Source: an optimization exercise on an open RTL-to-GDS flow (aim: small area). Production flows keep margins and buffers that such runs may drop.
RTL that was checked went through simulation tests only; none was proved equivalent to the original.
Some runs may be left out. An edit can pass the tests and still lose a function that they never use.
The RTL of runs 2 to 6 was laid out without a check of its function.
Power is estimated from default activity; no workload was simulated.

Figure 1. Metal 1 (run 1).
Scale bar: 50 um.
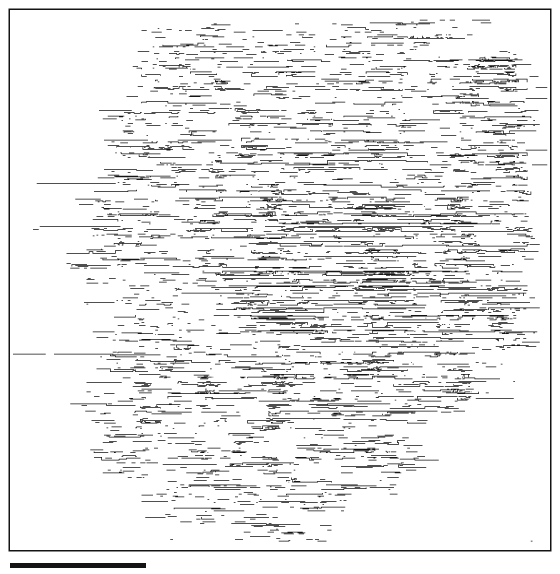
Figure 2. Met2 routing (run 1).
Scale bar: 50 um.
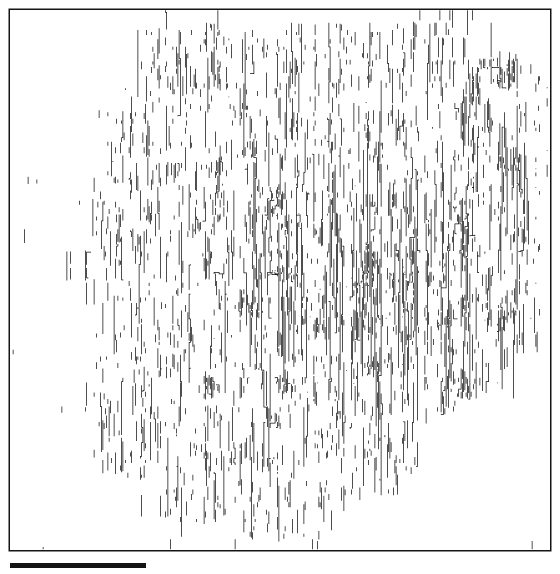
Figure 3. M3 wires (run 1).
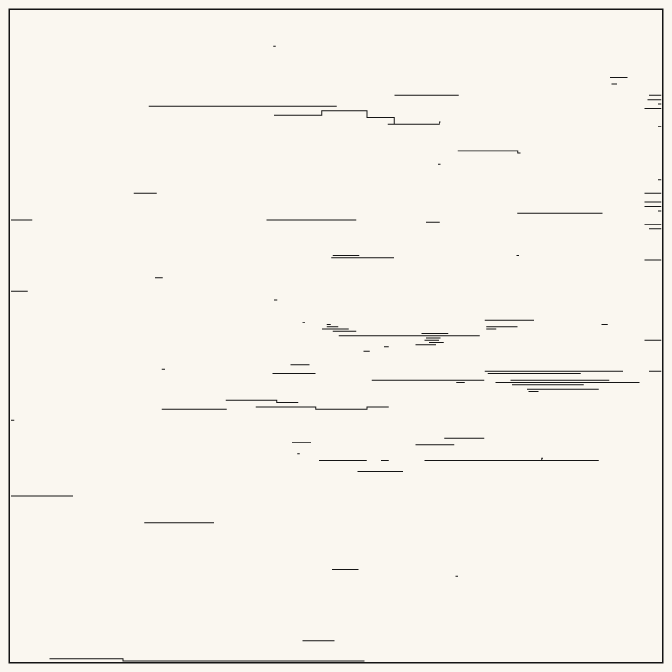
`run.sh`:
```
#!/bin/bash
# synth_recipe.tcl (not shown) runs the flow's synth.tcl, then flattens the netlist and writes it again
# the make line also repeats each setting of config.mk as NAME=value (left out here)
make -C /OpenROAD-flow-scripts/flow DESIGN_CONFIG=/design/flow/config.mk WORK_HOME=/design/flow/orfs CLKGATE_MAP_FILE= SYNTH_SCRIPT=/design/flow/synth_recipe.tcl finish
```
`constraint.sdc`:
```
create_clock -name core_clock -period 20.0 [get_ports {clk}]
set_input_delay 4.0000 -clock core_clock [delete_from_list [all_inputs] [get_ports {clk}]]
set_output_delay 4.0000 -clock core_clock [all_outputs]
set_load 0.01 [all_outputs]
```
`config.mk`:
```
export PLATFORM = sky130hd
export DESIGN_NAME = SuperBallPickupMasterRotaryChampionDeluxe5
export DESIGN_NICKNAME = SuperBallPickupMasterRotaryChampionDeluxe5
export VERILOG_FILES = /design/flow/design.v
export SDC_FILE = /design/flow/constraint.sdc
export NUM_CORES = 4
export LEC_CHECK = 0
export CAP_MARGIN = 20
export CORE_MARGIN = 2
export CORE_UTILIZATION = 40
export SLEW_MARGIN = 20
```
`design.v`:
```
`timescale 1ns / 1ps
module Contador_Comparador(
	input clk, rst,
	input enable,
	output iguales
	);
reg [12:0] cnt;
wire [12:0] nxt;
assign iguales = cnt[12] & cnt[9] & cnt[8] & cnt[7] & cnt[3];
inc_chain #(13) inc(.q(cnt), .cin(enable & ~iguales), .s(nxt));
always @(posedge rst or posedge clk)
	if (rst) cnt <= 13'd0;
	else cnt <= nxt & ~({13{iguales}} & 13'b1_0011_1000_1000);
endmodule
`timescale 1ns / 1ps
module Debouncer(
	input Clock,
	input Reset,
	input Switch,
	output Sw_Clean
	);
wire Delay_End;
reg c, a, b;
always @(posedge Reset or posedge Clock)
	if (Reset) begin
		c <= 1'b0;
		a <= 1'b0;
		b <= 1'b0;
	end else begin
		c <= c ? ~Delay_End : (b | (a & ~Switch));
		a <= a ^ (c & Delay_End);
		b <= ~c & ~a & ~b & Switch;
	end
assign Sw_Clean = c;
Contador_Comparador CC(.clk(Clock), .rst(Reset), .enable(Switch), .iguales(Delay_End));
endmodule
`timescale 1ns / 1ps
module MaquinaEstados(
	input A,
	input B,
	input clk,
	input reset,
	output step,
	output down
);
reg p, q, r;
wire second = r ? A : B;
always @(posedge clk, posedge reset)
	if (reset) begin
		p <= 1'b0;
		q <= 1'b0;
		r <= 1'b0;
	end else begin
		p <= p ? ~second : (~q & (A ^ B));
		q <= p & second;
		r <= (p | q) ? r : B;
	end
assign step = q;
assign down = r;
endmodule
`timescale 1ns / 1ps
module SumadorRotary #(parameter [11:0] resetValue = 12'd0)(
	input clk,
	input reset,
	input step,
	input down,
	output reg [15:0] result
	);
wire up = step & ~down;
wire dn = step & down;
wire [15:0] b = {{12{dn}}, up, up, up, step};
wire [16:0] c;
wire [15:0] s;
assign c[0] = 1'b0;
genvar i;
generate for (i = 0; i < 16; i = i + 1) begin : g
	assign s[i] = result[i] ^ b[i] ^ c[i];
	assign c[i+1] = (result[i] & b[i]) | (result[i] & c[i]) | (b[i] & c[i]);
end endgenerate
always @(posedge reset or posedge clk)
	if (reset) result <= {4'd0, resetValue};
	else result <= s;
endmodule
`timescale 1ns / 1ps
module RotaryEncoders #(parameter [11:0] resetValue = 12'd0)(
	input clk,
	input reset,
	input LeftA,
	input LeftB,
	input RightA,
	input RightB,
	output [15:0] result,
	output [15:0] result2,
	output moved		 
	);
wire la, lb, ra, rb;
wire step1, down1, step2, down2;
Debouncer deb1(.Clock(clk), .Reset(reset), .Switch(LeftA), .Sw_Clean(la));
Debouncer deb2(.Clock(clk), .Reset(reset), .Switch(LeftB), .Sw_Clean(lb));
MaquinaEstados maquina1(.A(la), .B(lb), .clk(clk), .reset(reset), .step(step1), .down(down1));
SumadorRotary #(resetValue) sumador(.clk(clk), .reset(reset), .step(step1), .down(down1), .result(result));
Debouncer deb4(.Clock(clk), .Reset(reset), .Switch(RightA), .Sw_Clean(ra));
Debouncer deb3(.Clock(clk), .Reset(reset), .Switch(RightB), .Sw_Clean(rb));
MaquinaEstados maquina2(.A(ra), .B(rb), .clk(clk), .reset(reset), .step(step2), .down(down2));
SumadorRotary #(resetValue) sumador2(.clk(clk), .reset(reset), .step(step2), .down(down2), .result(result2));
assign moved = step1 | step2;
endmodule
`timescale 1ns / 1ps
module clockdiv(
	input wire clk,
	input wire clr,
	output reg dclk
	);
always @(posedge clk or posedge clr)
	if (clr) dclk <= 1'b0;
	else dclk <= ~dclk;
endmodule
`timescale 1ns / 1ps
module vga640x480(
	input wire clk,			 
	input wire pix_en,		 
	input wire moved,		 
	input wire clr,			 
	input [15:0] posx,
	input [15:0] posy,
	input [15:0] posx2,
	input [15:0] posy2,
	output wire hsync,
	output wire vsync,
	output wire [2:0] red,
	output wire [2:0] green,
	output wire [1:0] blue,
	output [3:0] score1,
	output [3:0] score2
	);
reg [9:0] hc;
reg [9:0] vc;
wire hend = hc[9] & hc[8] & hc[4] & hc[3] & hc[2] & hc[1] & hc[0];	 
wire vend = vc[9] & vc[3];						 
wire [9:0] hc_inc, vc_inc;
inc_chain #(10) hinc(.q(hc), .cin(pix_en & ~hend), .s(hc_inc));
inc_chain #(10) vinc(.q(vc), .cin(pix_en & hend & ~vend), .s(vc_inc));
always @(posedge clk or posedge clr)
	if (clr) begin
		hc <= 10'd0;
		vc <= 10'd0;
	end else begin
		hc <= hc_inc & ~({10{pix_en & hend}} & 10'b11_0001_1111);
		vc <= vc_inc & ~({10{pix_en & hend & vend}} & 10'b10_0000_1000);
	end
assign hsync = hc[9] | hc[8] | hc[7] | (hc[6] & hc[5]);	 
assign vsync = |vc[9:1];					 
reg [8:0] ball;
wire [10:0] hh = {1'b0, hc} - 11'd145;
wire [10:0] vv = {1'b0, vc} - 11'd32;
wire [10:0] dh1, dv1, dh2, dv2, dhb, dvb;
sub_chain #(11) sh1(.a(hh), .b({1'b0, posx[9:0]}), .d(dh1));
sub_chain #(11) sv1(.a(vv), .b({1'b0, posy[9:0]}), .d(dv1));
sub_chain #(11) sh2(.a(hh), .b({1'b0, posx2[9:0]}), .d(dh2));
sub_chain #(11) sv2(.a(vv), .b({1'b0, posy2[9:0]}), .d(dv2));
sub_chain #(11) shb(.a(hh), .b({2'b0, ball}), .d(dhb));
sub_chain #(11) svb(.a(vv), .b({2'b0, ball}), .d(dvb));
wire h1 = ~|posx[15:10]  & ~|dh1[10:5] & (dh1[4:0] <= 5'd18);
wire v1 = ~|posy[15:10]  & ~|dv1[10:5] & (dv1[4:0] <= 5'd18);
wire h2 = ~|posx2[15:10] & ~|dh2[10:5] & (dh2[4:0] <= 5'd18);
wire v2 = ~|posy2[15:10] & ~|dv2[10:5] & (dv2[4:0] <= 5'd18);
wire hb = ~|dhb[10:4] & (dhb[3:0] <= 4'd8);
wire vb = ~|dvb[10:4] & (dvb[3:0] <= 4'd8);
wire p1 = h1 & v1;
wire p2 = h2 & v2;
wire pb = hb & vb;
reg [7:0] player1_color;
reg [7:0] player2_color;
assign {red, green, blue} = (p1 & p2 & pb) ? 8'b101_110_01 :
                            p1 ? player1_color :
                            p2 ? player2_color :
                            pb ? 8'b001_111_01 : 8'b0;
reg [8:0] random;
wire rend = random[8] & random[7] & random[4];	 
wire [8:0] random_inc;
inc_chain #(9) rinc(.q(random), .cin(pix_en & ~rend), .s(random_inc));
always @(posedge clk or posedge clr)
	if (clr) random <= 9'd0;
	else random <= random_inc & ~({9{pix_en & rend}} & 9'b1_1001_0000);
wire [9:0] cx1, cy1, cx2, cy2;
sub_chain #(10) scx1(.a({1'b0, ball}), .b({1'b0, posx[8:0]}), .d(cx1));
sub_chain #(10) scy1(.a({1'b0, ball}), .b({1'b0, posy[8:0]}), .d(cy1));
sub_chain #(10) scx2(.a({1'b0, ball}), .b({1'b0, posx2[8:0]}), .d(cx2));
sub_chain #(10) scy2(.a({1'b0, ball}), .b({1'b0, posy2[8:0]}), .d(cy2));
wire catch1 = ~|posx[15:9]  & ~|posy[15:9]  & ~|cx1[9:5] & (cx1[4:0] <= 5'd20) & ~|cy1[9:5] & (cy1[4:0] <= 5'd20);
wire catch2 = ~|posx2[15:9] & ~|posy2[15:9] & ~|cx2[9:5] & (cx2[4:0] <= 5'd20) & ~|cy2[9:5] & (cy2[4:0] <= 5'd20);
reg moved_q;
wire [7:0] c1_inc, c2_inc;
inc_chain #(8) c1i(.q(player1_color), .cin(1'b1), .s(c1_inc));
inc_chain #(8) c2i(.q(player2_color), .cin(1'b1), .s(c2_inc));
always @(posedge clk or posedge clr)
	if (clr) begin
		moved_q <= 1'b0;
		ball <= 9'd300;
		player1_color <= 8'b11100110;
		player2_color <= 8'b00101011;
	end else begin
		moved_q <= moved;
		if (moved_q) begin
			if (catch1) begin
				ball <= random;
				player1_color <= c1_inc;
			end else if (catch2) begin
				ball <= random;
				player2_color <= c2_inc;
			end
		end
	end
assign score1 = player1_color[3:0] - 4'd6;
assign score2 = player2_color[3:0] - 4'd11;
endmodule
`timescale 1ns / 1ps
module inc_chain #(parameter N = 4)(
	input [N-1:0] q,
	input cin,
	output [N-1:0] s
	);
wire [N:0] c;
assign c[0] = cin;
genvar i;
generate for (i = 0; i < N; i = i + 1) begin : g
	assign s[i] = q[i] ^ c[i];
	assign c[i+1] = q[i] & c[i];
end endgenerate
endmodule
module sub_chain #(parameter N = 4)(
	input [N-1:0] a,
	input [N-1:0] b,
	output [N-1:0] d
	);
wire [N:0] c;
assign c[0] = 1'b1;
genvar i;
generate for (i = 0; i < N; i = i + 1) begin : g
	assign d[i] = a[i] ^ ~b[i] ^ c[i];
	assign c[i+1] = (a[i] & ~b[i]) | (a[i] & c[i]) | (~b[i] & c[i]);
end endgenerate
endmodule
`timescale 1ns / 1ps
module Timer(
	input clk, rst,
	output toggle
	);
reg [17:0] localCount;
wire [17:0] nxt;
assign toggle = localCount[17] & localCount[16] & localCount[15] & localCount[14]
              & localCount[12] & localCount[7] & localCount[4];
inc_chain #(18) inc(.q(localCount), .cin(~toggle), .s(nxt));
always @(posedge rst, posedge clk)
	if (rst) localCount <= 18'd0;
	else localCount <= nxt & ~({18{toggle}} & 18'b11_1101_0000_1001_0000);
endmodule
`timescale 1ns / 1ps
module bin_to_hex(
    input w,
    input x,
    input y,
    input z,
    output [6:0] num
    );
		assign num[6]= (~w&~x&~y&z)| (~w&x&~y&~z)| (w&x&~y&z)| (w&~x&y&z);
		assign num[5]= (w&x&y&z)| (w&x&y&~z)| (w&x&~y&~z)| (w&~x&y&z)|(~w&x&y&~z)|(~w&x&~y&z);
		assign num[4]= (~w&~x&y&~z)| (w&x&~y&~z)| (w&x&y);
		assign num[3]= (x&y&z)| (~x&~y&z)| (w&~x&y&~z)| (~w&x&~y&~z);
		assign num[2]= (~w&z)| (~x&~y&z)| (~w&x&~y);
		assign num[1] = (~w&~x&~y&z)| (~w&~x&y&z)| (~w&~x&y&~z)| (~w&x&y&z)| (w&x&~y&z);
		assign num[0]= (~w&~x&~y)| (~w&x&y&z)| (w&x&~y&~z);
endmodule
`timescale 1ns / 1ps
module Display(
	input clk,
	input rst,
	input [3:0] score1,
	input [3:0] score2,
	output [6:0] numOut,
	output [3:0] transistor
	);
wire tggl;
reg [1:0] sw;
Timer dispTimer(.clk(clk), .rst(rst), .toggle(tggl));
always @(posedge rst, posedge clk)
	if (rst) sw <= 2'd0;
	else if (tggl) sw <= sw + 2'd1;
wire [3:0] cur = sw[0] ? (sw[1] ? 4'd1 : 4'd2) : (sw[1] ? score1 : score2);
assign transistor = sw[0] ? (sw[1] ? 4'b1110 : 4'b1011) : (sw[1] ? 4'b1101 : 4'b0111);
bin_to_hex converter(.w(cur[3]), .x(cur[2]), .y(cur[1]), .z(cur[0]), .num(numOut));
endmodule
`timescale 1ns / 1ps
module SuperBallPickupMasterRotaryChampionDeluxe5(
	input LeftA,
	input LeftB,
	input RightA,
	input RightB,
	input LeftA2,
	input LeftB2,
	input RightA2,
	input RightB2,
	input wire clk,			 
	input wire reset,			 
	output wire [6:0] seg,	 
	output wire [3:0] an,	 
	output wire dp,			 
	output wire [2:0] red,	 
	output wire [2:0] green, 
	output wire [1:0] blue,	 
	output wire hsync,		 
	output wire vsync,			 
	output resetOut
	);
assign dp = 1;
wire [15:0] posx, posy, posx2, posy2;
wire moved1, moved2;
wire dclk;
wire [3:0] score1, score2;
RotaryEncoders #(12'd100) rot(.clk(clk), .reset(reset), .LeftA(LeftA), .LeftB(LeftB), .RightA(RightA), .RightB(RightB), .result(posx), .result2(posy), .moved(moved1));
RotaryEncoders #(12'd400) rot2(.clk(clk), .reset(reset), .LeftA(LeftA2), .LeftB(LeftB2), .RightA(RightA2), .RightB(RightB2), .result(posx2), .result2(posy2), .moved(moved2));
clockdiv U1(.clk(clk), .clr(reset), .dclk(dclk));
vga640x480 U3(.clk(clk), .pix_en(~dclk), .moved(moved1 | moved2), .clr(reset), .hsync(hsync), .vsync(vsync),
	.posx(posx), .posy(posy), .posx2(posx2), .posy2(posy2), .red(red), .green(green), .blue(blue),
	.score1(score1), .score2(score2));
Display outputDisp(.clk(clk), .rst(reset), .score1(score1), .score2(score2), .numOut(seg), .transistor(an));
assign resetOut = reset;
endmodule
```
==> impl_metrics.toml, run 1 <==
[grt]
grt_first_pass_wirelength_um = 43420
grt_usage = 0.1369
grt-busiest-layer = "met2"
gr-total-overflow = 0

[clock_tree]
cts_buffer_depth = 3
ctsHtreeMaxLevel = 2
cts.root.buffer_cell = "clkbuf_16"
clk_pin_slew_worst_paths_ns = 0.06
clock_sinks = 280
cts_tree = "done"
cts_setup_buffers = 0
clk_latency_ns = 0.51
ctsHoldBuffers = 0
cts-buffers-inserted = 34

[cells_and_area]
dominant_cells = "multi-input gates"
ff_latch_area_um2 = 7038
buf_share = 0.01963
largest_reg_flops = 18
flops_and_latches = 280
fin_area_um2 = 17340
multi_input_area_share = 0.4467
top_register = "outputDisp.dispTimer.localCount"
drive_above_1_share = 0.09010
syn2layout_area_growth_pct = 13.91
n_antenna_cell = 0
seq_area_frac = 0.4059
finalNetCount = 1530
layout_common_cells = "dfrtp_1, ha_1, fa_1, inv_1, xnor2_1"
buffers = 35
nClkBuffers = 46
nFillCells = 3401
inv_count = 106
finalCoreUtilization = 0.4614
nMultiInputCombCells = 761
layout_commonest_cell = "dfrtp_1"

[logic_synthesis]
synthSimpleGateAreaFrac = 0.09264
ys.flop_type = "dfrtp_1"
synth.most_common_cell = "dfrtp_1"
yosysTopAreaCell = "dfrtp_1"
synth.distinct_cells = 56
synth_area_leaders = "dfrtp_1, fa_1, ha_1, dfstp_2, xnor2_1"
ys_ff_latch = 280
synth.yosys.warnings = 9
synthTopCellsByCount = "dfrtp_1, ha_1, fa_1"
synth_top_area_frac = 0.4192
synthAdderAreaFrac = 0.3114
synth-edff-count = 0
synth_compound_area_frac = 0.04644
synth_top_family_by_area = "adder cells"
syn_area_per_cell_um2 = 13.13
synth_area_um2 = 15220
synthArstFlopShare = 1.000
synth_xor_area_frac = 0.03970

[power]
pg_clk_uw = 630
pwr-share-comb = 0.235
p_int_mw = 1.319
switchingPower_uw = 572.0
powerDensity_nw_per_um2 = 109.0
p_clk_frac = 0.333
seq_power_uw = 816
peakVddDrop_mv = 0.05796
p_leak_nw = 8.400
p_sw_frac = 0.3025
p_total_mw = 1.891

[critical_path]
cp_top_family = "adder cells"
arrival_ns = 7.60
worst-setup-path-type = "reg -> out"
timing.rr.end = "rot2.sumador2.result[15]"
cp_slowest_cell = "nor4_4"
worstPathMaxFanout = 12
r2r-start = "rot2.maquina2.q"
critPathLaunchType = "flop"
crit_required_ns = 16.00
slowest_delay_ns = 0.70
timing.critical_path.mode_cell = "fa_1"
cp.depth = 21
reg2reg_slack_ns = 13.66
cp-endpoint = "red[2]"
crit_buf_inv = 5
setup.worst_path.start = "U3.vc[0]"
worstSetupEndpointType = "output port"
worstPathCellList = "inv_1 -> ha_1 -> inv_1 -> fa_1 -> inv_1 -> fa_1 -> inv_1 -> fa_1 -> fa_1 -> fa_1 -> fa_1 -> fa_1 -> fa_1 -> fa_1 -> or4_1 -> nor4_1 -> o211ai_1 -> nor4_4 -> mux2_2 -> o21ai_0 -> clkdlybuf4s50_1"

[placed_design]
dpl.hpwl_um = 18280
io_buffers = 31
dp_slack_ns = 8.589
placed_area_um2 = 16160
place_congestion = 0.8051
numPlacedInstances = 1693

[timing]
hold_viol = 0
setup_violations = 0
max_freq_mhz = 86.19
fin_tns_setup_ns = 0
tightestPinTransition_ns = 0.9461
skew_ns = 0.008961
rsz0062_at_grt = "false"
slew_headroom = 0.3692
period_share = 0.5801
setup_slack_ns = 8.398

[routing]
wl_met3_um = 1030
drt_pass1_iterations = 4
wl_met1_um = 12320
drt_iter0_drc = 493
dr_wl_met2_um = 11280
vias_per_cell = 4.840
highest_layer = "met4"

[worst_hold_path]
holdPathEnd = "rot.deb3.b"
hold_path_class = "reg -> reg"
min_path_cells = 1
min_from = "rot.deb3.b"

[die]
dieHeight_um = 199.1
taps = 511
initial_core_util = 0.4051
pin_count = 33
core_um2 = 37580

[status]
status = "finished clean"

[run]
maxCapViolCount = 0
## Picture notes: Figure 1
main direction: horizontal
longest straight run: 52.9 um
nets with wire on the layer: 1451
wire length on this layer: 12300 um
share of all routed wire: 49%
vias: 8490
GRT met1 Usage: 0.2036
final wirelength: 25230 um

## Picture notes: Figure 2
longest straight run: 48.6 um
nets with wire on the layer: 1294
share of all routed wire: 45%
wire length on this layer: 11300 um
main direction: vertical
met2 Use GR: 0.2045

## Picture notes: Figure 3
share of all routed wire: 4.1%
wire length on this layer: 1030 um
nets with wire on the layer: 54
longest straight run: 73.6 um
main direction: horizontal
met3 Resource Use GR: 0.02245

## Run 2: files that changed since run 1, shown whole
==> design.v <==
`timescale 1ns / 1ps
module Contador_Comparador(
	input clk, rst,
	input enable,
	output iguales
	);
reg [12:0] cnt;
wire [12:0] nxt;
assign iguales = cnt[12] & cnt[9] & cnt[8] & cnt[7] & cnt[3];
inc_chain #(13) inc(.q(cnt), .cin(enable & ~iguales), .s(nxt));
always @(posedge rst or posedge clk)
	if (rst) cnt <= 13'd0;
	else cnt <= nxt & ~({13{iguales}} & 13'b1_0011_1000_1000);
endmodule
`timescale 1ns / 1ps
module Debouncer(
	input Clock,
	input Reset,
	input Switch,
	output Sw_Clean
	);
wire Delay_End;
reg c, a, b;
always @(posedge Reset or posedge Clock)
	if (Reset) begin
		c <= 1'b0;
		a <= 1'b0;
		b <= 1'b0;
	end else begin
		c <= c ? ~Delay_End : (b | (a & ~Switch));
		a <= a ^ (c & Delay_End);
		b <= ~c & ~a & ~b & Switch;
	end
assign Sw_Clean = c;
Contador_Comparador CC(.clk(Clock), .rst(Reset), .enable(Switch), .iguales(Delay_End));
endmodule
`timescale 1ns / 1ps
module MaquinaEstados(
	input A,
	input B,
	input clk,
	input reset,
	output step,
	output down
);
reg p, q, r;
wire second = r ? A : B;
always @(posedge clk, posedge reset)
	if (reset) begin
		p <= 1'b0;
		q <= 1'b0;
		r <= 1'b0;
	end else begin
		p <= p ? ~second : (~q & (A ^ B));
		q <= p & second;
		r <= (p | q) ? r : B;
	end
assign step = q;
assign down = r;
endmodule
`timescale 1ns / 1ps
module SumadorRotary #(parameter [11:0] resetValue = 12'd0)(
	input clk,
	input reset,
	input step,
	input down,
	output reg [15:0] result
	);
wire up = step & ~down;
wire dn = step & down;
wire [15:0] s;
add_chain #(16) add(.a(result), .b({{12{up}}, dn, dn, dn, step}), .cin(1'b0), .s(s));
always @(posedge reset or posedge clk)
	if (reset) result <= ~{4'd0, resetValue};
	else result <= s;
endmodule
`timescale 1ns / 1ps
module RotaryEncoders #(parameter [11:0] resetValue = 12'd0)(
	input clk,
	input reset,
	input LeftA,
	input LeftB,
	input RightA,
	input RightB,
	output [15:0] result,	 
	output [15:0] result2,
	output moved		 
	);
wire la, lb, ra, rb;
wire step1, down1, step2, down2;
Debouncer deb1(.Clock(clk), .Reset(reset), .Switch(LeftA), .Sw_Clean(la));
Debouncer deb2(.Clock(clk), .Reset(reset), .Switch(LeftB), .Sw_Clean(lb));
MaquinaEstados maquina1(.A(la), .B(lb), .clk(clk), .reset(reset), .step(step1), .down(down1));
SumadorRotary #(resetValue) sumador(.clk(clk), .reset(reset), .step(step1), .down(down1), .result(result));
Debouncer deb4(.Clock(clk), .Reset(reset), .Switch(RightA), .Sw_Clean(ra));
Debouncer deb3(.Clock(clk), .Reset(reset), .Switch(RightB), .Sw_Clean(rb));
MaquinaEstados maquina2(.A(ra), .B(rb), .clk(clk), .reset(reset), .step(step2), .down(down2));
SumadorRotary #(resetValue) sumador2(.clk(clk), .reset(reset), .step(step2), .down(down2), .result(result2));
assign moved = step1 | step2;
endmodule
`timescale 1ns / 1ps
module clockdiv(
	input wire clk,
	input wire clr,
	output reg dclk
	);
always @(posedge clk or posedge clr)
	if (clr) dclk <= 1'b0;
	else dclk <= ~dclk;
endmodule
`timescale 1ns / 1ps
module vga640x480(
	input wire clk,			 
	input wire pix_en,		 
	input wire moved,		 
	input wire clr,			 
	input [15:0] nposx,		 
	input [15:0] nposy,
	input [15:0] nposx2,
	input [15:0] nposy2,
	output wire hsync,
	output wire vsync,
	output wire [2:0] red,
	output wire [2:0] green,
	output wire [1:0] blue,
	output [3:0] score1,
	output [3:0] score2
	);
reg [10:0] ha;
reg [10:0] va;
wire hend = ~ha[10] & ha[9] & ha[7] & ha[3] & ha[2] & ha[1];		 
wire vend = ~va[10] & va[8] & va[7] & va[6] & va[5] & va[3];		 
wire [10:0] ha_inc, va_inc;
inc_chain #(11) hinc(.q(ha), .cin(pix_en & ~hend), .s(ha_inc));
inc_chain #(11) vinc(.q(va), .cin(pix_en & hend & ~vend), .s(va_inc));
wire hload = pix_en & hend;		 
wire vload = pix_en & hend & vend;	 
always @(posedge clk or posedge clr)
	if (clr) begin
		ha <= -11'sd145;
		va <= -11'sd32;
	end else begin
		ha <= (ha_inc | ({11{hload}} & 11'b101_0110_0001)) & ~({11{hload}} & 11'b000_1000_0000);
		va <= (va_inc | ({11{vload}} & 11'b110_0000_0000)) & ~({11{vload}} & 11'b000_0000_1000);
	end
assign hsync = ~ha[10] | (ha[9] & ha[8] & ha[7] & ha[6] & (ha[5] | ha[4] | (ha[3] & ha[2] & ha[1] & ha[0])));
assign vsync = ~va[10] | va[4] | va[3] | va[2] | va[1];
reg [8:0] ball;
wire [10:0] nball = {2'b11, ~ball};
wire [10:0] dh1, dv1, dh2, dv2, dhb, dvb;
add_chain #(11) sh1(.a(ha), .b({1'b1, nposx[9:0]}),  .cin(1'b1), .s(dh1));
add_chain #(11) sv1(.a(va), .b({1'b1, nposy[9:0]}),  .cin(1'b1), .s(dv1));
add_chain #(11) sh2(.a(ha), .b({1'b1, nposx2[9:0]}), .cin(1'b1), .s(dh2));
add_chain #(11) sv2(.a(va), .b({1'b1, nposy2[9:0]}), .cin(1'b1), .s(dv2));
add_chain #(11) shb(.a(ha), .b(nball), .cin(1'b1), .s(dhb));
add_chain #(11) svb(.a(va), .b(nball), .cin(1'b1), .s(dvb));
wire h1 = &nposx[15:10]  & ~|dh1[10:5] & ~(dh1[4] & (dh1[3] | dh1[2] | (dh1[1] & dh1[0])));
wire v1 = &nposy[15:10]  & ~|dv1[10:5] & ~(dv1[4] & (dv1[3] | dv1[2] | (dv1[1] & dv1[0])));
wire h2 = &nposx2[15:10] & ~|dh2[10:5] & ~(dh2[4] & (dh2[3] | dh2[2] | (dh2[1] & dh2[0])));
wire v2 = &nposy2[15:10] & ~|dv2[10:5] & ~(dv2[4] & (dv2[3] | dv2[2] | (dv2[1] & dv2[0])));
wire hb = ~|dhb[10:4] & ~(dhb[3] & (dhb[2] | dhb[1] | dhb[0]));
wire vb = ~|dvb[10:4] & ~(dvb[3] & (dvb[2] | dvb[1] | dvb[0]));
wire p1 = h1 & v1;
wire p2 = h2 & v2;
wire pb = hb & vb;
reg [7:0] player1_color;
reg [7:0] player2_color;
assign {red, green, blue} = (p1 & p2 & pb) ? 8'b101_110_01 :
                            p1 ? player1_color :
                            p2 ? player2_color :
                            pb ? 8'b001_111_01 : 8'b0;
reg [8:0] random;
wire rend = random[8] & random[7] & random[4];	 
wire [8:0] random_inc;
inc_chain #(9) rinc(.q(random), .cin(pix_en & ~rend), .s(random_inc));
always @(posedge clk or posedge clr)
	if (clr) random <= 9'd0;
	else random <= random_inc & ~({9{pix_en & rend}} & 9'b1_1001_0000);
wire [9:0] cx1, cy1, cx2, cy2;
add_chain #(10) scx1(.a({1'b0, ball}), .b({1'b1, nposx[8:0]}),  .cin(1'b1), .s(cx1));
add_chain #(10) scy1(.a({1'b0, ball}), .b({1'b1, nposy[8:0]}),  .cin(1'b1), .s(cy1));
add_chain #(10) scx2(.a({1'b0, ball}), .b({1'b1, nposx2[8:0]}), .cin(1'b1), .s(cx2));
add_chain #(10) scy2(.a({1'b0, ball}), .b({1'b1, nposy2[8:0]}), .cin(1'b1), .s(cy2));
wire in1x = &nposx[15:9]  & ~|cx1[9:5] & ~(cx1[4] & (cx1[3] | (cx1[2] & (cx1[1] | cx1[0]))));
wire in1y = &nposy[15:9]  & ~|cy1[9:5] & ~(cy1[4] & (cy1[3] | (cy1[2] & (cy1[1] | cy1[0]))));
wire in2x = &nposx2[15:9] & ~|cx2[9:5] & ~(cx2[4] & (cx2[3] | (cx2[2] & (cx2[1] | cx2[0]))));
wire in2y = &nposy2[15:9] & ~|cy2[9:5] & ~(cy2[4] & (cy2[3] | (cy2[2] & (cy2[1] | cy2[0]))));
reg moved_q;
wire catch1 = moved_q & in1x & in1y;
wire catch2 = moved_q & ~(in1x & in1y) & in2x & in2y;
wire [7:0] c1_inc, c2_inc;
inc_chain #(8) c1i(.q(player1_color), .cin(catch1), .s(c1_inc));
inc_chain #(8) c2i(.q(player2_color), .cin(catch2), .s(c2_inc));
always @(posedge clk or posedge clr)
	if (clr) begin
		moved_q <= 1'b0;
		ball <= 9'd300;
		player1_color <= 8'b11100110;
		player2_color <= 8'b00101011;
	end else begin
		moved_q <= moved;
		if (catch1 | catch2) ball <= random;
		player1_color <= c1_inc;
		player2_color <= c2_inc;
	end
assign score1 = player1_color[3:0] - 4'd6;
assign score2 = player2_color[3:0] - 4'd11;
endmodule
`timescale 1ns / 1ps
module inc_chain #(parameter N = 4)(
	input [N-1:0] q,
	input cin,
	output [N-1:0] s
	);
wire [N:0] c;
assign c[0] = cin;
genvar i;
generate for (i = 0; i < N; i = i + 1) begin : g
	assign s[i] = q[i] ^ c[i];
	assign c[i+1] = q[i] & c[i];
end endgenerate
endmodule
module add_chain #(parameter N = 4)(
	input [N-1:0] a,
	input [N-1:0] b,
	input cin,
	output [N-1:0] s
	);
wire [N:0] c;
assign c[0] = cin;
genvar i;
generate for (i = 0; i < N; i = i + 1) begin : g
	assign s[i] = a[i] ^ b[i] ^ c[i];
	assign c[i+1] = (a[i] & b[i]) | (a[i] & c[i]) | (b[i] & c[i]);
end endgenerate
endmodule
`timescale 1ns / 1ps
module Timer(
	input clk, rst,
	output toggle
	);
localparam [17:0] FIRST = 18'h0db34;
localparam [17:0] LAST  = 18'h26c9a;
reg [17:0] lfsr;
assign toggle = (lfsr == LAST);
always @(posedge rst, posedge clk)
	if (rst) lfsr <= FIRST;
	else lfsr <= {lfsr[16:0], lfsr[17] ^ lfsr[10]} ^ {8'd0, toggle, 9'd0};
endmodule
`timescale 1ns / 1ps
module bin_to_hex(
    input w,
    input x,
    input y,
    input z,
    output [6:0] num
    );
		assign num[6]= (~w&~x&~y&z)| (~w&x&~y&~z)| (w&x&~y&z)| (w&~x&y&z);
		assign num[5]= (w&x&y&z)| (w&x&y&~z)| (w&x&~y&~z)| (w&~x&y&z)|(~w&x&y&~z)|(~w&x&~y&z);
		assign num[4]= (~w&~x&y&~z)| (w&x&~y&~z)| (w&x&y);
		assign num[3]= (x&y&z)| (~x&~y&z)| (w&~x&y&~z)| (~w&x&~y&~z);
		assign num[2]= (~w&z)| (~x&~y&z)| (~w&x&~y);
		assign num[1] = (~w&~x&~y&z)| (~w&~x&y&z)| (~w&~x&y&~z)| (~w&x&y&z)| (w&x&~y&z);
		assign num[0]= (~w&~x&~y)| (~w&x&y&z)| (w&x&~y&~z);
endmodule
`timescale 1ns / 1ps
module Display(
	input clk,
	input rst,
	input [3:0] score1,
	input [3:0] score2,
	output [6:0] numOut,
	output [3:0] transistor
	);
wire tggl;
reg [1:0] sw;
Timer dispTimer(.clk(clk), .rst(rst), .toggle(tggl));
always @(posedge rst, posedge clk)
	if (rst) sw <= 2'd0;
	else if (tggl) sw <= sw + 2'd1;
wire [3:0] cur = sw[0] ? (sw[1] ? 4'd1 : 4'd2) : (sw[1] ? score1 : score2);
assign transistor = sw[0] ? (sw[1] ? 4'b1110 : 4'b1011) : (sw[1] ? 4'b1101 : 4'b0111);
bin_to_hex converter(.w(cur[3]), .x(cur[2]), .y(cur[1]), .z(cur[0]), .num(numOut));
endmodule
`timescale 1ns / 1ps
module SuperBallPickupMasterRotaryChampionDeluxe5(
	input LeftA,
	input LeftB,
	input RightA,
	input RightB,
	input LeftA2,
	input LeftB2,
	input RightA2,
	input RightB2,
	input wire clk,			 
	input wire reset,			 
	output wire [6:0] seg,	 
	output wire [3:0] an,	 
	output wire dp,			 
	output wire [2:0] red,	 
	output wire [2:0] green, 
	output wire [1:0] blue,	 
	output wire hsync,		 
	output wire vsync,			 
	output resetOut
	);
assign dp = 1;
wire [15:0] posx, posy, posx2, posy2;
wire moved1, moved2;
wire dclk;
wire [3:0] score1, score2;
RotaryEncoders #(12'd100) rot(.clk(clk), .reset(reset), .LeftA(LeftA), .LeftB(LeftB), .RightA(RightA), .RightB(RightB), .result(posx), .result2(posy), .moved(moved1));
RotaryEncoders #(12'd400) rot2(.clk(clk), .reset(reset), .LeftA(LeftA2), .LeftB(LeftB2), .RightA(RightA2), .RightB(RightB2), .result(posx2), .result2(posy2), .moved(moved2));
clockdiv U1(.clk(clk), .clr(reset), .dclk(dclk));
vga640x480 U3(.clk(clk), .pix_en(~dclk), .moved(moved1 | moved2), .clr(reset), .hsync(hsync), .vsync(vsync),
	.nposx(posx), .nposy(posy), .nposx2(posx2), .nposy2(posy2), .red(red), .green(green), .blue(blue),
	.score1(score1), .score2(score2));
Display outputDisp(.clk(clk), .rst(reset), .score1(score1), .score2(score2), .numOut(seg), .transistor(an));
assign resetOut = reset;
endmodule
==> run 2 against run 1 <==
Non-clock buffer count grew 1; global-route usage grew 0.15 points; flip-flop and latch count grew 2; hold slack lost 0.073 ns; sequential share of layout area grew 2.1 points; fmax grew 1.8%; critical path depth shrank 1; first-iteration DRC count shrank 23%; synthesized cell count shrank 7.1%; largest cell class unchanged.
==> impl_metrics.toml, run 2 <==
[status]
status = "finished clean"

[cells_and_area]
largest_reg_flops = 18
nMultiInputCombCells = 701
clkCellAreaFrac = 0.06284
nClkBuffers = 42
multi_input_area_um2 = 7288
syn2layout_area_growth_pct = 13.41
nFillCells = 3241
finalCoreUtilization = 0.4595
n_antenna_cell = 0
ff_latch_area_um2 = 7168
finalNetCount = 1432
top_register = "outputDisp.dispTimer.lfsr"
inv_count = 83
layout_commonest_cell = "dfrtp_1"
buf_share = 0.02192
layout_common_cells = "dfrtp_1, ha_1, fa_1, dfstp_2, inv_1"
buffers = 36
multi_input_area_share = 0.4342
fin_area_um2 = 16780
drive_above_1_share = 0.1494
seq_area_frac = 0.4271
flops_and_latches = 282
dominant_cells = "multi-input gates"

[timing]
fin_tns_setup_ns = 0
setup_slack_ns = 8.598
fin_crit_ns = 11.40
slew_viol_final = 0
tightestPinTransition_ns = 0.9520
period_share = 0.5701
hold_viol = 0
setup_violations = 0
slew_headroom = 0.3625
hold_ws_ns = 0.3604
skew_ns = 0.009353
max_freq_mhz = 87.70
rsz0062_at_grt = "false"

[critical_path]
crit_required_ns = 16.00
reg2reg_slack_ns = 13.04
worst-setup-path-type = "reg -> out"
timing.critical_path.mode_cell = "fa_1"
cp_top_family = "adder cells"
timing.rr.end = "U3.player2_color[7]"
worstPathMaxFanout = 10
cp.depth = 20
slowest_delay_ns = 0.61
setup.worst_path.start = "U3.ha[0]"
cp-endpoint = "blue[0]"
r2r-start = "U3.ball[0]"
r2r.worst_path.cells = 26
arrival_ns = 7.40
worstSetupEndpointType = "output port"
critPathLaunchType = "flop"
cp_slowest_cell = "a211oi_2"
worstPathCellList = "inv_1 -> ha_1 -> inv_1 -> fa_1 -> fa_1 -> inv_1 -> fa_1 -> inv_1 -> fa_1 -> fa_1 -> fa_1 -> fa_1 -> fa_1 -> fa_1 -> nor4_1 -> nand3_1 -> a211oi_2 -> nor3_1 -> a221o_1 -> clkdlybuf4s50_1"
crit_buf_inv = 5

[logic_synthesis]
synth.yosys.warnings = 9
synth_nets = 1375
synth.most_common_cell = "dfrtp_1"
yosysTopAreaCell = "dfrtp_1"
synth_top_area_frac = 0.3263
ys_ff_latch = 282
synth-edff-count = 0
synthTopCellsByCount = "dfrtp_1, ha_1, fa_1"
synth_top_family_by_area = "adder cells"
synth_area_leaders = "dfrtp_1, fa_1, dfstp_2, ha_1, xnor2_1"
synth_xor_area_frac = 0.03314
syn_area_per_cell_um2 = 13.74
synth.distinct_cells = 56
synthAdderAreaFrac = 0.3084
synth_area_um2 = 14800
ys.flop_type = "dfrtp_1"
yosys-mux-area-fraction = 0.01547
synthSimpleGateAreaFrac = 0.09232
synth_compound_area_frac = 0.04151
synthArstFlopShare = 1.000
ys_seq_area_frac = 0.4844
postSynthCellCount = 1077

[clock_tree]
ctsHtreeMaxLevel = 1
cts-buffers-inserted = 30
ctsHoldBuffers = 0
cts_setup_buffers = 0
postCtsResizedCells = 0
cts.root.buffer_cell = "clkbuf_16"
cts_tree = "done"
clock_sinks = 282
clk_latency_ns = 0.56
cts_buffer_depth = 3
clk_pin_slew_worst_paths_ns = 0.06

[grt]
grt-busiest-layer = "met2"
grt_first_pass_wirelength_um = 43480
grt_use_met2 = 0.2199
gr-total-overflow = 0
grt_pass1_vias = 8504
grt_max_degree = 137
antenna_found_initial = 0
grt_usage = 0.1383

[power]
seq_power_uw = 855
switchingPower_uw = 519.9
pwr-share-comb = 0.198
peakVddDrop_mv = 0.07412
comb-power_uw = 356
power_leader = "sequential cells"
p_clk_frac = 0.325
p_sw_frac = 0.2900
pwr-share-seq = 0.477
powerDensity_nw_per_um2 = 106.8
p_total_mw = 1.793
p_int_mw = 1.273
pg_clk_uw = 582
p_leak_nw = 8.267

[routing]
dr_wl_met2_um = 11250
drt_pass1_iterations = 5
drc_errors = 0
wl_met1_um = 11920
drt_iter0_drc = 379
detail-route-antenna-nets = 0
vias_per_cell = 4.909

[run]
maxCapViolCount = 0

[worst_hold_path]
hold_path_class = "reg -> reg"
min_from = "outputDisp.dispTimer.lfsr[14]"
holdPathEnd = "outputDisp.dispTimer.lfsr[15]"
min_path_cells = 0

[die]
dieArea_um2 = 38550
initial_core_util = 0.4052
dieHeight_um = 196.4
die_w_um = 196.4
taps = 468
pin_count = 33
core_um2 = 36520

[placed_design]
dp_slack_ns = 9.203
place_congestion = 0.7976
numPlacedInstances = 1569
dpl.hpwl_um = 18160
placed_area_um2 = 15690
io_buffers = 31
Figure 4. M3 wires (run 2).
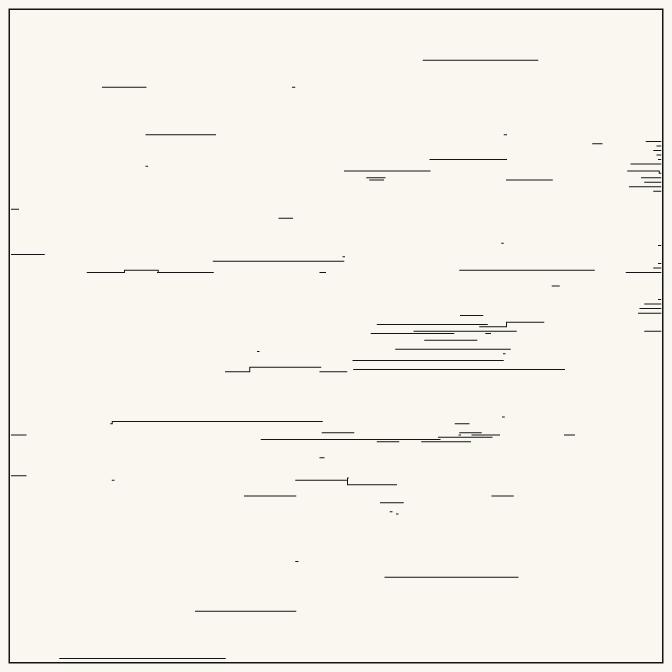
nets with wire on the layer: 48
wire length on this layer: 1070 um
main direction: horizontal
share of all routed wire: 4.3%
longest straight run: 63.5 um
final wirelength: 24860 um
vias: 7982
met3 Resource Use GR: 0.02122

Figure 5. The whole layout, all layers (run 2).
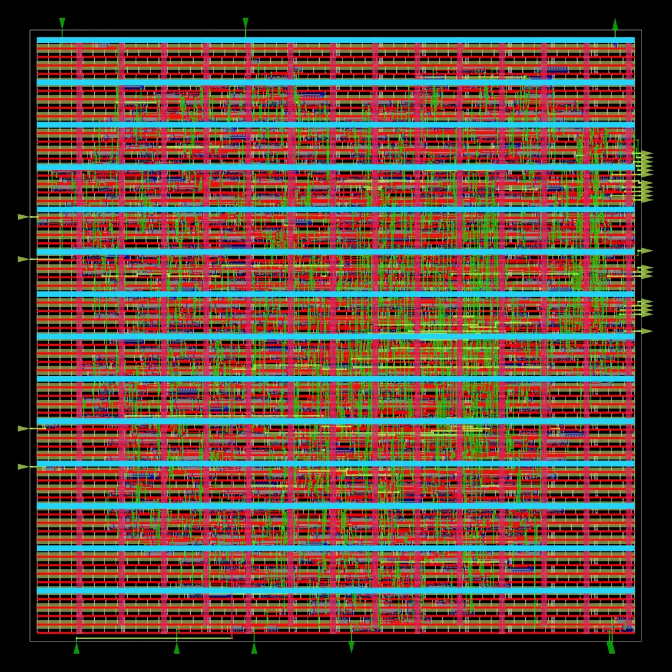
non-filler instance count after layout: 1626
Cell Rows: 70

Figure 6. Metal 1 (run 2).
Scale bar: 50 um.
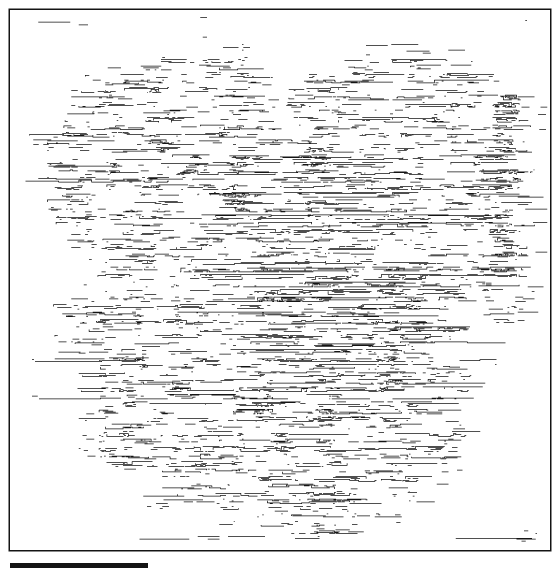
nets with wire on the layer: 1349
longest straight run: 47.8 um
main direction: horizontal
share of all routed wire: 48%
wire length on this layer: 11900 um
GRT met1 Usage: 0.1983

Figure 7. Wires after detailed routing (run 2).
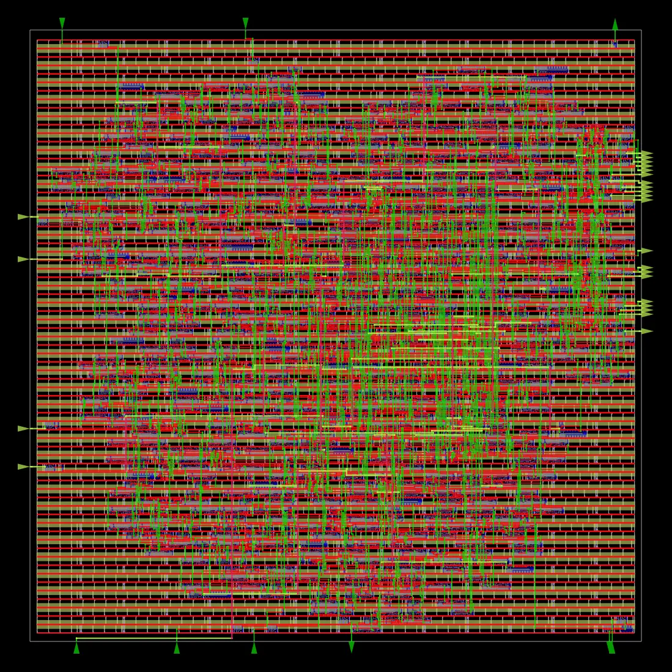
WL/cell: 15.29 um
Max Used Layer: met4
met3 routed WL: 1066 um

Figure 8. Met2 routing (run 2).
Scale bar: 50 um.
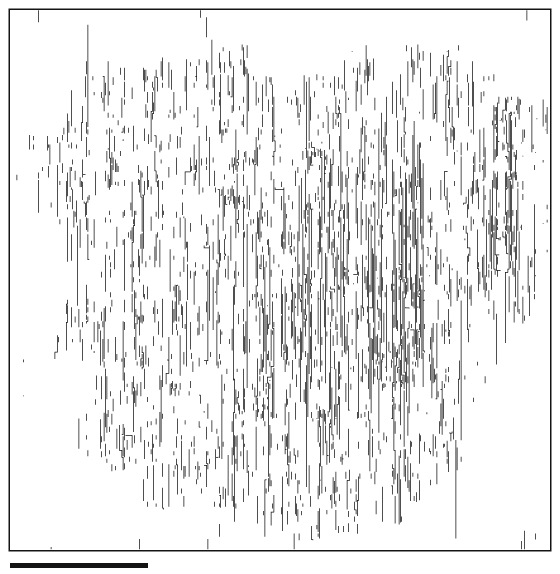

--- run 3 (diff from run 2) ---
--- a/config.mk
+++ b/config.mk
@@ -8,4 +8,5 @@
 export CAP_MARGIN = 20
 export CORE_MARGIN = 2
 export CORE_UTILIZATION = 40
+export CTS_BUF_LIST = sky130_fd_sc_hd__clkbuf_4
 export SLEW_MARGIN = 20
Figure 9. Met2 routing (run 3).
Scale bar: 50 um.
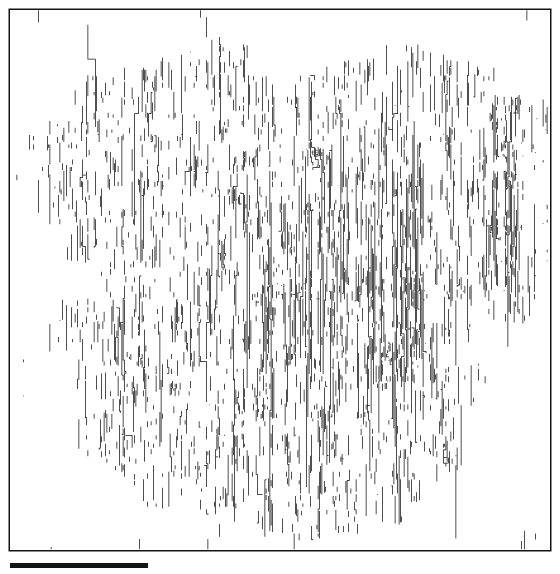
nets with wire on the layer: 1260
longest straight run: 65.3 um
wire length on this layer: 11700 um
main direction: vertical
final wirelength: 25160 um
met2 Use GR: 0.2231
vias: 8269

Figure 10. Wires after detailed routing (run 3).
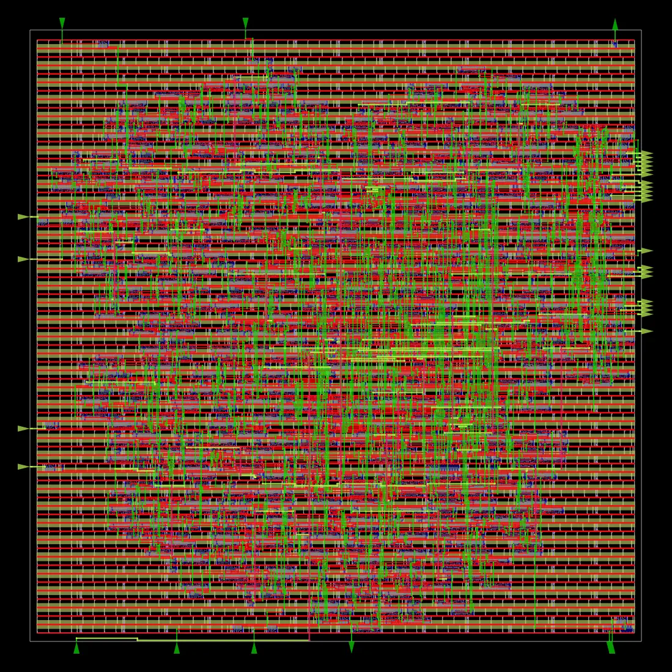
met3 routed WL: 1191 um
WL/cell: 14.73 um
WL met1: 11690 um

==> run 3 against run 2 <==
Still clean; combinational power is essentially flat; fmax is 1.7% lower; critical path depth unchanged; largest cell class unchanged.
==> impl_metrics.toml, run 3 <==
[status]
status = "finished clean"

[placed_design]
dpl.hpwl_um = 18160
place_congestion = 0.7976
dp_slack_ns = 9.203
placed_area_um2 = 15690
io_buffers = 31
numPlacedInstances = 1569

[grt]
grt_first_pass_wirelength_um = 44300
antenna_found_initial = 2
grt-busiest-layer = "met2"
met3_usage = 0.03628
gr-total-overflow = 0
grt_pass1_vias = 8931
grt_usage = 0.1442
grt_max_degree = 137

[power]
peakVddDrop_mv = 0.04279
power_leader = "sequential cells"
pwr-share-comb = 0.206
comb-power_uw = 355
p_leak_nw = 8.325
pwr-share-seq = 0.497
p_clk_frac = 0.296
powerDensity_nw_per_um2 = 103.0
p_int_mw = 1.197

[timing]
rsz0062_at_grt = "false"
slew_headroom = 0.3518
setup_slack_ns = 8.398
skew_ns = 0.05456
tightestPinTransition_ns = 0.9723
hold_ws_ns = 0.3646
period_share = 0.5801
hold_viol = 0
slew_viol_final = 0
setup_violations = 0
fin_crit_ns = 11.60

[logic_synthesis]
synth.yosys.warnings = 9
synth-edff-count = 0
postSynthCellCount = 1077
ys_ff_latch = 282
synth_top_family_by_area = "adder cells"
synthSimpleGateAreaFrac = 0.09232
synth.most_common_cell = "dfrtp_1"
synth_nets = 1375
synthArstFlopShare = 1.000
synth_xor_area_frac = 0.03314
synth_top_area_frac = 0.3263
synth_area_um2 = 14800
yosys-mux-area-fraction = 0.01547
synth_compound_area_frac = 0.04151
synthTopCellsByCount = "dfrtp_1, ha_1, fa_1"
synth.distinct_cells = 56
synthAdderAreaFrac = 0.3084

[critical_path]
timing.critical_path.mode_cell = "fa_1"
worstPathCellList = "inv_1 -> ha_1 -> inv_1 -> fa_1 -> fa_1 -> inv_1 -> fa_1 -> inv_1 -> fa_1 -> fa_1 -> fa_1 -> fa_1 -> fa_1 -> fa_1 -> nor4_1 -> nand4_1 -> a211oi_2 -> nor3_1 -> a221o_1 -> clkdlybuf4s50_1"
timing.rr.end = "U3.player2_color[7]"
cp-endpoint = "blue[0]"
setup.worst_path.start = "U3.va[0]"
critPathLaunchType = "flop"
worst-setup-path-type = "reg -> out"
reg2reg_slack_ns = 13.01
slowest_delay_ns = 0.60
cp_slowest_cell = "a211oi_2"
crit_required_ns = 16.00
worstPathMaxFanout = 10
cp_top_family = "adder cells"
cp.depth = 20
arrival_ns = 7.60
crit_buf_inv = 5

[clock_tree]
cts.root.buffer_cell = "clkbuf_4"
clock_sinks = 282
ctsHtreeMaxLevel = 3
cts_setup_buffers = 0
cts_tree = "done"
ctsHoldBuffers = 0
cts_buffer_depth = 3
clk_latency_ns = 0.74

[routing]
vias_per_cell = 4.841
dr_wl_met2_um = 11670
detail-route-antenna-nets = 0
drc_errors = 0
highest_layer = "met4"
drt_iter0_drc = 363

[cells_and_area]
fin_area_um2 = 16700
multi_input_area_um2 = 7288
top_register = "outputDisp.dispTimer.lfsr"
inv_count = 83
buffers = 35
clkCellAreaFrac = 0.05926
nMultiInputCombCells = 701
buf_share = 0.02038
stdcell_count = 1708
drive_above_1_share = 0.1982
flops_and_latches = 282
dominant_cells = "multi-input gates"
syn2layout_area_growth_pct = 12.85
ff_latch_area_um2 = 7168
finalNetCount = 1478
nFillCells = 3324

[die]
core_um2 = 36520
taps = 468
pin_count = 33
rows = 70
initial_core_util = 0.4052

[worst_hold_path]
hold_path_class = "reg -> reg"
min_from = "outputDisp.dispTimer.lfsr[14]"
holdPathEnd = "outputDisp.dispTimer.lfsr[15]"
Figure 11. The whole layout, all layers (run 3).
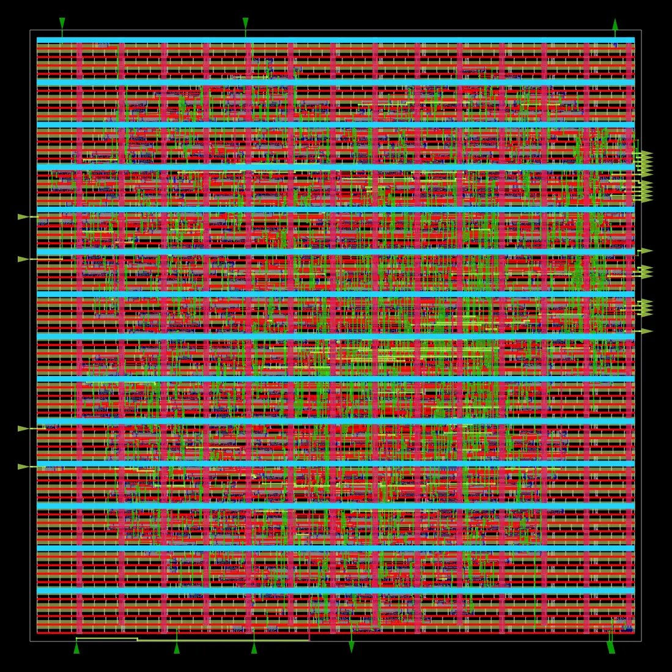
Layout Utilization: 0.4573
Die X: 196.4 um
die area: 38550 um^2
Die Ht: 196.4 um

Figure 12. Metal 1 (run 3).
Scale bar: 50 um.
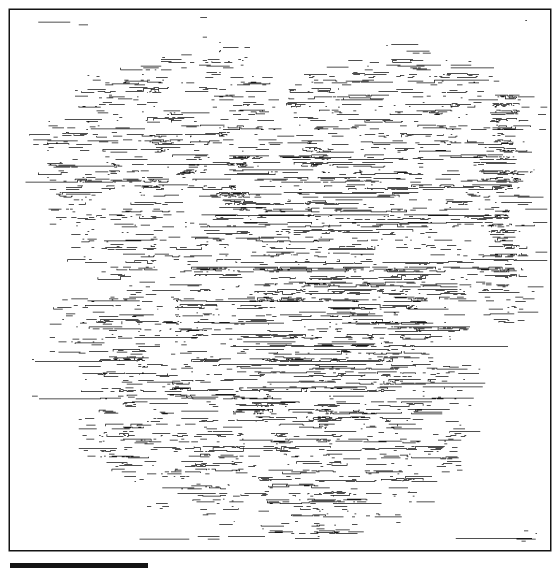
wire length on this layer: 11700 um
nets with wire on the layer: 1390
GRT met1 Usage: 0.1934

Figure 13. M3 wires (run 3).
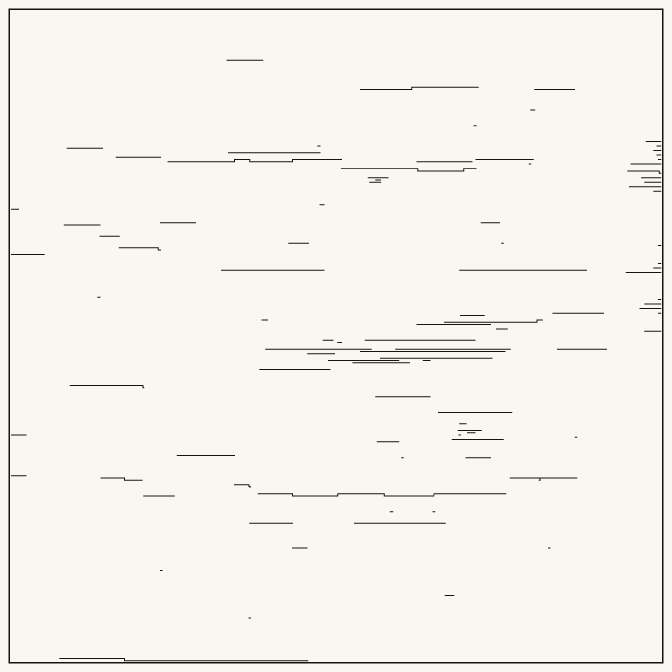

--- run 4 (diff from run 3) ---
==> flow/run.sh (new file) <==
#!/bin/bash
# Layout flow: the standard synthesis and layout, with a lighter clock tree
# (small buffers, no dummy loads) and the smallest buffer on the ports.
set -euo pipefail
bash standard.sh synth > synth.log 2>&1
bash standard.sh \
  "CTS_ARGS=-sink_clustering_enable -repair_clock_nets -dont_use_dummy_load -buf_list sky130_fd_sc_hd__clkbuf_4" \
  "BUFFER_PORTS_ARGS=-buffer_cell sky130_fd_sc_hd__buf_1" \
  finish > layout.log 2>&1
==> standard.sh (new file) <==
#!/bin/bash
# synth_recipe.tcl (not shown) runs the flow's synth.tcl, then flattens the netlist and writes it again
# the make line also repeats each setting of config.mk as NAME=value (left out here)
make -C /OpenROAD-flow-scripts/flow DESIGN_CONFIG=/design/flow/config.mk WORK_HOME=/design/flow/orfs CLKGATE_MAP_FILE= SYNTH_SCRIPT=/design/flow/synth_recipe.tcl "${@:-finish}"
--- a/config.mk
+++ b/config.mk
@@ -8,5 +8,4 @@
 export CAP_MARGIN = 20
 export CORE_MARGIN = 2
 export CORE_UTILIZATION = 40
-export CTS_BUF_LIST = sky130_fd_sc_hd__clkbuf_4
 export SLEW_MARGIN = 20
removed: run.sh
Figure 14. M3 wires (run 4).
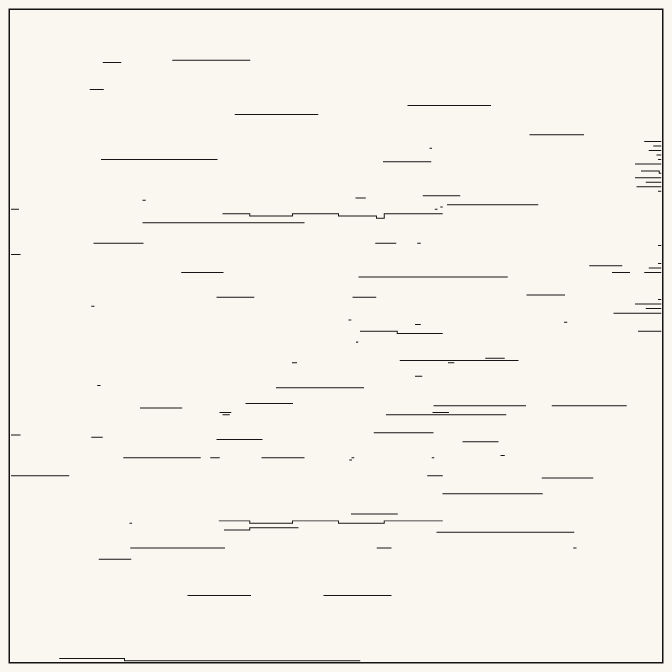
nets with wire on the layer: 52
share of all routed wire: 4.9%
longest straight run: 70.8 um
wire length on this layer: 1220 um
vias: 8148
met3 Resource Use GR: 0.03833
final wirelength: 24830 um

Figure 15. Metal 1 (run 4).
Scale bar: 50 um.
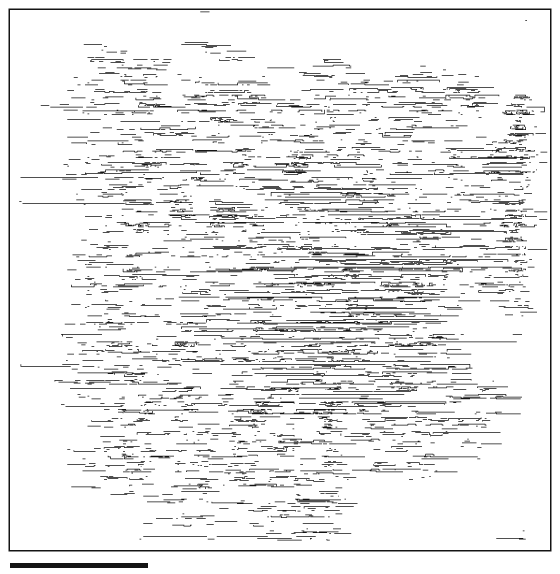
longest straight run: 59.8 um
share of all routed wire: 48%
main direction: horizontal
nets with wire on the layer: 1392
wire length on this layer: 12000 um
GRT met1 Usage: 0.1955

Figure 16. The whole layout, all layers (run 4).
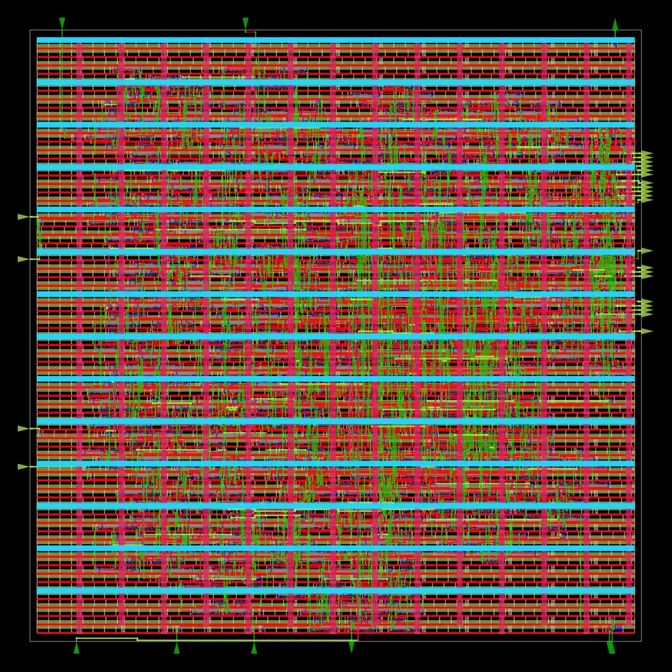
Final Instance Area: 16090 um^2
non-filler instance count after layout: 1648
Layout Utilization: 0.4404

Figure 17. Wires after detailed routing (run 4).
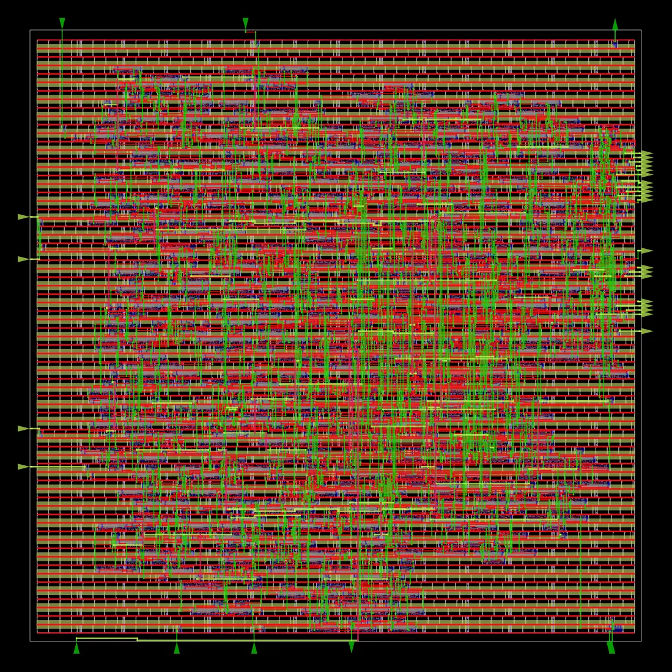
WL met2: 11050 um
met3 routed WL: 1220 um
WL/cell: 15.06 um
total global-route track usage: 0.1417

==> run 4 against run 3 <==
Still clean; clock power down 25%; non-clock buffer count down 1; flip-flop and latch count is the same; highest routed layer unchanged.
==> impl_metrics.toml, run 4 <==
[critical_path]
worst-setup-path-type = "reg -> out"
critPathLaunchType = "flop"
crit_buf_inv = 5
slowest_delay_ns = 0.63
worstPathCellList = "inv_1 -> ha_1 -> inv_1 -> fa_1 -> fa_1 -> inv_1 -> fa_1 -> inv_1 -> fa_1 -> fa_1 -> fa_1 -> fa_1 -> fa_1 -> fa_1 -> nor4_1 -> nand3_1 -> a211oi_2 -> nor3_1 -> a221o_1 -> buf_1"
timing.rr.end = "U3.player2_color[7]"
cp-endpoint = "blue[0]"
cp_slowest_cell = "a211oi_2"
cp.depth = 20
cp_top_family = "adder cells"
timing.critical_path.mode_cell = "fa_1"
worstPathMaxFanout = 10
setup.worst_path.start = "U3.ha[0]"
arrival_ns = 7.10
crit_required_ns = 16.00
reg2reg_slack_ns = 12.95

[grt]
grt_use_met2 = 0.2153
gr-total-overflow = 0
grt_pass1_vias = 8884
grt_first_pass_wirelength_um = 43710
antenna_found_initial = 1
grt_max_degree = 133

[logic_synthesis]
synthArstFlopShare = 1.000
synth_xor_area_frac = 0.03314
postSynthCellCount = 1077
yosys-mux-area-fraction = 0.01547
synth.most_common_cell = "dfrtp_1"
synth_nets = 1375
synth_area_um2 = 14800
synthAdderAreaFrac = 0.3084
synth.distinct_cells = 56
synthTopCellsByCount = "dfrtp_1, ha_1, fa_1"
synth-edff-count = 0
synthSimpleGateAreaFrac = 0.09232
synth_top_area_frac = 0.3263
ys_ff_latch = 282
synth_compound_area_frac = 0.04151

[timing]
setup_slack_ns = 8.896
skew_ns = 0.07457
tightestPinTransition_ns = 0.9973
fin_crit_ns = 11.10
slew_headroom = 0.3321
hold_viol = 0
hold_ws_ns = 0.3555
rsz0062_at_grt = "false"
slew_viol_final = 0
period_share = 0.5552

[clock_tree]
ctsHtreeMaxLevel = 3
ctsHoldBuffers = 0
cts_setup_buffers = 0
cts_buffer_depth = 3
cts_tree = "done"
cts.root.buffer_cell = "clkbuf_4"
clk_latency_ns = 0.70
clock_sinks = 282

[routing]
drt_iter0_drc = 413
drc_errors = 0
wl_met1_um = 11990

[cells_and_area]
nMultiInputCombCells = 701
syn2layout_area_growth_pct = 8.691
dominant_cells = "multi-input gates"
drive_above_1_share = 0.1688
ff_latch_area_um2 = 7168
clkCellAreaFrac = 0.03687
flops_and_latches = 282
inv_count = 83
buf_share = 0.008634
top_register = "outputDisp.dispTimer.lfsr"
nFillCells = 3361
multi_input_area_um2 = 7278
buffers = 34

[power]
peakVddDrop_mv = 0.03228
comb-power_uw = 349
pwr-share-seq = 0.539
pwr-share-comb = 0.219
p_leak_nw = 8.014
power_leader = "sequential cells"
powerDensity_nw_per_um2 = 98.79
p_int_mw = 1.091

[placed_design]
numPlacedInstances = 1568
io_buffers = 31
place_congestion = 0.7901
dpl.hpwl_um = 18020
dp_slack_ns = 9.587
placed_area_um2 = 15490

[worst_hold_path]
hold_path_class = "reg -> reg"
min_from = "outputDisp.dispTimer.lfsr[14]"
holdPathEnd = "outputDisp.dispTimer.lfsr[15]"

[die]
initial_core_util = 0.4052
pin_count = 33
taps = 468

[status]
status = "finished clean"
--- run 5 (diff from run 4) ---
==> flow/run.sh (replaced) <==
#!/bin/bash
# Layout flow: the standard synthesis and layout, with a lighter clock tree
# (small buffers, no dummy loads) and the smallest buffer on the ports.
set -euo pipefail
bash standard.sh synth > synth.log 2>&1
bash standard.sh \
  "CTS_ARGS=-sink_clustering_enable -repair_clock_nets -dont_use_dummy_load -buf_list sky130_fd_sc_hd__clkbuf_8 -sink_clustering_size 12 -sink_clustering_max_diameter 40" \
  "BUFFER_PORTS_ARGS=-buffer_cell sky130_fd_sc_hd__buf_1" \
  finish > layout.log 2>&1
Figure 18. Met2 routing (run 5).
Scale bar: 50 um.
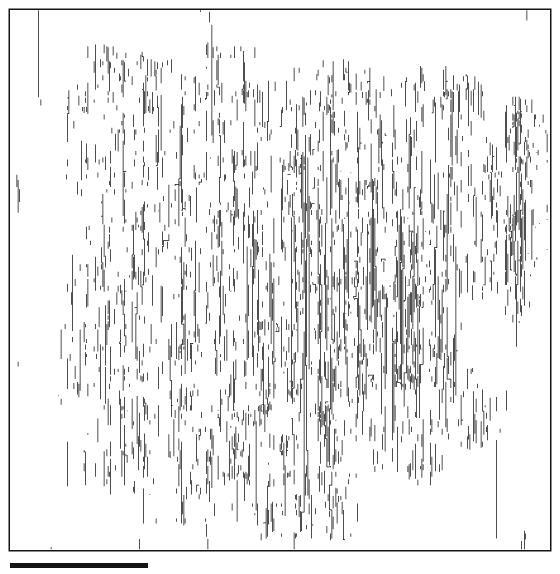
longest straight run: 65.6 um
nets with wire on the layer: 1201
wire length on this layer: 11000 um
main direction: vertical
share of all routed wire: 45%
met2 Use GR: 0.2146
vias: 7913
final wirelength: 24580 um

Figure 19. M3 wires (run 5).
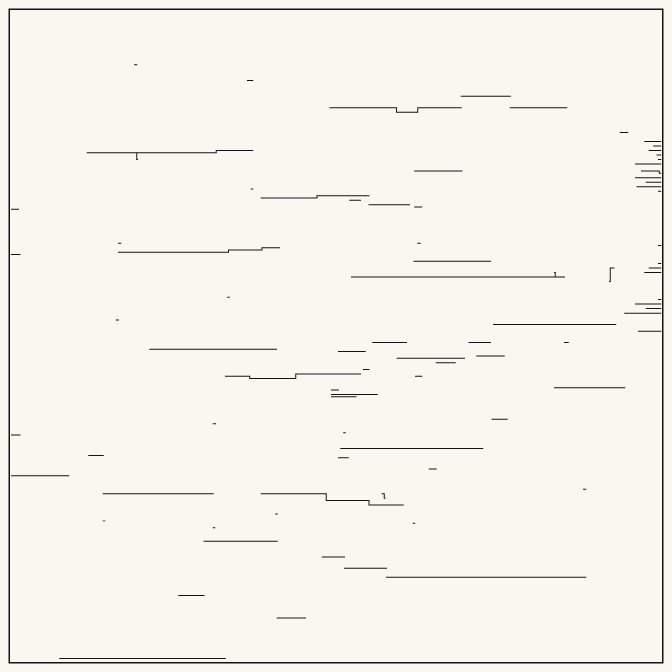
share of all routed wire: 4.0%
wire length on this layer: 986 um
longest straight run: 64.2 um
met3 Resource Use GR: 0.02652

Figure 20. Metal 1 (run 5).
Scale bar: 50 um.
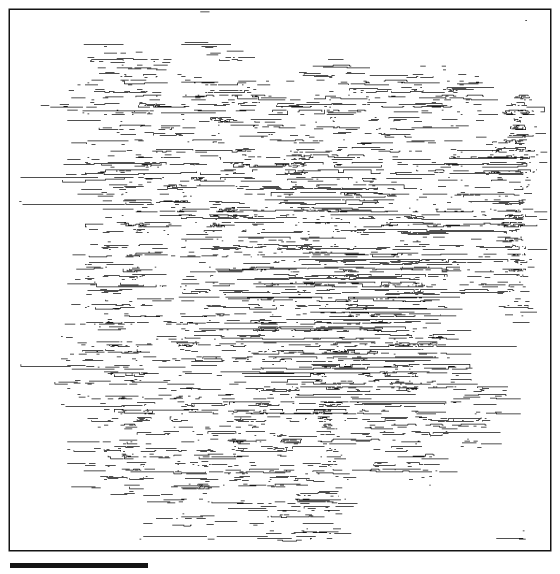
share of all routed wire: 49%
nets with wire on the layer: 1352
main direction: horizontal
wire length on this layer: 11900 um
GRT met1 Usage: 0.1990

Figure 21. Wires after detailed routing (run 5).
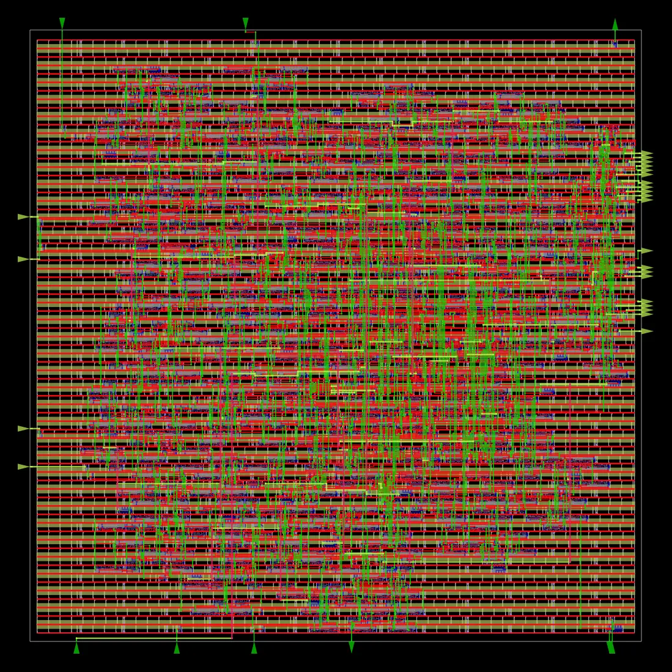
WL met2: 10960 um
total global-route track usage: 0.1397
WL/cell: 15.24 um
WL met1: 11920 um
met3 routed WL: 986 um

==> run 5 against run 4 <==
Still clean; highest routed layer unchanged; final area up 0.15%; critical endpoint unchanged; flip-flop and latch count did not move; die area unchanged; routed wire length down 1.0%; combinational power about the same.
==> impl_metrics.toml, run 5 <==
[status]
status = "finished clean"

[logic_synthesis]
synthSimpleGateAreaFrac = 0.09232
yosys-mux-area-fraction = 0.01547
synth_area_leaders = "dfrtp_1, fa_1, dfstp_2, ha_1, xnor2_1"
synth_xor_area_frac = 0.03314
syn_area_per_cell_um2 = 13.74
ys_ff_latch = 282
synthAdderAreaFrac = 0.3084
synth_top_family_by_area = "adder cells"
postSynthCellCount = 1077
synth-edff-count = 0
synthTopCellsByCount = "dfrtp_1, ha_1, fa_1"
synth_top_area_frac = 0.3263
synth_area_um2 = 14800
yosysTopAreaCell = "dfrtp_1"
synth_compound_area_frac = 0.04151
synth_nets = 1375
synthArstFlopShare = 1.000
synth.most_common_cell = "dfrtp_1"
synth.distinct_cells = 56
ys_seq_area_frac = 0.4844
synth.yosys.warnings = 9
ys.flop_type = "dfrtp_1"

[power]
p_total_mw = 1.602
pwr-share-comb = 0.217
p_leak_nw = 7.974
pg_clk_uw = 397
p_sw_frac = 0.3069
switchingPower_uw = 491.5
power_leader = "sequential cells"
p_int_mw = 1.110
pwr-share-seq = 0.535
powerDensity_nw_per_um2 = 99.42
comb-power_uw = 348
p_clk_frac = 0.248
seq_power_uw = 857
peakVddDrop_mv = 0.04382

[routing]
drt_pass1_iterations = 4
detail-route-antenna-nets = 0
drt_iter0_drc = 425
highest_layer = "met4"
drc_errors = 0
vias_per_cell = 4.906

[die]
rows = 70
die_w_um = 196.4
taps = 468
pin_count = 33
dieHeight_um = 196.4
dieArea_um2 = 38550
core_um2 = 36520
initial_core_util = 0.4052

[timing]
slew_viol_final = 0
tightestPinTransition_ns = 1.002
hold_viol = 0
hold_ws_ns = 0.3490
max_freq_mhz = 91.07
setup_violations = 0
fin_crit_ns = 10.98
rsz0062_at_grt = "false"
period_share = 0.5490
fin_tns_setup_ns = 0
skew_ns = 0.03865
slew_headroom = 0.3293
setup_slack_ns = 9.019

[placed_design]
place_congestion = 0.7901
dp_slack_ns = 9.587
io_buffers = 31
numPlacedInstances = 1568
placed_area_um2 = 15490
dpl.hpwl_um = 18020

[worst_hold_path]
holdPathEnd = "outputDisp.dispTimer.lfsr[14]"
min_path_cells = 0
min_from = "outputDisp.dispTimer.lfsr[13]"
hold_path_class = "reg -> reg"

[clock_tree]
postCtsResizedCells = 0
cts_buffer_depth = 3
ctsHoldBuffers = 0
cts_tree = "done"
cts.root.buffer_cell = "clkbuf_8"
clk_latency_ns = 0.57
clk_pin_slew_worst_paths_ns = 0.07
ctsHtreeMaxLevel = 2
cts_setup_buffers = 0
clock_sinks = 282
cts-buffers-inserted = 45

[cells_and_area]
finalNetCount = 1445
n_antenna_cell = 0
dominant_cells = "multi-input gates"
largest_reg_flops = 18
layout_common_cells = "dfrtp_1, ha_1, fa_1, dfstp_2, inv_1"
nFillCells = 3321
top_register = "outputDisp.dispTimer.lfsr"
layout_commonest_cell = "dfrtp_1"
buffers = 34
syn2layout_area_growth_pct = 8.852
buf_share = 0.008621
seq_area_frac = 0.4450
flops_and_latches = 282
clkCellAreaFrac = 0.03845
nClkBuffers = 45
fin_area_um2 = 16110
inv_count = 83
nMultiInputCombCells = 701
ff_latch_area_um2 = 7168
finalCoreUtilization = 0.4411
stdcell_count = 1613
multi_input_area_um2 = 7278
multi_input_area_share = 0.4518
drive_above_1_share = 0.1441

[grt]
gr-total-overflow = 0
grt_first_pass_wirelength_um = 43390
grt-busiest-layer = "met2"
grt_pass1_vias = 8596
grt_max_degree = 133
antenna_found_initial = 0

[critical_path]
cp_top_family = "adder cells"
crit_required_ns = 16.00
timing.rr.end = "U3.player2_color[7]"
crit_buf_inv = 5
cp_slowest_cell = "a211oi_2"
arrival_ns = 6.98
worstPathCellList = "inv_1 -> ha_1 -> inv_1 -> fa_1 -> fa_1 -> inv_1 -> fa_1 -> inv_1 -> fa_1 -> fa_1 -> fa_1 -> fa_1 -> fa_1 -> fa_1 -> nor4_1 -> nand4_1 -> a211oi_2 -> nor3_1 -> a221o_1 -> buf_1"
critPathLaunchType = "flop"
worst-setup-path-type = "reg -> out"
cp-endpoint = "blue[0]"
slowest_delay_ns = 0.59
setup.worst_path.start = "U3.va[0]"
reg2reg_slack_ns = 12.99
worstPathMaxFanout = 10
r2r-start = "U3.ball[0]"
worstSetupEndpointType = "output port"
cp.depth = 20
r2r.worst_path.cells = 26
timing.critical_path.mode_cell = "fa_1"

[run]
maxCapViolCount = 0
--- run 6 (diff from run 5) ---
==> flow/run.sh (replaced) <==
#!/bin/bash
# Layout flow: the standard synthesis and layout, with a lighter clock tree
# (small buffers, no dummy loads) and the smallest buffer on the ports.
set -euo pipefail
bash standard.sh synth > synth.log 2>&1
bash standard.sh \
  "CTS_ARGS=-sink_clustering_enable -repair_clock_nets -dont_use_dummy_load -buf_list sky130_fd_sc_hd__clkbuf_16 -sink_clustering_size 25 -sink_clustering_max_diameter 50" \
  "BUFFER_PORTS_ARGS=-buffer_cell sky130_fd_sc_hd__buf_1" \
  finish > layout.log 2>&1
Figure 22. Wires after detailed routing (run 6).
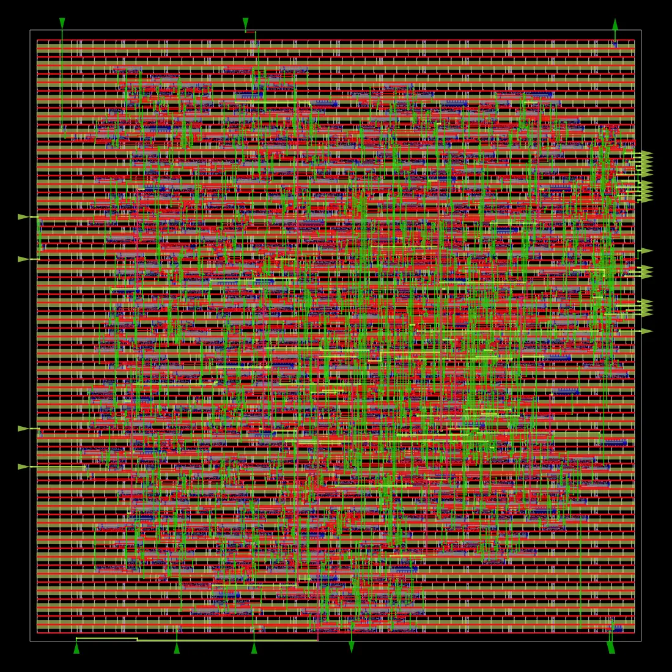
met3 routed WL: 944 um
total global-route track usage: 0.1389
final wirelength: 24520 um
vias: 7869
WL met2: 11090 um

Figure 23. Metal 1 (run 6).
Scale bar: 50 um.
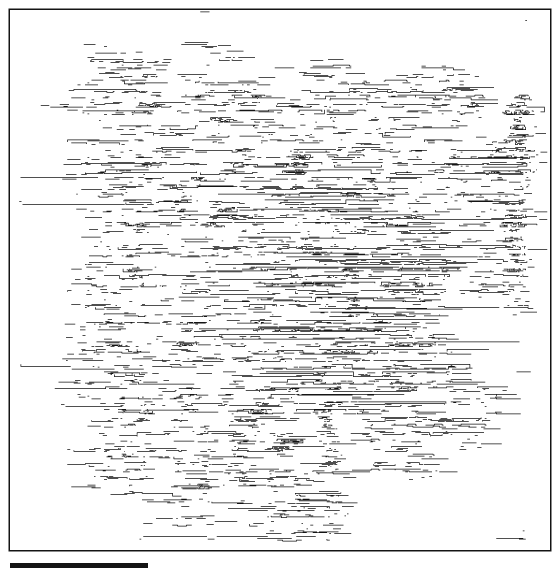
wire length on this layer: 11900 um
share of all routed wire: 48%
nets with wire on the layer: 1347
GRT met1 Usage: 0.2001

==> run 6 against run 5 <==
Combinational power about the same; still clean on timing, DRC and antenna; sequential share of layout area down 0.63 points; highest routed layer unchanged; synthesized cell count stayed put; first-iteration DRC count up 3.1%; non-clock buffer count stayed put.
==> impl_metrics.toml, run 6 <==
[die]
initial_core_util = 0.4052
core_um2 = 36520
dieHeight_um = 196.4
dieArea_um2 = 38550
rows = 70

[clock_tree]
clk_latency_ns = 0.52
cts-buffers-inserted = 34
clock_sinks = 282
postCtsResizedCells = 0
ctsHoldBuffers = 0
ctsHtreeMaxLevel = 2
cts_buffer_depth = 3
cts.root.buffer_cell = "clkbuf_16"

[critical_path]
r2r.worst_path.cells = 26
worst-setup-path-type = "reg -> out"
cp.depth = 20
reg2reg_slack_ns = 12.99
crit_buf_inv = 5
slowest_delay_ns = 0.63
worstSetupEndpointType = "output port"
cp-endpoint = "blue[0]"
timing.critical_path.mode_cell = "fa_1"
setup.worst_path.start = "U3.ha[0]"
worstPathMaxFanout = 10
worstPathCellList = "inv_1 -> ha_1 -> inv_1 -> fa_1 -> fa_1 -> inv_1 -> fa_1 -> inv_1 -> fa_1 -> fa_1 -> fa_1 -> fa_1 -> fa_1 -> fa_1 -> nor4_1 -> nand3_1 -> a211oi_2 -> nor3_1 -> a221o_1 -> buf_1"
arrival_ns = 6.92
critPathLaunchType = "flop"
cp_slowest_cell = "a211oi_2"
crit_required_ns = 16.00
cp_top_family = "adder cells"

[placed_design]
io_buffers = 31
place_congestion = 0.7901
dpl.hpwl_um = 18020
numPlacedInstances = 1568
placed_area_um2 = 15490
dp_slack_ns = 9.587

[logic_synthesis]
synth-edff-count = 0
ys.flop_type = "dfrtp_1"
synth.distinct_cells = 56
synth.yosys.warnings = 9
synthArstFlopShare = 1.000
ys_ff_latch = 282
synth.most_common_cell = "dfrtp_1"
syn_area_per_cell_um2 = 13.74
synth_area_leaders = "dfrtp_1, fa_1, dfstp_2, ha_1, xnor2_1"
postSynthCellCount = 1077
synthTopCellsByCount = "dfrtp_1, ha_1, fa_1"
ys_seq_area_frac = 0.4844
synthAdderAreaFrac = 0.3084
synth_nets = 1375
synth_compound_area_frac = 0.04151
synth_xor_area_frac = 0.03314

[power]
power_leader = "sequential cells"
powerDensity_nw_per_um2 = 104.8
p_sw_frac = 0.2935
pg_clk_uw = 506
switchingPower_uw = 502.5
seq_power_uw = 857
pwr-share-seq = 0.501
pwr-share-comb = 0.204
p_leak_nw = 8.069
peakVddDrop_mv = 0.05873
p_total_mw = 1.712
comb-power_uw = 349

[cells_and_area]
multi_input_area_um2 = 7278
n_antenna_cell = 0
seq_area_frac = 0.4387
multi_input_area_share = 0.4454
largest_reg_flops = 18
ff_latch_area_um2 = 7168
layout_commonest_cell = "dfrtp_1"
layout_common_cells = "dfrtp_1, ha_1, fa_1, dfstp_2, inv_1"
syn2layout_area_growth_pct = 10.42
clkCellAreaFrac = 0.05207
dominant_cells = "multi-input gates"
flops_and_latches = 282
nFillCells = 3287
nClkBuffers = 34
drive_above_1_share = 0.1358

[worst_hold_path]
min_path_cells = 0
holdPathEnd = "outputDisp.dispTimer.lfsr[14]"
hold_path_class = "reg -> reg"

[run]
maxCapViolCount = 0

[timing]
hold_ws_ns = 0.3495
period_share = 0.5461
tightestPinTransition_ns = 0.9975
max_freq_mhz = 91.57
fin_crit_ns = 10.92
setup_violations = 0
slew_headroom = 0.3320
skew_ns = 0.05306
setup_slack_ns = 9.079

[routing]
drc_errors = 0
vias_per_cell = 4.912
wire_per_inst_um = 15.30
drt_pass1_iterations = 4
wl_met1_um = 11880
drt_iter0_drc = 438

[grt]
grt_pass1_vias = 8507
met3_usage = 0.02173
grt-busiest-layer = "met2"
antenna_found_initial = 0
gr-total-overflow = 0
grt_first_pass_wirelength_um = 43230

[status]
status = "finished clean"
Figure 24. Met2 routing (run 6).
Scale bar: 50 um.
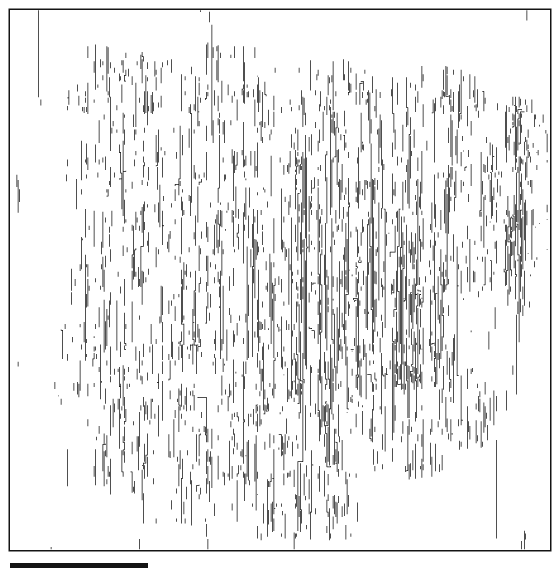
wire length on this layer: 11100 um
longest straight run: 65.6 um
main direction: vertical
met2 Use GR: 0.2162

Figure 25. The whole layout, all layers (run 6).
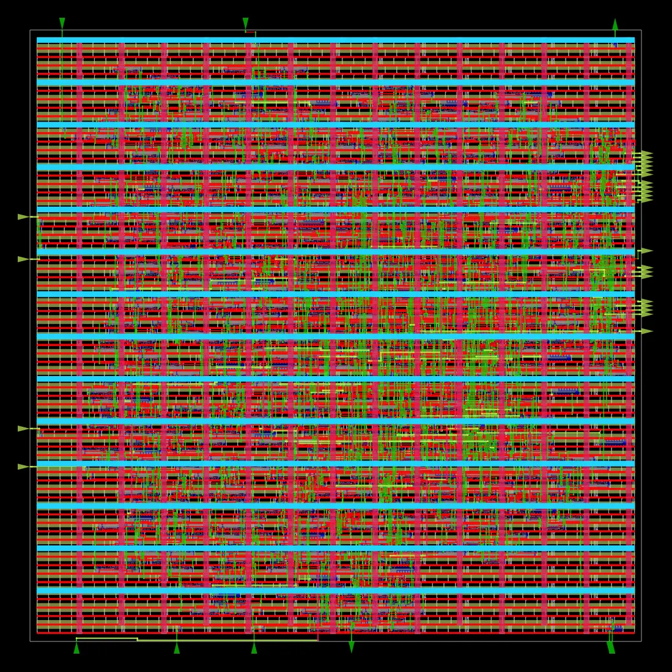
Final Instance Area: 16340 um^2
Layout Utilization: 0.4474
I/O Pins: 33
non-filler instance count after layout: 1602

Figure 26. M3 wires (run 6).
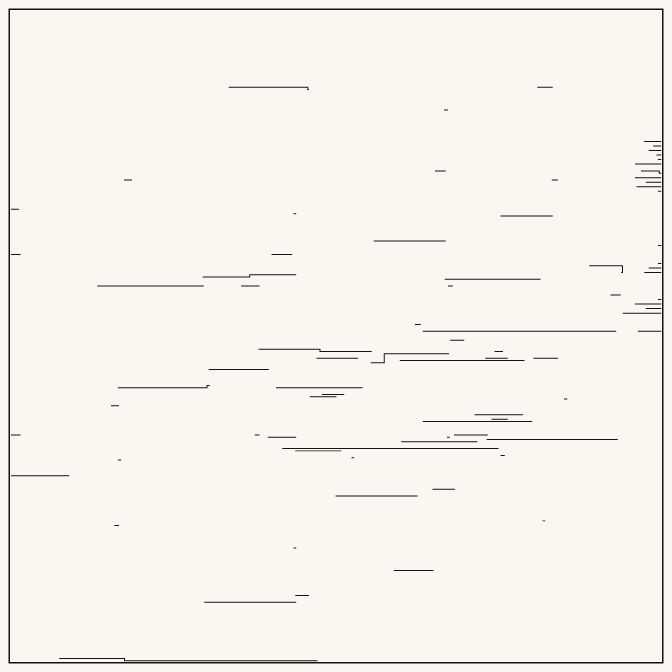

--- run 7 (diff from run 6) ---
--- a/design.v
+++ b/design.v
@@ -69,7 +69,7 @@
 wire up = step & ~down;
 wire dn = step & down;
 wire [15:0] s;
-add_chain #(16) add(.a(result), .b({{12{up}}, dn, dn, dn, step}), .cin(1'b0), .s(s));
+add_chain #(16) add(.a(result), .b({{12{up}}, dn, dn, dn, step}), .cin(1'b0), .s(s), .co());
 always @(posedge reset or posedge clk)
 	if (reset) result <= ~{4'd0, resetValue};
 	else result <= s;
@@ -146,20 +146,21 @@
 assign hsync = ~ha[10] | (ha[9] & ha[8] & ha[7] & ha[6] & (ha[5] | ha[4] | (ha[3] & ha[2] & ha[1] & ha[0])));
 assign vsync = ~va[10] | va[4] | va[3] | va[2] | va[1];
 reg [8:0] ball;
-wire [10:0] nball = {2'b11, ~ball};
-wire [10:0] dh1, dv1, dh2, dv2, dhb, dvb;
-add_chain #(11) sh1(.a(ha), .b({1'b1, nposx[9:0]}),  .cin(1'b1), .s(dh1));
-add_chain #(11) sv1(.a(va), .b({1'b1, nposy[9:0]}),  .cin(1'b1), .s(dv1));
-add_chain #(11) sh2(.a(ha), .b({1'b1, nposx2[9:0]}), .cin(1'b1), .s(dh2));
-add_chain #(11) sv2(.a(va), .b({1'b1, nposy2[9:0]}), .cin(1'b1), .s(dv2));
-add_chain #(11) shb(.a(ha), .b(nball), .cin(1'b1), .s(dhb));
-add_chain #(11) svb(.a(va), .b(nball), .cin(1'b1), .s(dvb));
-wire h1 = &nposx[15:10]  & ~|dh1[10:5] & ~(dh1[4] & (dh1[3] | dh1[2] | (dh1[1] & dh1[0])));
-wire v1 = &nposy[15:10]  & ~|dv1[10:5] & ~(dv1[4] & (dv1[3] | dv1[2] | (dv1[1] & dv1[0])));
-wire h2 = &nposx2[15:10] & ~|dh2[10:5] & ~(dh2[4] & (dh2[3] | dh2[2] | (dh2[1] & dh2[0])));
-wire v2 = &nposy2[15:10] & ~|dv2[10:5] & ~(dv2[4] & (dv2[3] | dv2[2] | (dv2[1] & dv2[0])));
-wire hb = ~|dhb[10:4] & ~(dhb[3] & (dhb[2] | dhb[1] | dhb[0]));
-wire vb = ~|dvb[10:4] & ~(dvb[3] & (dvb[2] | dvb[1] | dvb[0]));
+wire [9:0] dh1, dh2, dhb;
+wire [8:0] dv1, dv2, dvb;
+wire ch1, ch2, chb, cv1, cv2, cvb;
+add_chain #(10) sh1(.a(ha[9:0]), .b(nposx[9:0]),  .cin(1'b1), .s(dh1), .co(ch1));
+add_chain #(10) sh2(.a(ha[9:0]), .b(nposx2[9:0]), .cin(1'b1), .s(dh2), .co(ch2));
+add_chain #(10) shb(.a(ha[9:0]), .b({1'b1, ~ball}), .cin(1'b1), .s(dhb), .co(chb));
+add_chain #(9)  sv1(.a(va[8:0]), .b(nposy[8:0]),  .cin(1'b1), .s(dv1), .co(cv1));
+add_chain #(9)  sv2(.a(va[8:0]), .b(nposy2[8:0]), .cin(1'b1), .s(dv2), .co(cv2));
+add_chain #(9)  svb(.a(va[8:0]), .b(~ball), .cin(1'b1), .s(dvb), .co(cvb));
+wire h1 = ~ha[10] & &nposx[15:10]  & ch1 & ~|dh1[9:5] & ~(dh1[4] & (dh1[3] | dh1[2] | (dh1[1] & dh1[0])));
+wire h2 = ~ha[10] & &nposx2[15:10] & ch2 & ~|dh2[9:5] & ~(dh2[4] & (dh2[3] | dh2[2] | (dh2[1] & dh2[0])));
+wire v1 = ~va[10] & &nposy[15:9]   & cv1 & ~|dv1[8:5] & ~(dv1[4] & (dv1[3] | dv1[2] | (dv1[1] & dv1[0])));
+wire v2 = ~va[10] & &nposy2[15:9]  & cv2 & ~|dv2[8:5] & ~(dv2[4] & (dv2[3] | dv2[2] | (dv2[1] & dv2[0])));
+wire hb = ~ha[10] & chb & ~|dhb[9:4] & ~(dhb[3] & (dhb[2] | dhb[1] | dhb[0]));
+wire vb = ~va[10] & cvb & ~|dvb[8:4] & ~(dvb[3] & (dvb[2] | dvb[1] | dvb[0]));
 wire p1 = h1 & v1;
 wire p2 = h2 & v2;
 wire pb = hb & vb;
@@ -176,15 +177,16 @@
 always @(posedge clk or posedge clr)
 	if (clr) random <= 9'd0;
 	else random <= random_inc & ~({9{pix_en & rend}} & 9'b1_1001_0000);
-wire [9:0] cx1, cy1, cx2, cy2;
-add_chain #(10) scx1(.a({1'b0, ball}), .b({1'b1, nposx[8:0]}),  .cin(1'b1), .s(cx1));
-add_chain #(10) scy1(.a({1'b0, ball}), .b({1'b1, nposy[8:0]}),  .cin(1'b1), .s(cy1));
-add_chain #(10) scx2(.a({1'b0, ball}), .b({1'b1, nposx2[8:0]}), .cin(1'b1), .s(cx2));
-add_chain #(10) scy2(.a({1'b0, ball}), .b({1'b1, nposy2[8:0]}), .cin(1'b1), .s(cy2));
-wire in1x = &nposx[15:9]  & ~|cx1[9:5] & ~(cx1[4] & (cx1[3] | (cx1[2] & (cx1[1] | cx1[0]))));
-wire in1y = &nposy[15:9]  & ~|cy1[9:5] & ~(cy1[4] & (cy1[3] | (cy1[2] & (cy1[1] | cy1[0]))));
-wire in2x = &nposx2[15:9] & ~|cx2[9:5] & ~(cx2[4] & (cx2[3] | (cx2[2] & (cx2[1] | cx2[0]))));
-wire in2y = &nposy2[15:9] & ~|cy2[9:5] & ~(cy2[4] & (cy2[3] | (cy2[2] & (cy2[1] | cy2[0]))));
+wire [8:0] cx1, cy1, cx2, cy2;
+wire kx1, ky1, kx2, ky2;
+add_chain #(9) scx1(.a(ball), .b(nposx[8:0]),  .cin(1'b1), .s(cx1), .co(kx1));
+add_chain #(9) scy1(.a(ball), .b(nposy[8:0]),  .cin(1'b1), .s(cy1), .co(ky1));
+add_chain #(9) scx2(.a(ball), .b(nposx2[8:0]), .cin(1'b1), .s(cx2), .co(kx2));
+add_chain #(9) scy2(.a(ball), .b(nposy2[8:0]), .cin(1'b1), .s(cy2), .co(ky2));
+wire in1x = &nposx[15:9]  & kx1 & ~|cx1[8:5] & ~(cx1[4] & (cx1[3] | (cx1[2] & (cx1[1] | cx1[0]))));
+wire in1y = &nposy[15:9]  & ky1 & ~|cy1[8:5] & ~(cy1[4] & (cy1[3] | (cy1[2] & (cy1[1] | cy1[0]))));
+wire in2x = &nposx2[15:9] & kx2 & ~|cx2[8:5] & ~(cx2[4] & (cx2[3] | (cx2[2] & (cx2[1] | cx2[0]))));
+wire in2y = &nposy2[15:9] & ky2 & ~|cy2[8:5] & ~(cy2[4] & (cy2[3] | (cy2[2] & (cy2[1] | cy2[0]))));
 reg moved_q;
 wire catch1 = moved_q & in1x & in1y;
 wire catch2 = moved_q & ~(in1x & in1y) & in2x & in2y;
@@ -224,7 +226,8 @@
 	input [N-1:0] a,
 	input [N-1:0] b,
 	input cin,
-	output [N-1:0] s
+	output [N-1:0] s,
+	output co
 	);
 wire [N:0] c;
 assign c[0] = cin;
@@ -233,6 +236,7 @@
 	assign s[i] = a[i] ^ b[i] ^ c[i];
 	assign c[i+1] = (a[i] & b[i]) | (a[i] & c[i]) | (b[i] & c[i]);
 end endgenerate
+assign co = c[N];
 endmodule
 `timescale 1ns / 1ps
 module Timer(
==> flow/run.sh (replaced) <==
#!/bin/bash
# Layout flow: the standard synthesis and layout, with a lighter clock tree
# (small buffers, no dummy loads) and the smallest buffer on the ports.
set -euo pipefail
bash standard.sh synth > synth.log 2>&1
bash standard.sh \
  "CTS_ARGS=-sink_clustering_enable -repair_clock_nets -dont_use_dummy_load -buf_list sky130_fd_sc_hd__clkbuf_4 -sink_clustering_size 8 -sink_clustering_max_diameter 200" \
  "BUFFER_PORTS_ARGS=-buffer_cell sky130_fd_sc_hd__buf_1" \
  finish > layout.log 2>&1
Figure 27. M3 wires (run 7).
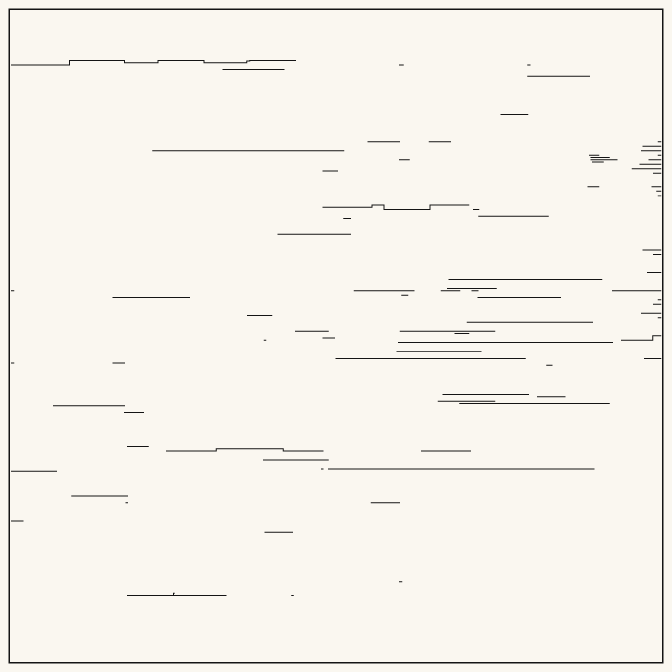
nets with wire on the layer: 55
wire length on this layer: 1180 um
longest straight run: 80.0 um
final wirelength: 24460 um
vias: 7913

Figure 28. The whole layout, all layers (run 7).
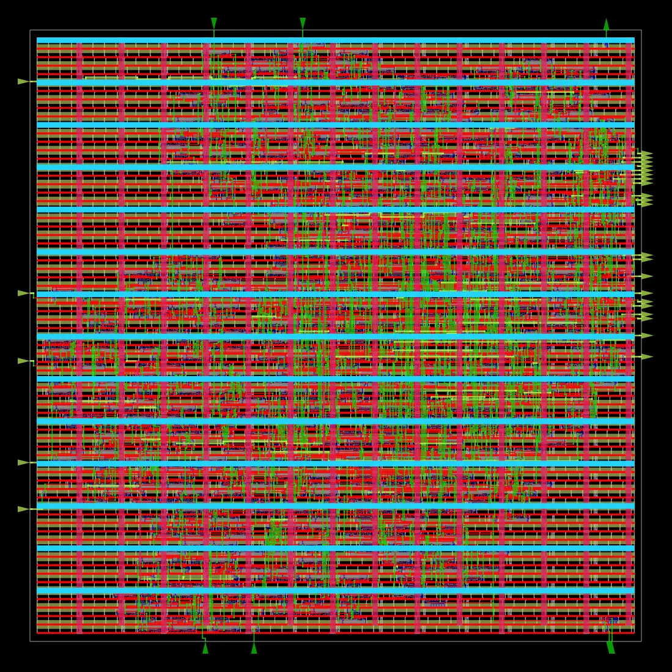
non-filler instance count after layout: 1597
Final Instance Area: 15820 um^2
die area: 38580 um^2
Die Ht: 196.4 um
Die X: 196.4 um

Figure 29. Met2 routing (run 7).
Scale bar: 50 um.
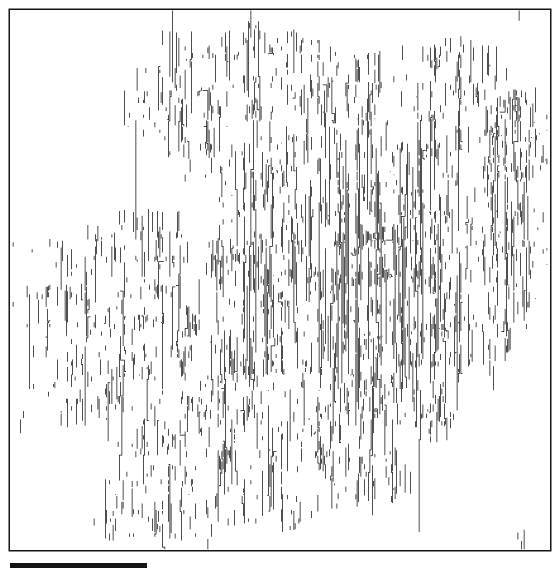
wire length on this layer: 11300 um
nets with wire on the layer: 1189
main direction: vertical
share of all routed wire: 46%
longest straight run: 67.7 um
met2 Use GR: 0.2188

Figure 30. Wires after detailed routing (run 7).
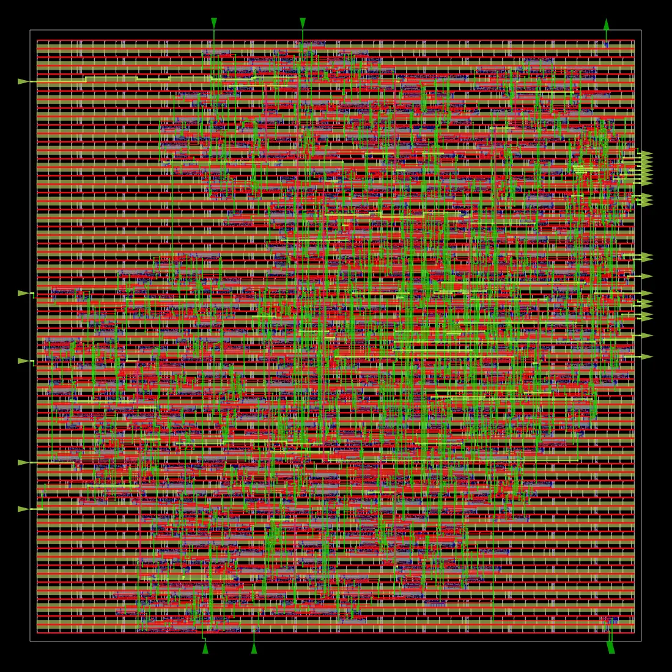
WL met1: 11490 um
total global-route track usage: 0.1374

==> run 7 against run 6 <==
Area after synthesis about the same; fmax is 2.2% lower; combinational power decreased by 2%; non-clock buffer count stayed put; flip-flop and latch count unchanged; utilization is 1.4 points lower; via count is 0.56% higher; clock power is 45% lower; global-route usage decreased by 0.15 points; largest power group unchanged.
==> impl_metrics.toml, run 7 <==
[placed_design]
numPlacedInstances = 1555
io_buffers = 31
place_congestion = 0.7937
dpl.hpwl_um = 17540
dp_slack_ns = 9.503
placed_area_um2 = 15510

[logic_synthesis]
synth_compound_area_frac = 0.03717
postSynthCellCount = 1067
synth_nets = 1362
ys_ff_latch = 282
ys.flop_type = "dfrtp_1"
synth-edff-count = 0
synth.yosys.warnings = 9
synth.most_common_cell = "dfrtp_1"
synthArstFlopShare = 1.000
synth_xor_area_frac = 0.02957
ys_seq_area_frac = 0.4840
synthAdderAreaFrac = 0.3053
synth.distinct_cells = 57

[cells_and_area]
flops_and_latches = 282
multi_input_area_share = 0.4609
layout_commonest_cell = "dfrtp_1"
finalCoreUtilization = 0.4331
clkCellAreaFrac = 0.01946
seq_area_frac = 0.4532
ff_latch_area_um2 = 7168
syn2layout_area_growth_pct = 6.810
dominant_cells = "multi-input gates"
layout_common_cells = "dfrtp_1, ha_1, fa_1, dfstp_2, inv_1"
n_antenna_cell = 1

[worst_hold_path]
min_path_cells = 0

[critical_path]
cp.depth = 20
worstSetupEndpointType = "output port"
crit_required_ns = 16.00
worstPathCellList = "inv_1 -> ha_1 -> inv_1 -> fa_1 -> fa_1 -> inv_1 -> fa_1 -> inv_1 -> fa_1 -> fa_1 -> fa_1 -> fa_1 -> fa_1 -> fa_1 -> nor4_1 -> and4_1 -> and4_1 -> mux2_2 -> mux2_2 -> buf_1"
slowest_delay_ns = 0.59
cp-endpoint = "green[0]"
critPathLaunchType = "flop"
worstPathMaxFanout = 13
setup.worst_path.start = "U3.ha[0]"
worst-setup-path-type = "reg -> out"
r2r.worst_path.cells = 25
reg2reg_slack_ns = 12.86
arrival_ns = 7.17

[grt]
met3_usage = 0.02652
grt_pass1_vias = 8511
antenna_found_initial = 1
grt-busiest-layer = "met2"

[routing]
drt_iter0_drc = 336
wire_per_inst_um = 15.32
vias_per_cell = 4.955
drt_pass1_iterations = 7
dr_wl_met2_um = 11300

[power]
p_total_mw = 1.477
comb-power_uw = 343
pwr-share-seq = 0.579
peakVddDrop_mv = 0.04197
power_leader = "sequential cells"
pg_clk_uw = 279
seq_power_uw = 855
p_sw_frac = 0.3204
powerDensity_nw_per_um2 = 93.35

[timing]
skew_ns = 0.06532
setup_slack_ns = 8.828
period_share = 0.5586
hold_ws_ns = 0.3620
fin_crit_ns = 11.17
max_freq_mhz = 89.51

[clock_tree]
clock_sinks = 282
cts_buffer_depth = 3
cts.root.buffer_cell = "clkbuf_4"
ctsHtreeMaxLevel = 2

[die]
initial_core_util = 0.4055
rows = 70
core_um2 = 36520

[status]
status = "finished clean"
--- run 8 (diff from run 7) ---
==> flow/run.sh (replaced) <==
#!/bin/bash
# Layout flow: the standard synthesis and layout, with a lighter clock tree
# (small buffers, no dummy loads) and the smallest buffer on the ports.
set -euo pipefail
bash standard.sh synth > synth.log 2>&1
bash standard.sh \
  "CTS_ARGS=-sink_clustering_enable -repair_clock_nets -dont_use_dummy_load -buf_list sky130_fd_sc_hd__clkbuf_4" \
  "BUFFER_PORTS_ARGS=-buffer_cell sky130_fd_sc_hd__buf_1" \
  finish > layout.log 2>&1
Figure 31. Metal 1 (run 8).
Scale bar: 50 um.
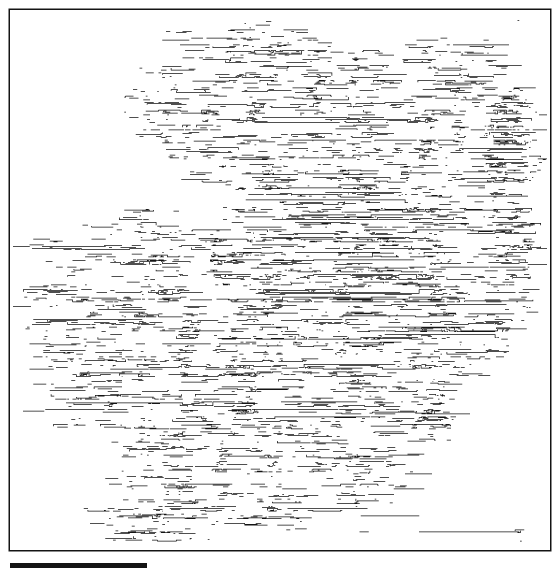
nets with wire on the layer: 1385
wire length on this layer: 11700 um
longest straight run: 58.0 um
share of all routed wire: 47%
GRT met1 Usage: 0.1895
final wirelength: 24720 um
vias: 8163

Figure 32. M3 wires (run 8).
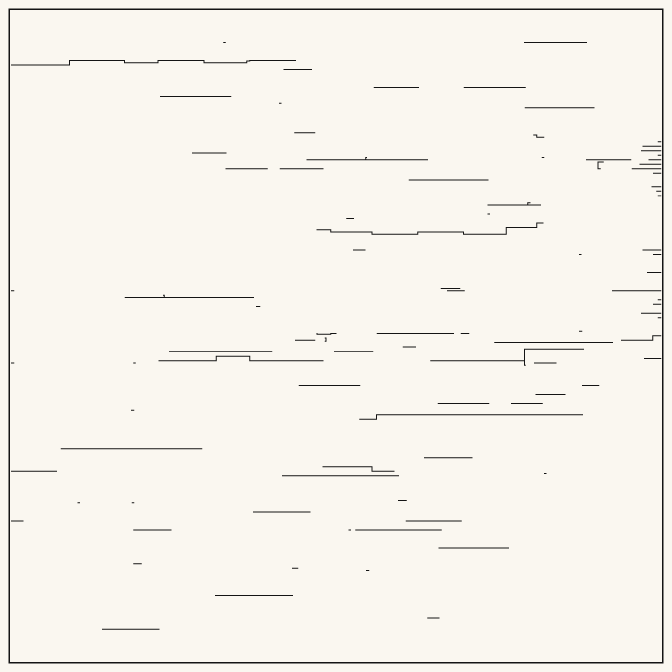
wire length on this layer: 1190 um
main direction: horizontal
met3 Resource Use GR: 0.03953

==> run 8 against run 7 <==
Largest cell class unchanged; die area unchanged; worst setup slack lost 0.056 ns; hold slack gained 0.0016 ns; critical endpoint unchanged; sequential share of layout area down 0.93 points; global-route usage grew 0.36 points; final area rose by 2.1%.
==> impl_metrics.toml, run 8 <==
[routing]
wire_per_inst_um = 15.05
dr_wl_met2_um = 11390
drt_iter0_drc = 346
drt_pass1_iterations = 5
wl_met1_um = 11670
vias_per_cell = 4.968

[critical_path]
cp.depth = 20
slowest_delay_ns = 0.58
arrival_ns = 7.23
r2r.worst_path.cells = 25
setup.worst_path.start = "U3.ha[0]"
worstSetupEndpointType = "output port"
worstPathMaxFanout = 13
worst-setup-path-type = "reg -> out"
worstPathCellList = "inv_1 -> ha_1 -> inv_1 -> fa_1 -> fa_1 -> inv_1 -> fa_1 -> inv_1 -> fa_1 -> fa_1 -> fa_1 -> fa_1 -> fa_1 -> fa_1 -> nor4_1 -> and4_1 -> and4_1 -> mux2_2 -> mux2_2 -> buf_1"
r2r-start = "U3.ball[0]"
crit_required_ns = 16.00
reg2reg_slack_ns = 12.86
critPathLaunchType = "flop"
cp-endpoint = "green[0]"

[logic_synthesis]
postSynthCellCount = 1067
synth.most_common_cell = "dfrtp_1"
synth_area_um2 = 14810
synth.distinct_cells = 57
synth_area_leaders = "dfrtp_1, fa_1, dfstp_2, ha_1, xnor2_1"
synth.yosys.warnings = 9
ys_seq_area_frac = 0.4840
ys_ff_latch = 282
ys.flop_type = "dfrtp_1"
synth-edff-count = 0
synthSimpleGateAreaFrac = 0.09623
synth_compound_area_frac = 0.03717
synth_nets = 1362
synthArstFlopShare = 1.000
synth_xor_area_frac = 0.02957
synthAdderAreaFrac = 0.3053
syn_area_per_cell_um2 = 13.88

[clock_tree]
ctsHtreeMaxLevel = 3
cts_buffer_depth = 3
clock_sinks = 282
cts.root.buffer_cell = "clkbuf_4"

[power]
p_total_mw = 1.598
pwr-share-seq = 0.536
peakVddDrop_mv = 0.04085
comb-power_uw = 344
seq_power_uw = 857
p_sw_frac = 0.3114
powerDensity_nw_per_um2 = 98.95
pg_clk_uw = 397
power_leader = "sequential cells"

[cells_and_area]
nFillCells = 3309
multi_input_area_share = 0.4515
layout_common_cells = "dfrtp_1, ha_1, fa_1, dfstp_2, clkbuf_4"
n_antenna_cell = 4
flops_and_latches = 282
dominant_cells = "multi-input gates"
layout_commonest_cell = "dfrtp_1"
seq_area_frac = 0.4439
syn2layout_area_growth_pct = 9.040
clkCellAreaFrac = 0.03905
ff_latch_area_um2 = 7168

[timing]
max_freq_mhz = 89.06
period_share = 0.5614
fin_crit_ns = 11.23
slew_viol_final = 0
hold_ws_ns = 0.3636
setup_slack_ns = 8.772
skew_ns = 0.06984

[die]
dieArea_um2 = 38580
initial_core_util = 0.4055
dieHeight_um = 196.4
rows = 70
die_w_um = 196.4
core_um2 = 36520

[grt]
grt-busiest-layer = "met2"
antenna_found_initial = 2
grt_pass1_vias = 8875
grt_usage = 0.1411

[placed_design]
dpl.hpwl_um = 17540
numPlacedInstances = 1555
place_congestion = 0.7937
io_buffers = 31
dp_slack_ns = 9.503
placed_area_um2 = 15510

[worst_hold_path]
min_path_cells = 0

[status]
status = "finished clean"
Figure 33. Met2 routing (run 8).
Scale bar: 50 um.
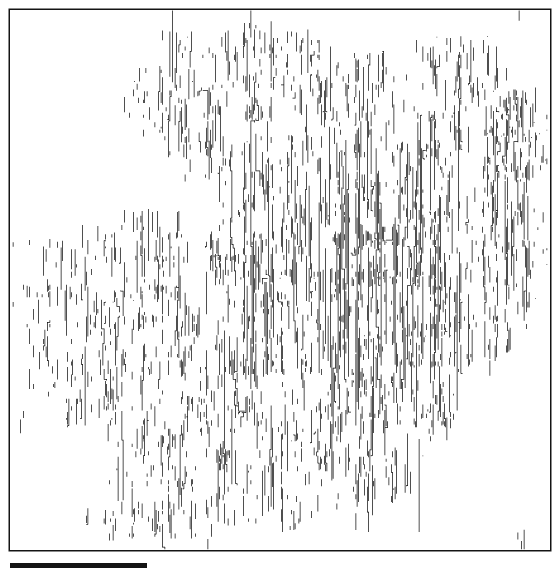
longest straight run: 67.0 um
nets with wire on the layer: 1234
met2 Use GR: 0.2192

Figure 34. The whole layout, all layers (run 8).
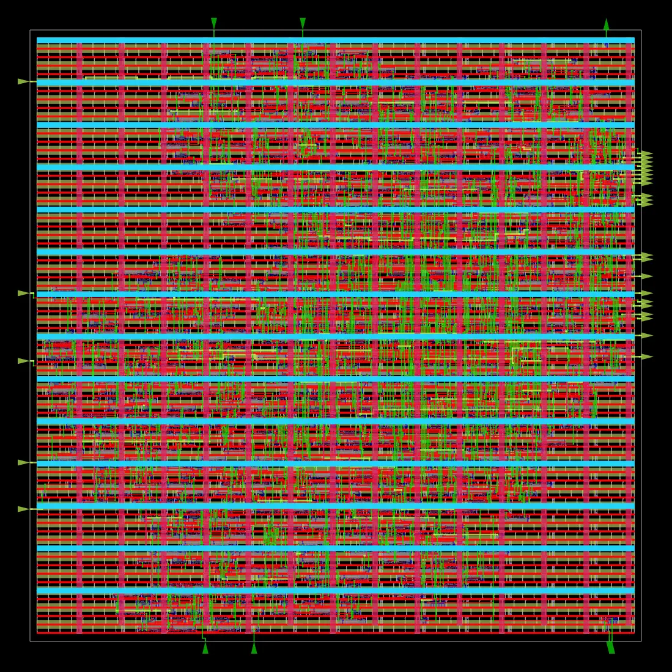
Final Instance Area: 16150 um^2
non-filler instance count after layout: 1643
Layout Utilization: 0.4421

--- run 9 (diff from run 8) ---
--- a/design.v
+++ b/design.v
@@ -4,13 +4,13 @@
 	input enable,
 	output iguales
 	);
-reg [12:0] cnt;
-wire [12:0] nxt;
-assign iguales = cnt[12] & cnt[9] & cnt[8] & cnt[7] & cnt[3];
-inc_chain #(13) inc(.q(cnt), .cin(enable & ~iguales), .s(nxt));
+localparam [12:0] FIRST = 13'h0310;
+localparam [10:0] LAST  = 11'h388;
+reg [12:0] lfsr;
+assign iguales = (lfsr[10:0] == LAST);
 always @(posedge rst or posedge clk)
-	if (rst) cnt <= 13'd0;
-	else cnt <= nxt & ~({13{iguales}} & 13'b1_0011_1000_1000);
+	if (rst) lfsr <= FIRST;
+	else if (enable | iguales) lfsr <= {lfsr[11:0], lfsr[12] ^ lfsr[2]} ^ {2'b0, iguales, 10'd0};
 endmodule
 `timescale 1ns / 1ps
 module Debouncer(
@@ -49,12 +49,12 @@
 	if (reset) begin
 		p <= 1'b0;
 		q <= 1'b0;
-		r <= 1'b0;
 	end else begin
 		p <= p ? ~second : (~q & (A ^ B));
 		q <= p & second;
-		r <= (p | q) ? r : B;
 	end
+always @(posedge clk)
+	r <= (p | q) ? r : B;
 assign step = q;
 assign down = r;
 endmodule
@@ -126,25 +126,27 @@
 	output [3:0] score1,
 	output [3:0] score2
 	);
-reg [10:0] ha;
-reg [10:0] va;
-wire hend = ~ha[10] & ha[9] & ha[7] & ha[3] & ha[2] & ha[1];		 
-wire vend = ~va[10] & va[8] & va[7] & va[6] & va[5] & va[3];		 
-wire [10:0] ha_inc, va_inc;
-inc_chain #(11) hinc(.q(ha), .cin(pix_en & ~hend), .s(ha_inc));
-inc_chain #(11) vinc(.q(va), .cin(pix_en & hend & ~vend), .s(va_inc));
+reg [9:0] ha;
+reg [9:0] va;
+wire hneg = ha[9] & ha[8];
+wire vneg = va[9];
+wire hend = ha[9] & ~ha[8] & ha[7] & ha[3] & ha[2] & ha[1];		 
+wire vend = ~va[9] & va[8] & va[7] & va[6] & va[5] & va[3];		 
+wire [9:0] ha_inc, va_inc;
+inc_chain #(10) hinc(.q(ha), .cin(pix_en & ~hend), .s(ha_inc));
+inc_chain #(10) vinc(.q(va), .cin(pix_en & hend & ~vend), .s(va_inc));
 wire hload = pix_en & hend;		 
 wire vload = pix_en & hend & vend;	 
 always @(posedge clk or posedge clr)
 	if (clr) begin
-		ha <= -11'sd145;
-		va <= -11'sd32;
+		ha <= 10'd879;
+		va <= 10'd992;
 	end else begin
-		ha <= (ha_inc | ({11{hload}} & 11'b101_0110_0001)) & ~({11{hload}} & 11'b000_1000_0000);
-		va <= (va_inc | ({11{vload}} & 11'b110_0000_0000)) & ~({11{vload}} & 11'b000_0000_1000);
+		ha <= (ha_inc | ({10{hload}} & 10'b01_0110_0001)) & ~({10{hload}} & 10'b00_1000_0000);
+		va <= (va_inc | ({10{vload}} & 10'b10_0000_0000)) & ~({10{vload}} & 10'b00_0000_1000);
 	end
-assign hsync = ~ha[10] | (ha[9] & ha[8] & ha[7] & ha[6] & (ha[5] | ha[4] | (ha[3] & ha[2] & ha[1] & ha[0])));
-assign vsync = ~va[10] | va[4] | va[3] | va[2] | va[1];
+assign hsync = ~hneg | (ha[7] & ha[6] & (ha[5] | ha[4] | (ha[3] & ha[2] & ha[1] & ha[0])));
+assign vsync = ~vneg | va[4] | va[3] | va[2] | va[1];
 reg [8:0] ball;
 wire [9:0] dh1, dh2, dhb;
 wire [8:0] dv1, dv2, dvb;
@@ -155,12 +157,12 @@
 add_chain #(9)  sv1(.a(va[8:0]), .b(nposy[8:0]),  .cin(1'b1), .s(dv1), .co(cv1));
 add_chain #(9)  sv2(.a(va[8:0]), .b(nposy2[8:0]), .cin(1'b1), .s(dv2), .co(cv2));
 add_chain #(9)  svb(.a(va[8:0]), .b(~ball), .cin(1'b1), .s(dvb), .co(cvb));
-wire h1 = ~ha[10] & &nposx[15:10]  & ch1 & ~|dh1[9:5] & ~(dh1[4] & (dh1[3] | dh1[2] | (dh1[1] & dh1[0])));
-wire h2 = ~ha[10] & &nposx2[15:10] & ch2 & ~|dh2[9:5] & ~(dh2[4] & (dh2[3] | dh2[2] | (dh2[1] & dh2[0])));
-wire v1 = ~va[10] & &nposy[15:9]   & cv1 & ~|dv1[8:5] & ~(dv1[4] & (dv1[3] | dv1[2] | (dv1[1] & dv1[0])));
-wire v2 = ~va[10] & &nposy2[15:9]  & cv2 & ~|dv2[8:5] & ~(dv2[4] & (dv2[3] | dv2[2] | (dv2[1] & dv2[0])));
-wire hb = ~ha[10] & chb & ~|dhb[9:4] & ~(dhb[3] & (dhb[2] | dhb[1] | dhb[0]));
-wire vb = ~va[10] & cvb & ~|dvb[8:4] & ~(dvb[3] & (dvb[2] | dvb[1] | dvb[0]));
+wire h1 = ~hneg & &nposx[15:10]  & ch1 & ~|dh1[9:5] & ~(dh1[4] & (dh1[3] | dh1[2] | (dh1[1] & dh1[0])));
+wire h2 = ~hneg & &nposx2[15:10] & ch2 & ~|dh2[9:5] & ~(dh2[4] & (dh2[3] | dh2[2] | (dh2[1] & dh2[0])));
+wire v1 = ~vneg & &nposy[15:9]   & cv1 & ~|dv1[8:5] & ~(dv1[4] & (dv1[3] | dv1[2] | (dv1[1] & dv1[0])));
+wire v2 = ~vneg & &nposy2[15:9]  & cv2 & ~|dv2[8:5] & ~(dv2[4] & (dv2[3] | dv2[2] | (dv2[1] & dv2[0])));
+wire hb = ~hneg & chb & ~|dhb[9:4] & ~(dhb[3] & (dhb[2] | dhb[1] | dhb[0]));
+wire vb = ~vneg & cvb & ~|dvb[8:4] & ~(dvb[3] & (dvb[2] | dvb[1] | dvb[0]));
 wire p1 = h1 & v1;
 wire p2 = h2 & v2;
 wire pb = hb & vb;
==> flow/run.sh (replaced) <==
#!/bin/bash
# Layout flow: the standard synthesis and layout (standard.sh), with a
# lighter clock tree (clkbuf_4 leaf buffers driving about 7 flip-flops each,
# no dummy loads) and the smallest buffer (buf_1) on the input and output ports.
# Each step's full output goes to its own log here (synth.log, layout.log),
# besides ORFS's per-step logs under orfs/logs.
set -euo pipefail
bash standard.sh synth > synth.log 2>&1
bash standard.sh \
  "CTS_ARGS=-sink_clustering_enable -repair_clock_nets -dont_use_dummy_load -buf_list sky130_fd_sc_hd__clkbuf_4 -sink_clustering_size 7 -sink_clustering_max_diameter 60" \
  "BUFFER_PORTS_ARGS=-buffer_cell sky130_fd_sc_hd__buf_1" \
  finish > layout.log 2>&1
==> run 9 against run 8 <==
Routed wire length up 2.6%; first-iteration DRC count down 3.8%; fmax up 1.3%; critical path depth unchanged; count of clock-buffer cells in the layout down 37; via count about the same; critical path type unchanged; largest cell class is now registers.
==> impl_metrics.toml, run 9 <==
[die]
initial_core_util = 0.4034
rows = 70
die_w_um = 195.5
dieArea_um2 = 38200
core_um2 = 36350

[power]
seq_power_uw = 865
pg_clk_uw = 299
p_sw_frac = 0.3253
pwr-share-seq = 0.566
comb-power_uw = 364
p_leak_nw = 7.215
power_leader = "sequential cells"
powerDensity_nw_per_um2 = 97.41
switchingPower_uw = 497.1
pwr-share-comb = 0.238
peakVddDrop_mv = 0.05588
p_total_mw = 1.528

[logic_synthesis]
syn_area_per_cell_um2 = 13.54
synth.yosys.warnings = 9
ys_seq_area_frac = 0.4887
synthArstFlopShare = 0.9857
synth.most_common_cell = "dfrtp_1"
postSynthCellCount = 1083
synth_compound_area_frac = 0.04002
synthSimpleGateAreaFrac = 0.1117
synthAdderAreaFrac = 0.2232
synth_area_leaders = "dfrtp_1, dfstp_2, fa_1, mux2_2, ha_1"
ys_ff_latch = 280
yosysTopAreaCell = "dfrtp_1"
synthTopCellsByCount = "dfrtp_1, fa_1, dfstp_2"
synth_top_family_by_area = "adder cells"
synth_xor_area_frac = 0.02927
synth_area_um2 = 14660
synth_nets = 1279
synth_top_area_frac = 0.2816
synth-edff-count = 4
yosys-mux-area-fraction = 0.08166
ys.flop_type = "dfrtp_1"
synth.distinct_cells = 64

[cells_and_area]
drive_above_1_share = 0.2422
layout_commonest_cell = "dfrtp_1"
seq_area_frac = 0.4567
ff_latch_area_um2 = 7166
buf_share = 0.009171
stdcell_count = 1618
nMultiInputCombCells = 712
inv_count = 76
dominant_cells = "registers"
syn2layout_area_growth_pct = 6.997
finalNetCount = 1346
largest_reg_flops = 18
clkCellAreaFrac = 0.02249
nClkBuffers = 47
n_antenna_cell = 2
multi_input_area_um2 = 7143
multi_input_area_share = 0.4553
layout_common_cells = "dfrtp_1, fa_1, dfstp_2, nand2_1, mux2_2"
finalCoreUtilization = 0.4316
nFillCells = 3338
flops_and_latches = 280

[clock_tree]
cts_setup_buffers = 0
cts_tree = "done"
postCtsResizedCells = 0
cts-buffers-inserted = 47
clock_sinks = 280
clk_pin_slew_worst_paths_ns = 0.07
cts.root.buffer_cell = "clkbuf_4"
clk_latency_ns = 0.75
cts_buffer_depth = 3
ctsHoldBuffers = 0
ctsHtreeMaxLevel = 2

[routing]
vias_per_cell = 5.041
wire_per_inst_um = 15.68
drt_pass1_iterations = 4
drt_iter0_drc = 333
wl_met1_um = 11780
drc_errors = 0

[critical_path]
crit_required_ns = 16.00
timing.critical_path.mode_cell = "fa_1"
arrival_ns = 7.08
crit_buf_inv = 5
reg2reg_slack_ns = 13.12
cp_slowest_cell = "and4_1"
cp_top_family = "adder cells"
worstPathMaxFanout = 15
worstPathCellList = "inv_1 -> ha_1 -> inv_1 -> fa_1 -> fa_1 -> inv_1 -> fa_1 -> inv_1 -> fa_1 -> fa_1 -> fa_1 -> fa_1 -> fa_1 -> fa_1 -> nor4_1 -> and4_1 -> and4_1 -> mux2i_1 -> o221a_2 -> buf_1"
cp.depth = 20
slowest_delay_ns = 0.61
timing.rr.end = "U3.player2_color[7]"
worstSetupEndpointType = "output port"
r2r-start = "U3.ball[0]"
worst-setup-path-type = "reg -> out"
r2r.worst_path.cells = 25
cp-endpoint = "green[0]"
setup.worst_path.start = "U3.ha[0]"
critPathLaunchType = "flop"

[grt]
grt-busiest-layer = "met2"
gr-total-overflow = 0
grt_max_degree = 147
grt_usage = 0.1434
antenna_found_initial = 1
grt_pass1_vias = 8915
grt_use_met2 = 0.2332

[worst_hold_path]
holdPathEnd = "outputDisp.dispTimer.lfsr[12]"
min_path_cells = 0

[placed_design]
placed_area_um2 = 15330
place_congestion = 0.8224
io_buffers = 31
numPlacedInstances = 1569
dp_slack_ns = 9.566
dpl.hpwl_um = 17700

[timing]
setup_slack_ns = 8.920
max_freq_mhz = 90.25
slew_viol_final = 0
period_share = 0.5540
rsz0062_at_grt = "false"
fin_tns_setup_ns = 0
skew_ns = 0.07987
hold_viol = 0
hold_ws_ns = 0.3663
fin_crit_ns = 11.08
setup_violations = 0
tightestPinTransition_ns = 0.9752
slew_headroom = 0.3469

[run]
maxCapViolCount = 0

[status]
status = "finished clean"
Figure 35. Wires after detailed routing (run 9).
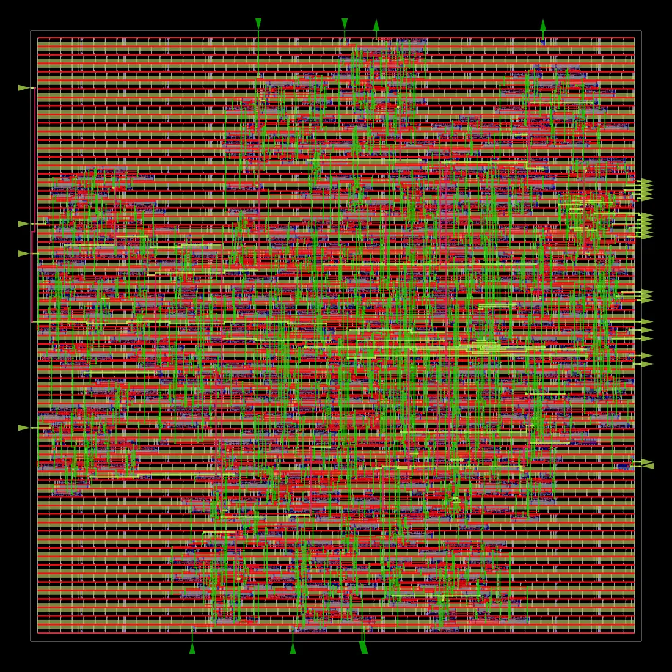
vias: 8157
met3 routed WL: 1158 um
WL met2: 11780 um

Figure 36. M3 wires (run 9).
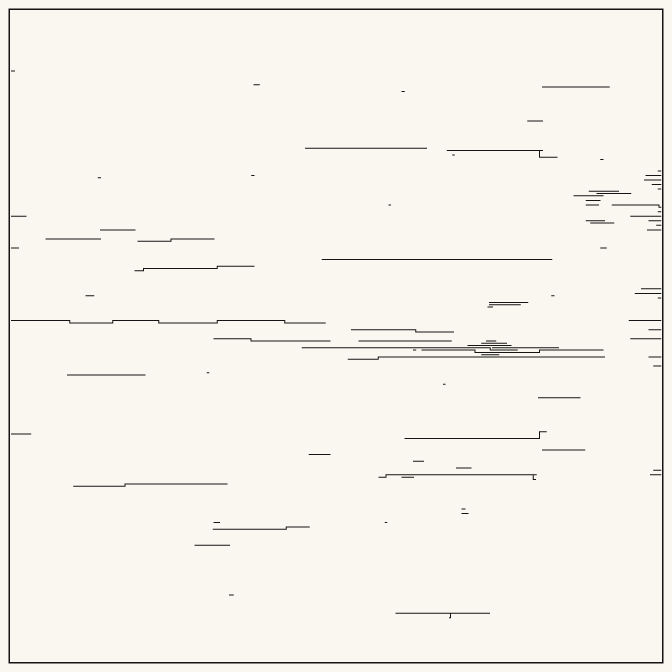
share of all routed wire: 4.6%
main direction: horizontal
longest straight run: 68.8 um
wire length on this layer: 1160 um
nets with wire on the layer: 55
met3 Resource Use GR: 0.03333
final wirelength: 25370 um

Figure 37. The whole layout, all layers (run 9).
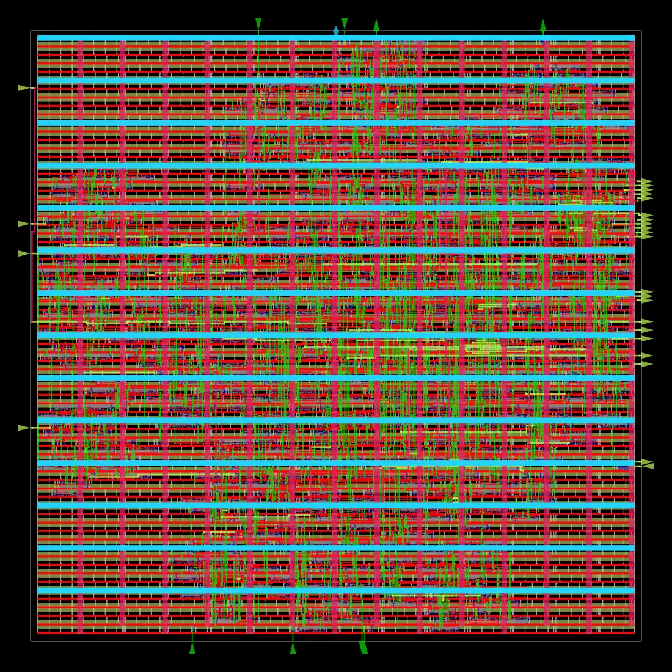
Die Ht: 195.5 um
Final Instance Area: 15690 um^2

Figure 38. Metal 1 (run 9).
Scale bar: 50 um.
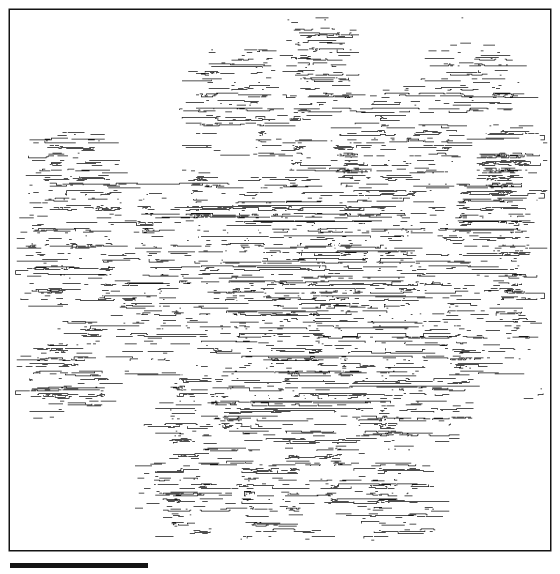
wire length on this layer: 11800 um
main direction: horizontal
share of all routed wire: 46%
GRT met1 Usage: 0.1867

-- re-timing with driven ports --
In the flow no input, the clock included, has a driving cell. The finished layouts below were timed again as built, in two steps.
Step 1, drivers: a clkbuf_16 drives clk and a buf_2 each remaining input, both assumed.
Step 2 adds t to the input delays and takes it off the output delays; t is the mean of the earliest and latest rising clock arrival at the registers after step 1. Input paths then give back, and output paths get back, about the clock's delay inside the block.
Slacks: ideal ports / drivers / drivers and shift; pairs: ideal ports / drivers.
run	t, ns	setup WS [ns]	pins driven straight from the clock port
run 1	0.550	8.398 / 8.350 / 8.900	1
run 2	0.599	8.598 / 8.551 / 9.150	1
run 3	0.754	8.398 / 8.352 / 9.105	1
run 4	0.713	8.896 / 8.851 / 9.564	1
run 5	0.591	9.019 / 8.975 / 9.565	1
run 6	0.539	9.079 / 9.031 / 9.570	1
run 7	0.693	8.828 / 8.779 / 9.471	1
run 8	0.742	8.772 / 8.722 / 9.464	1
run 9	0.746	8.920 / 8.876 / 9.621	1
After both steps every run listed still meets setup and hold.
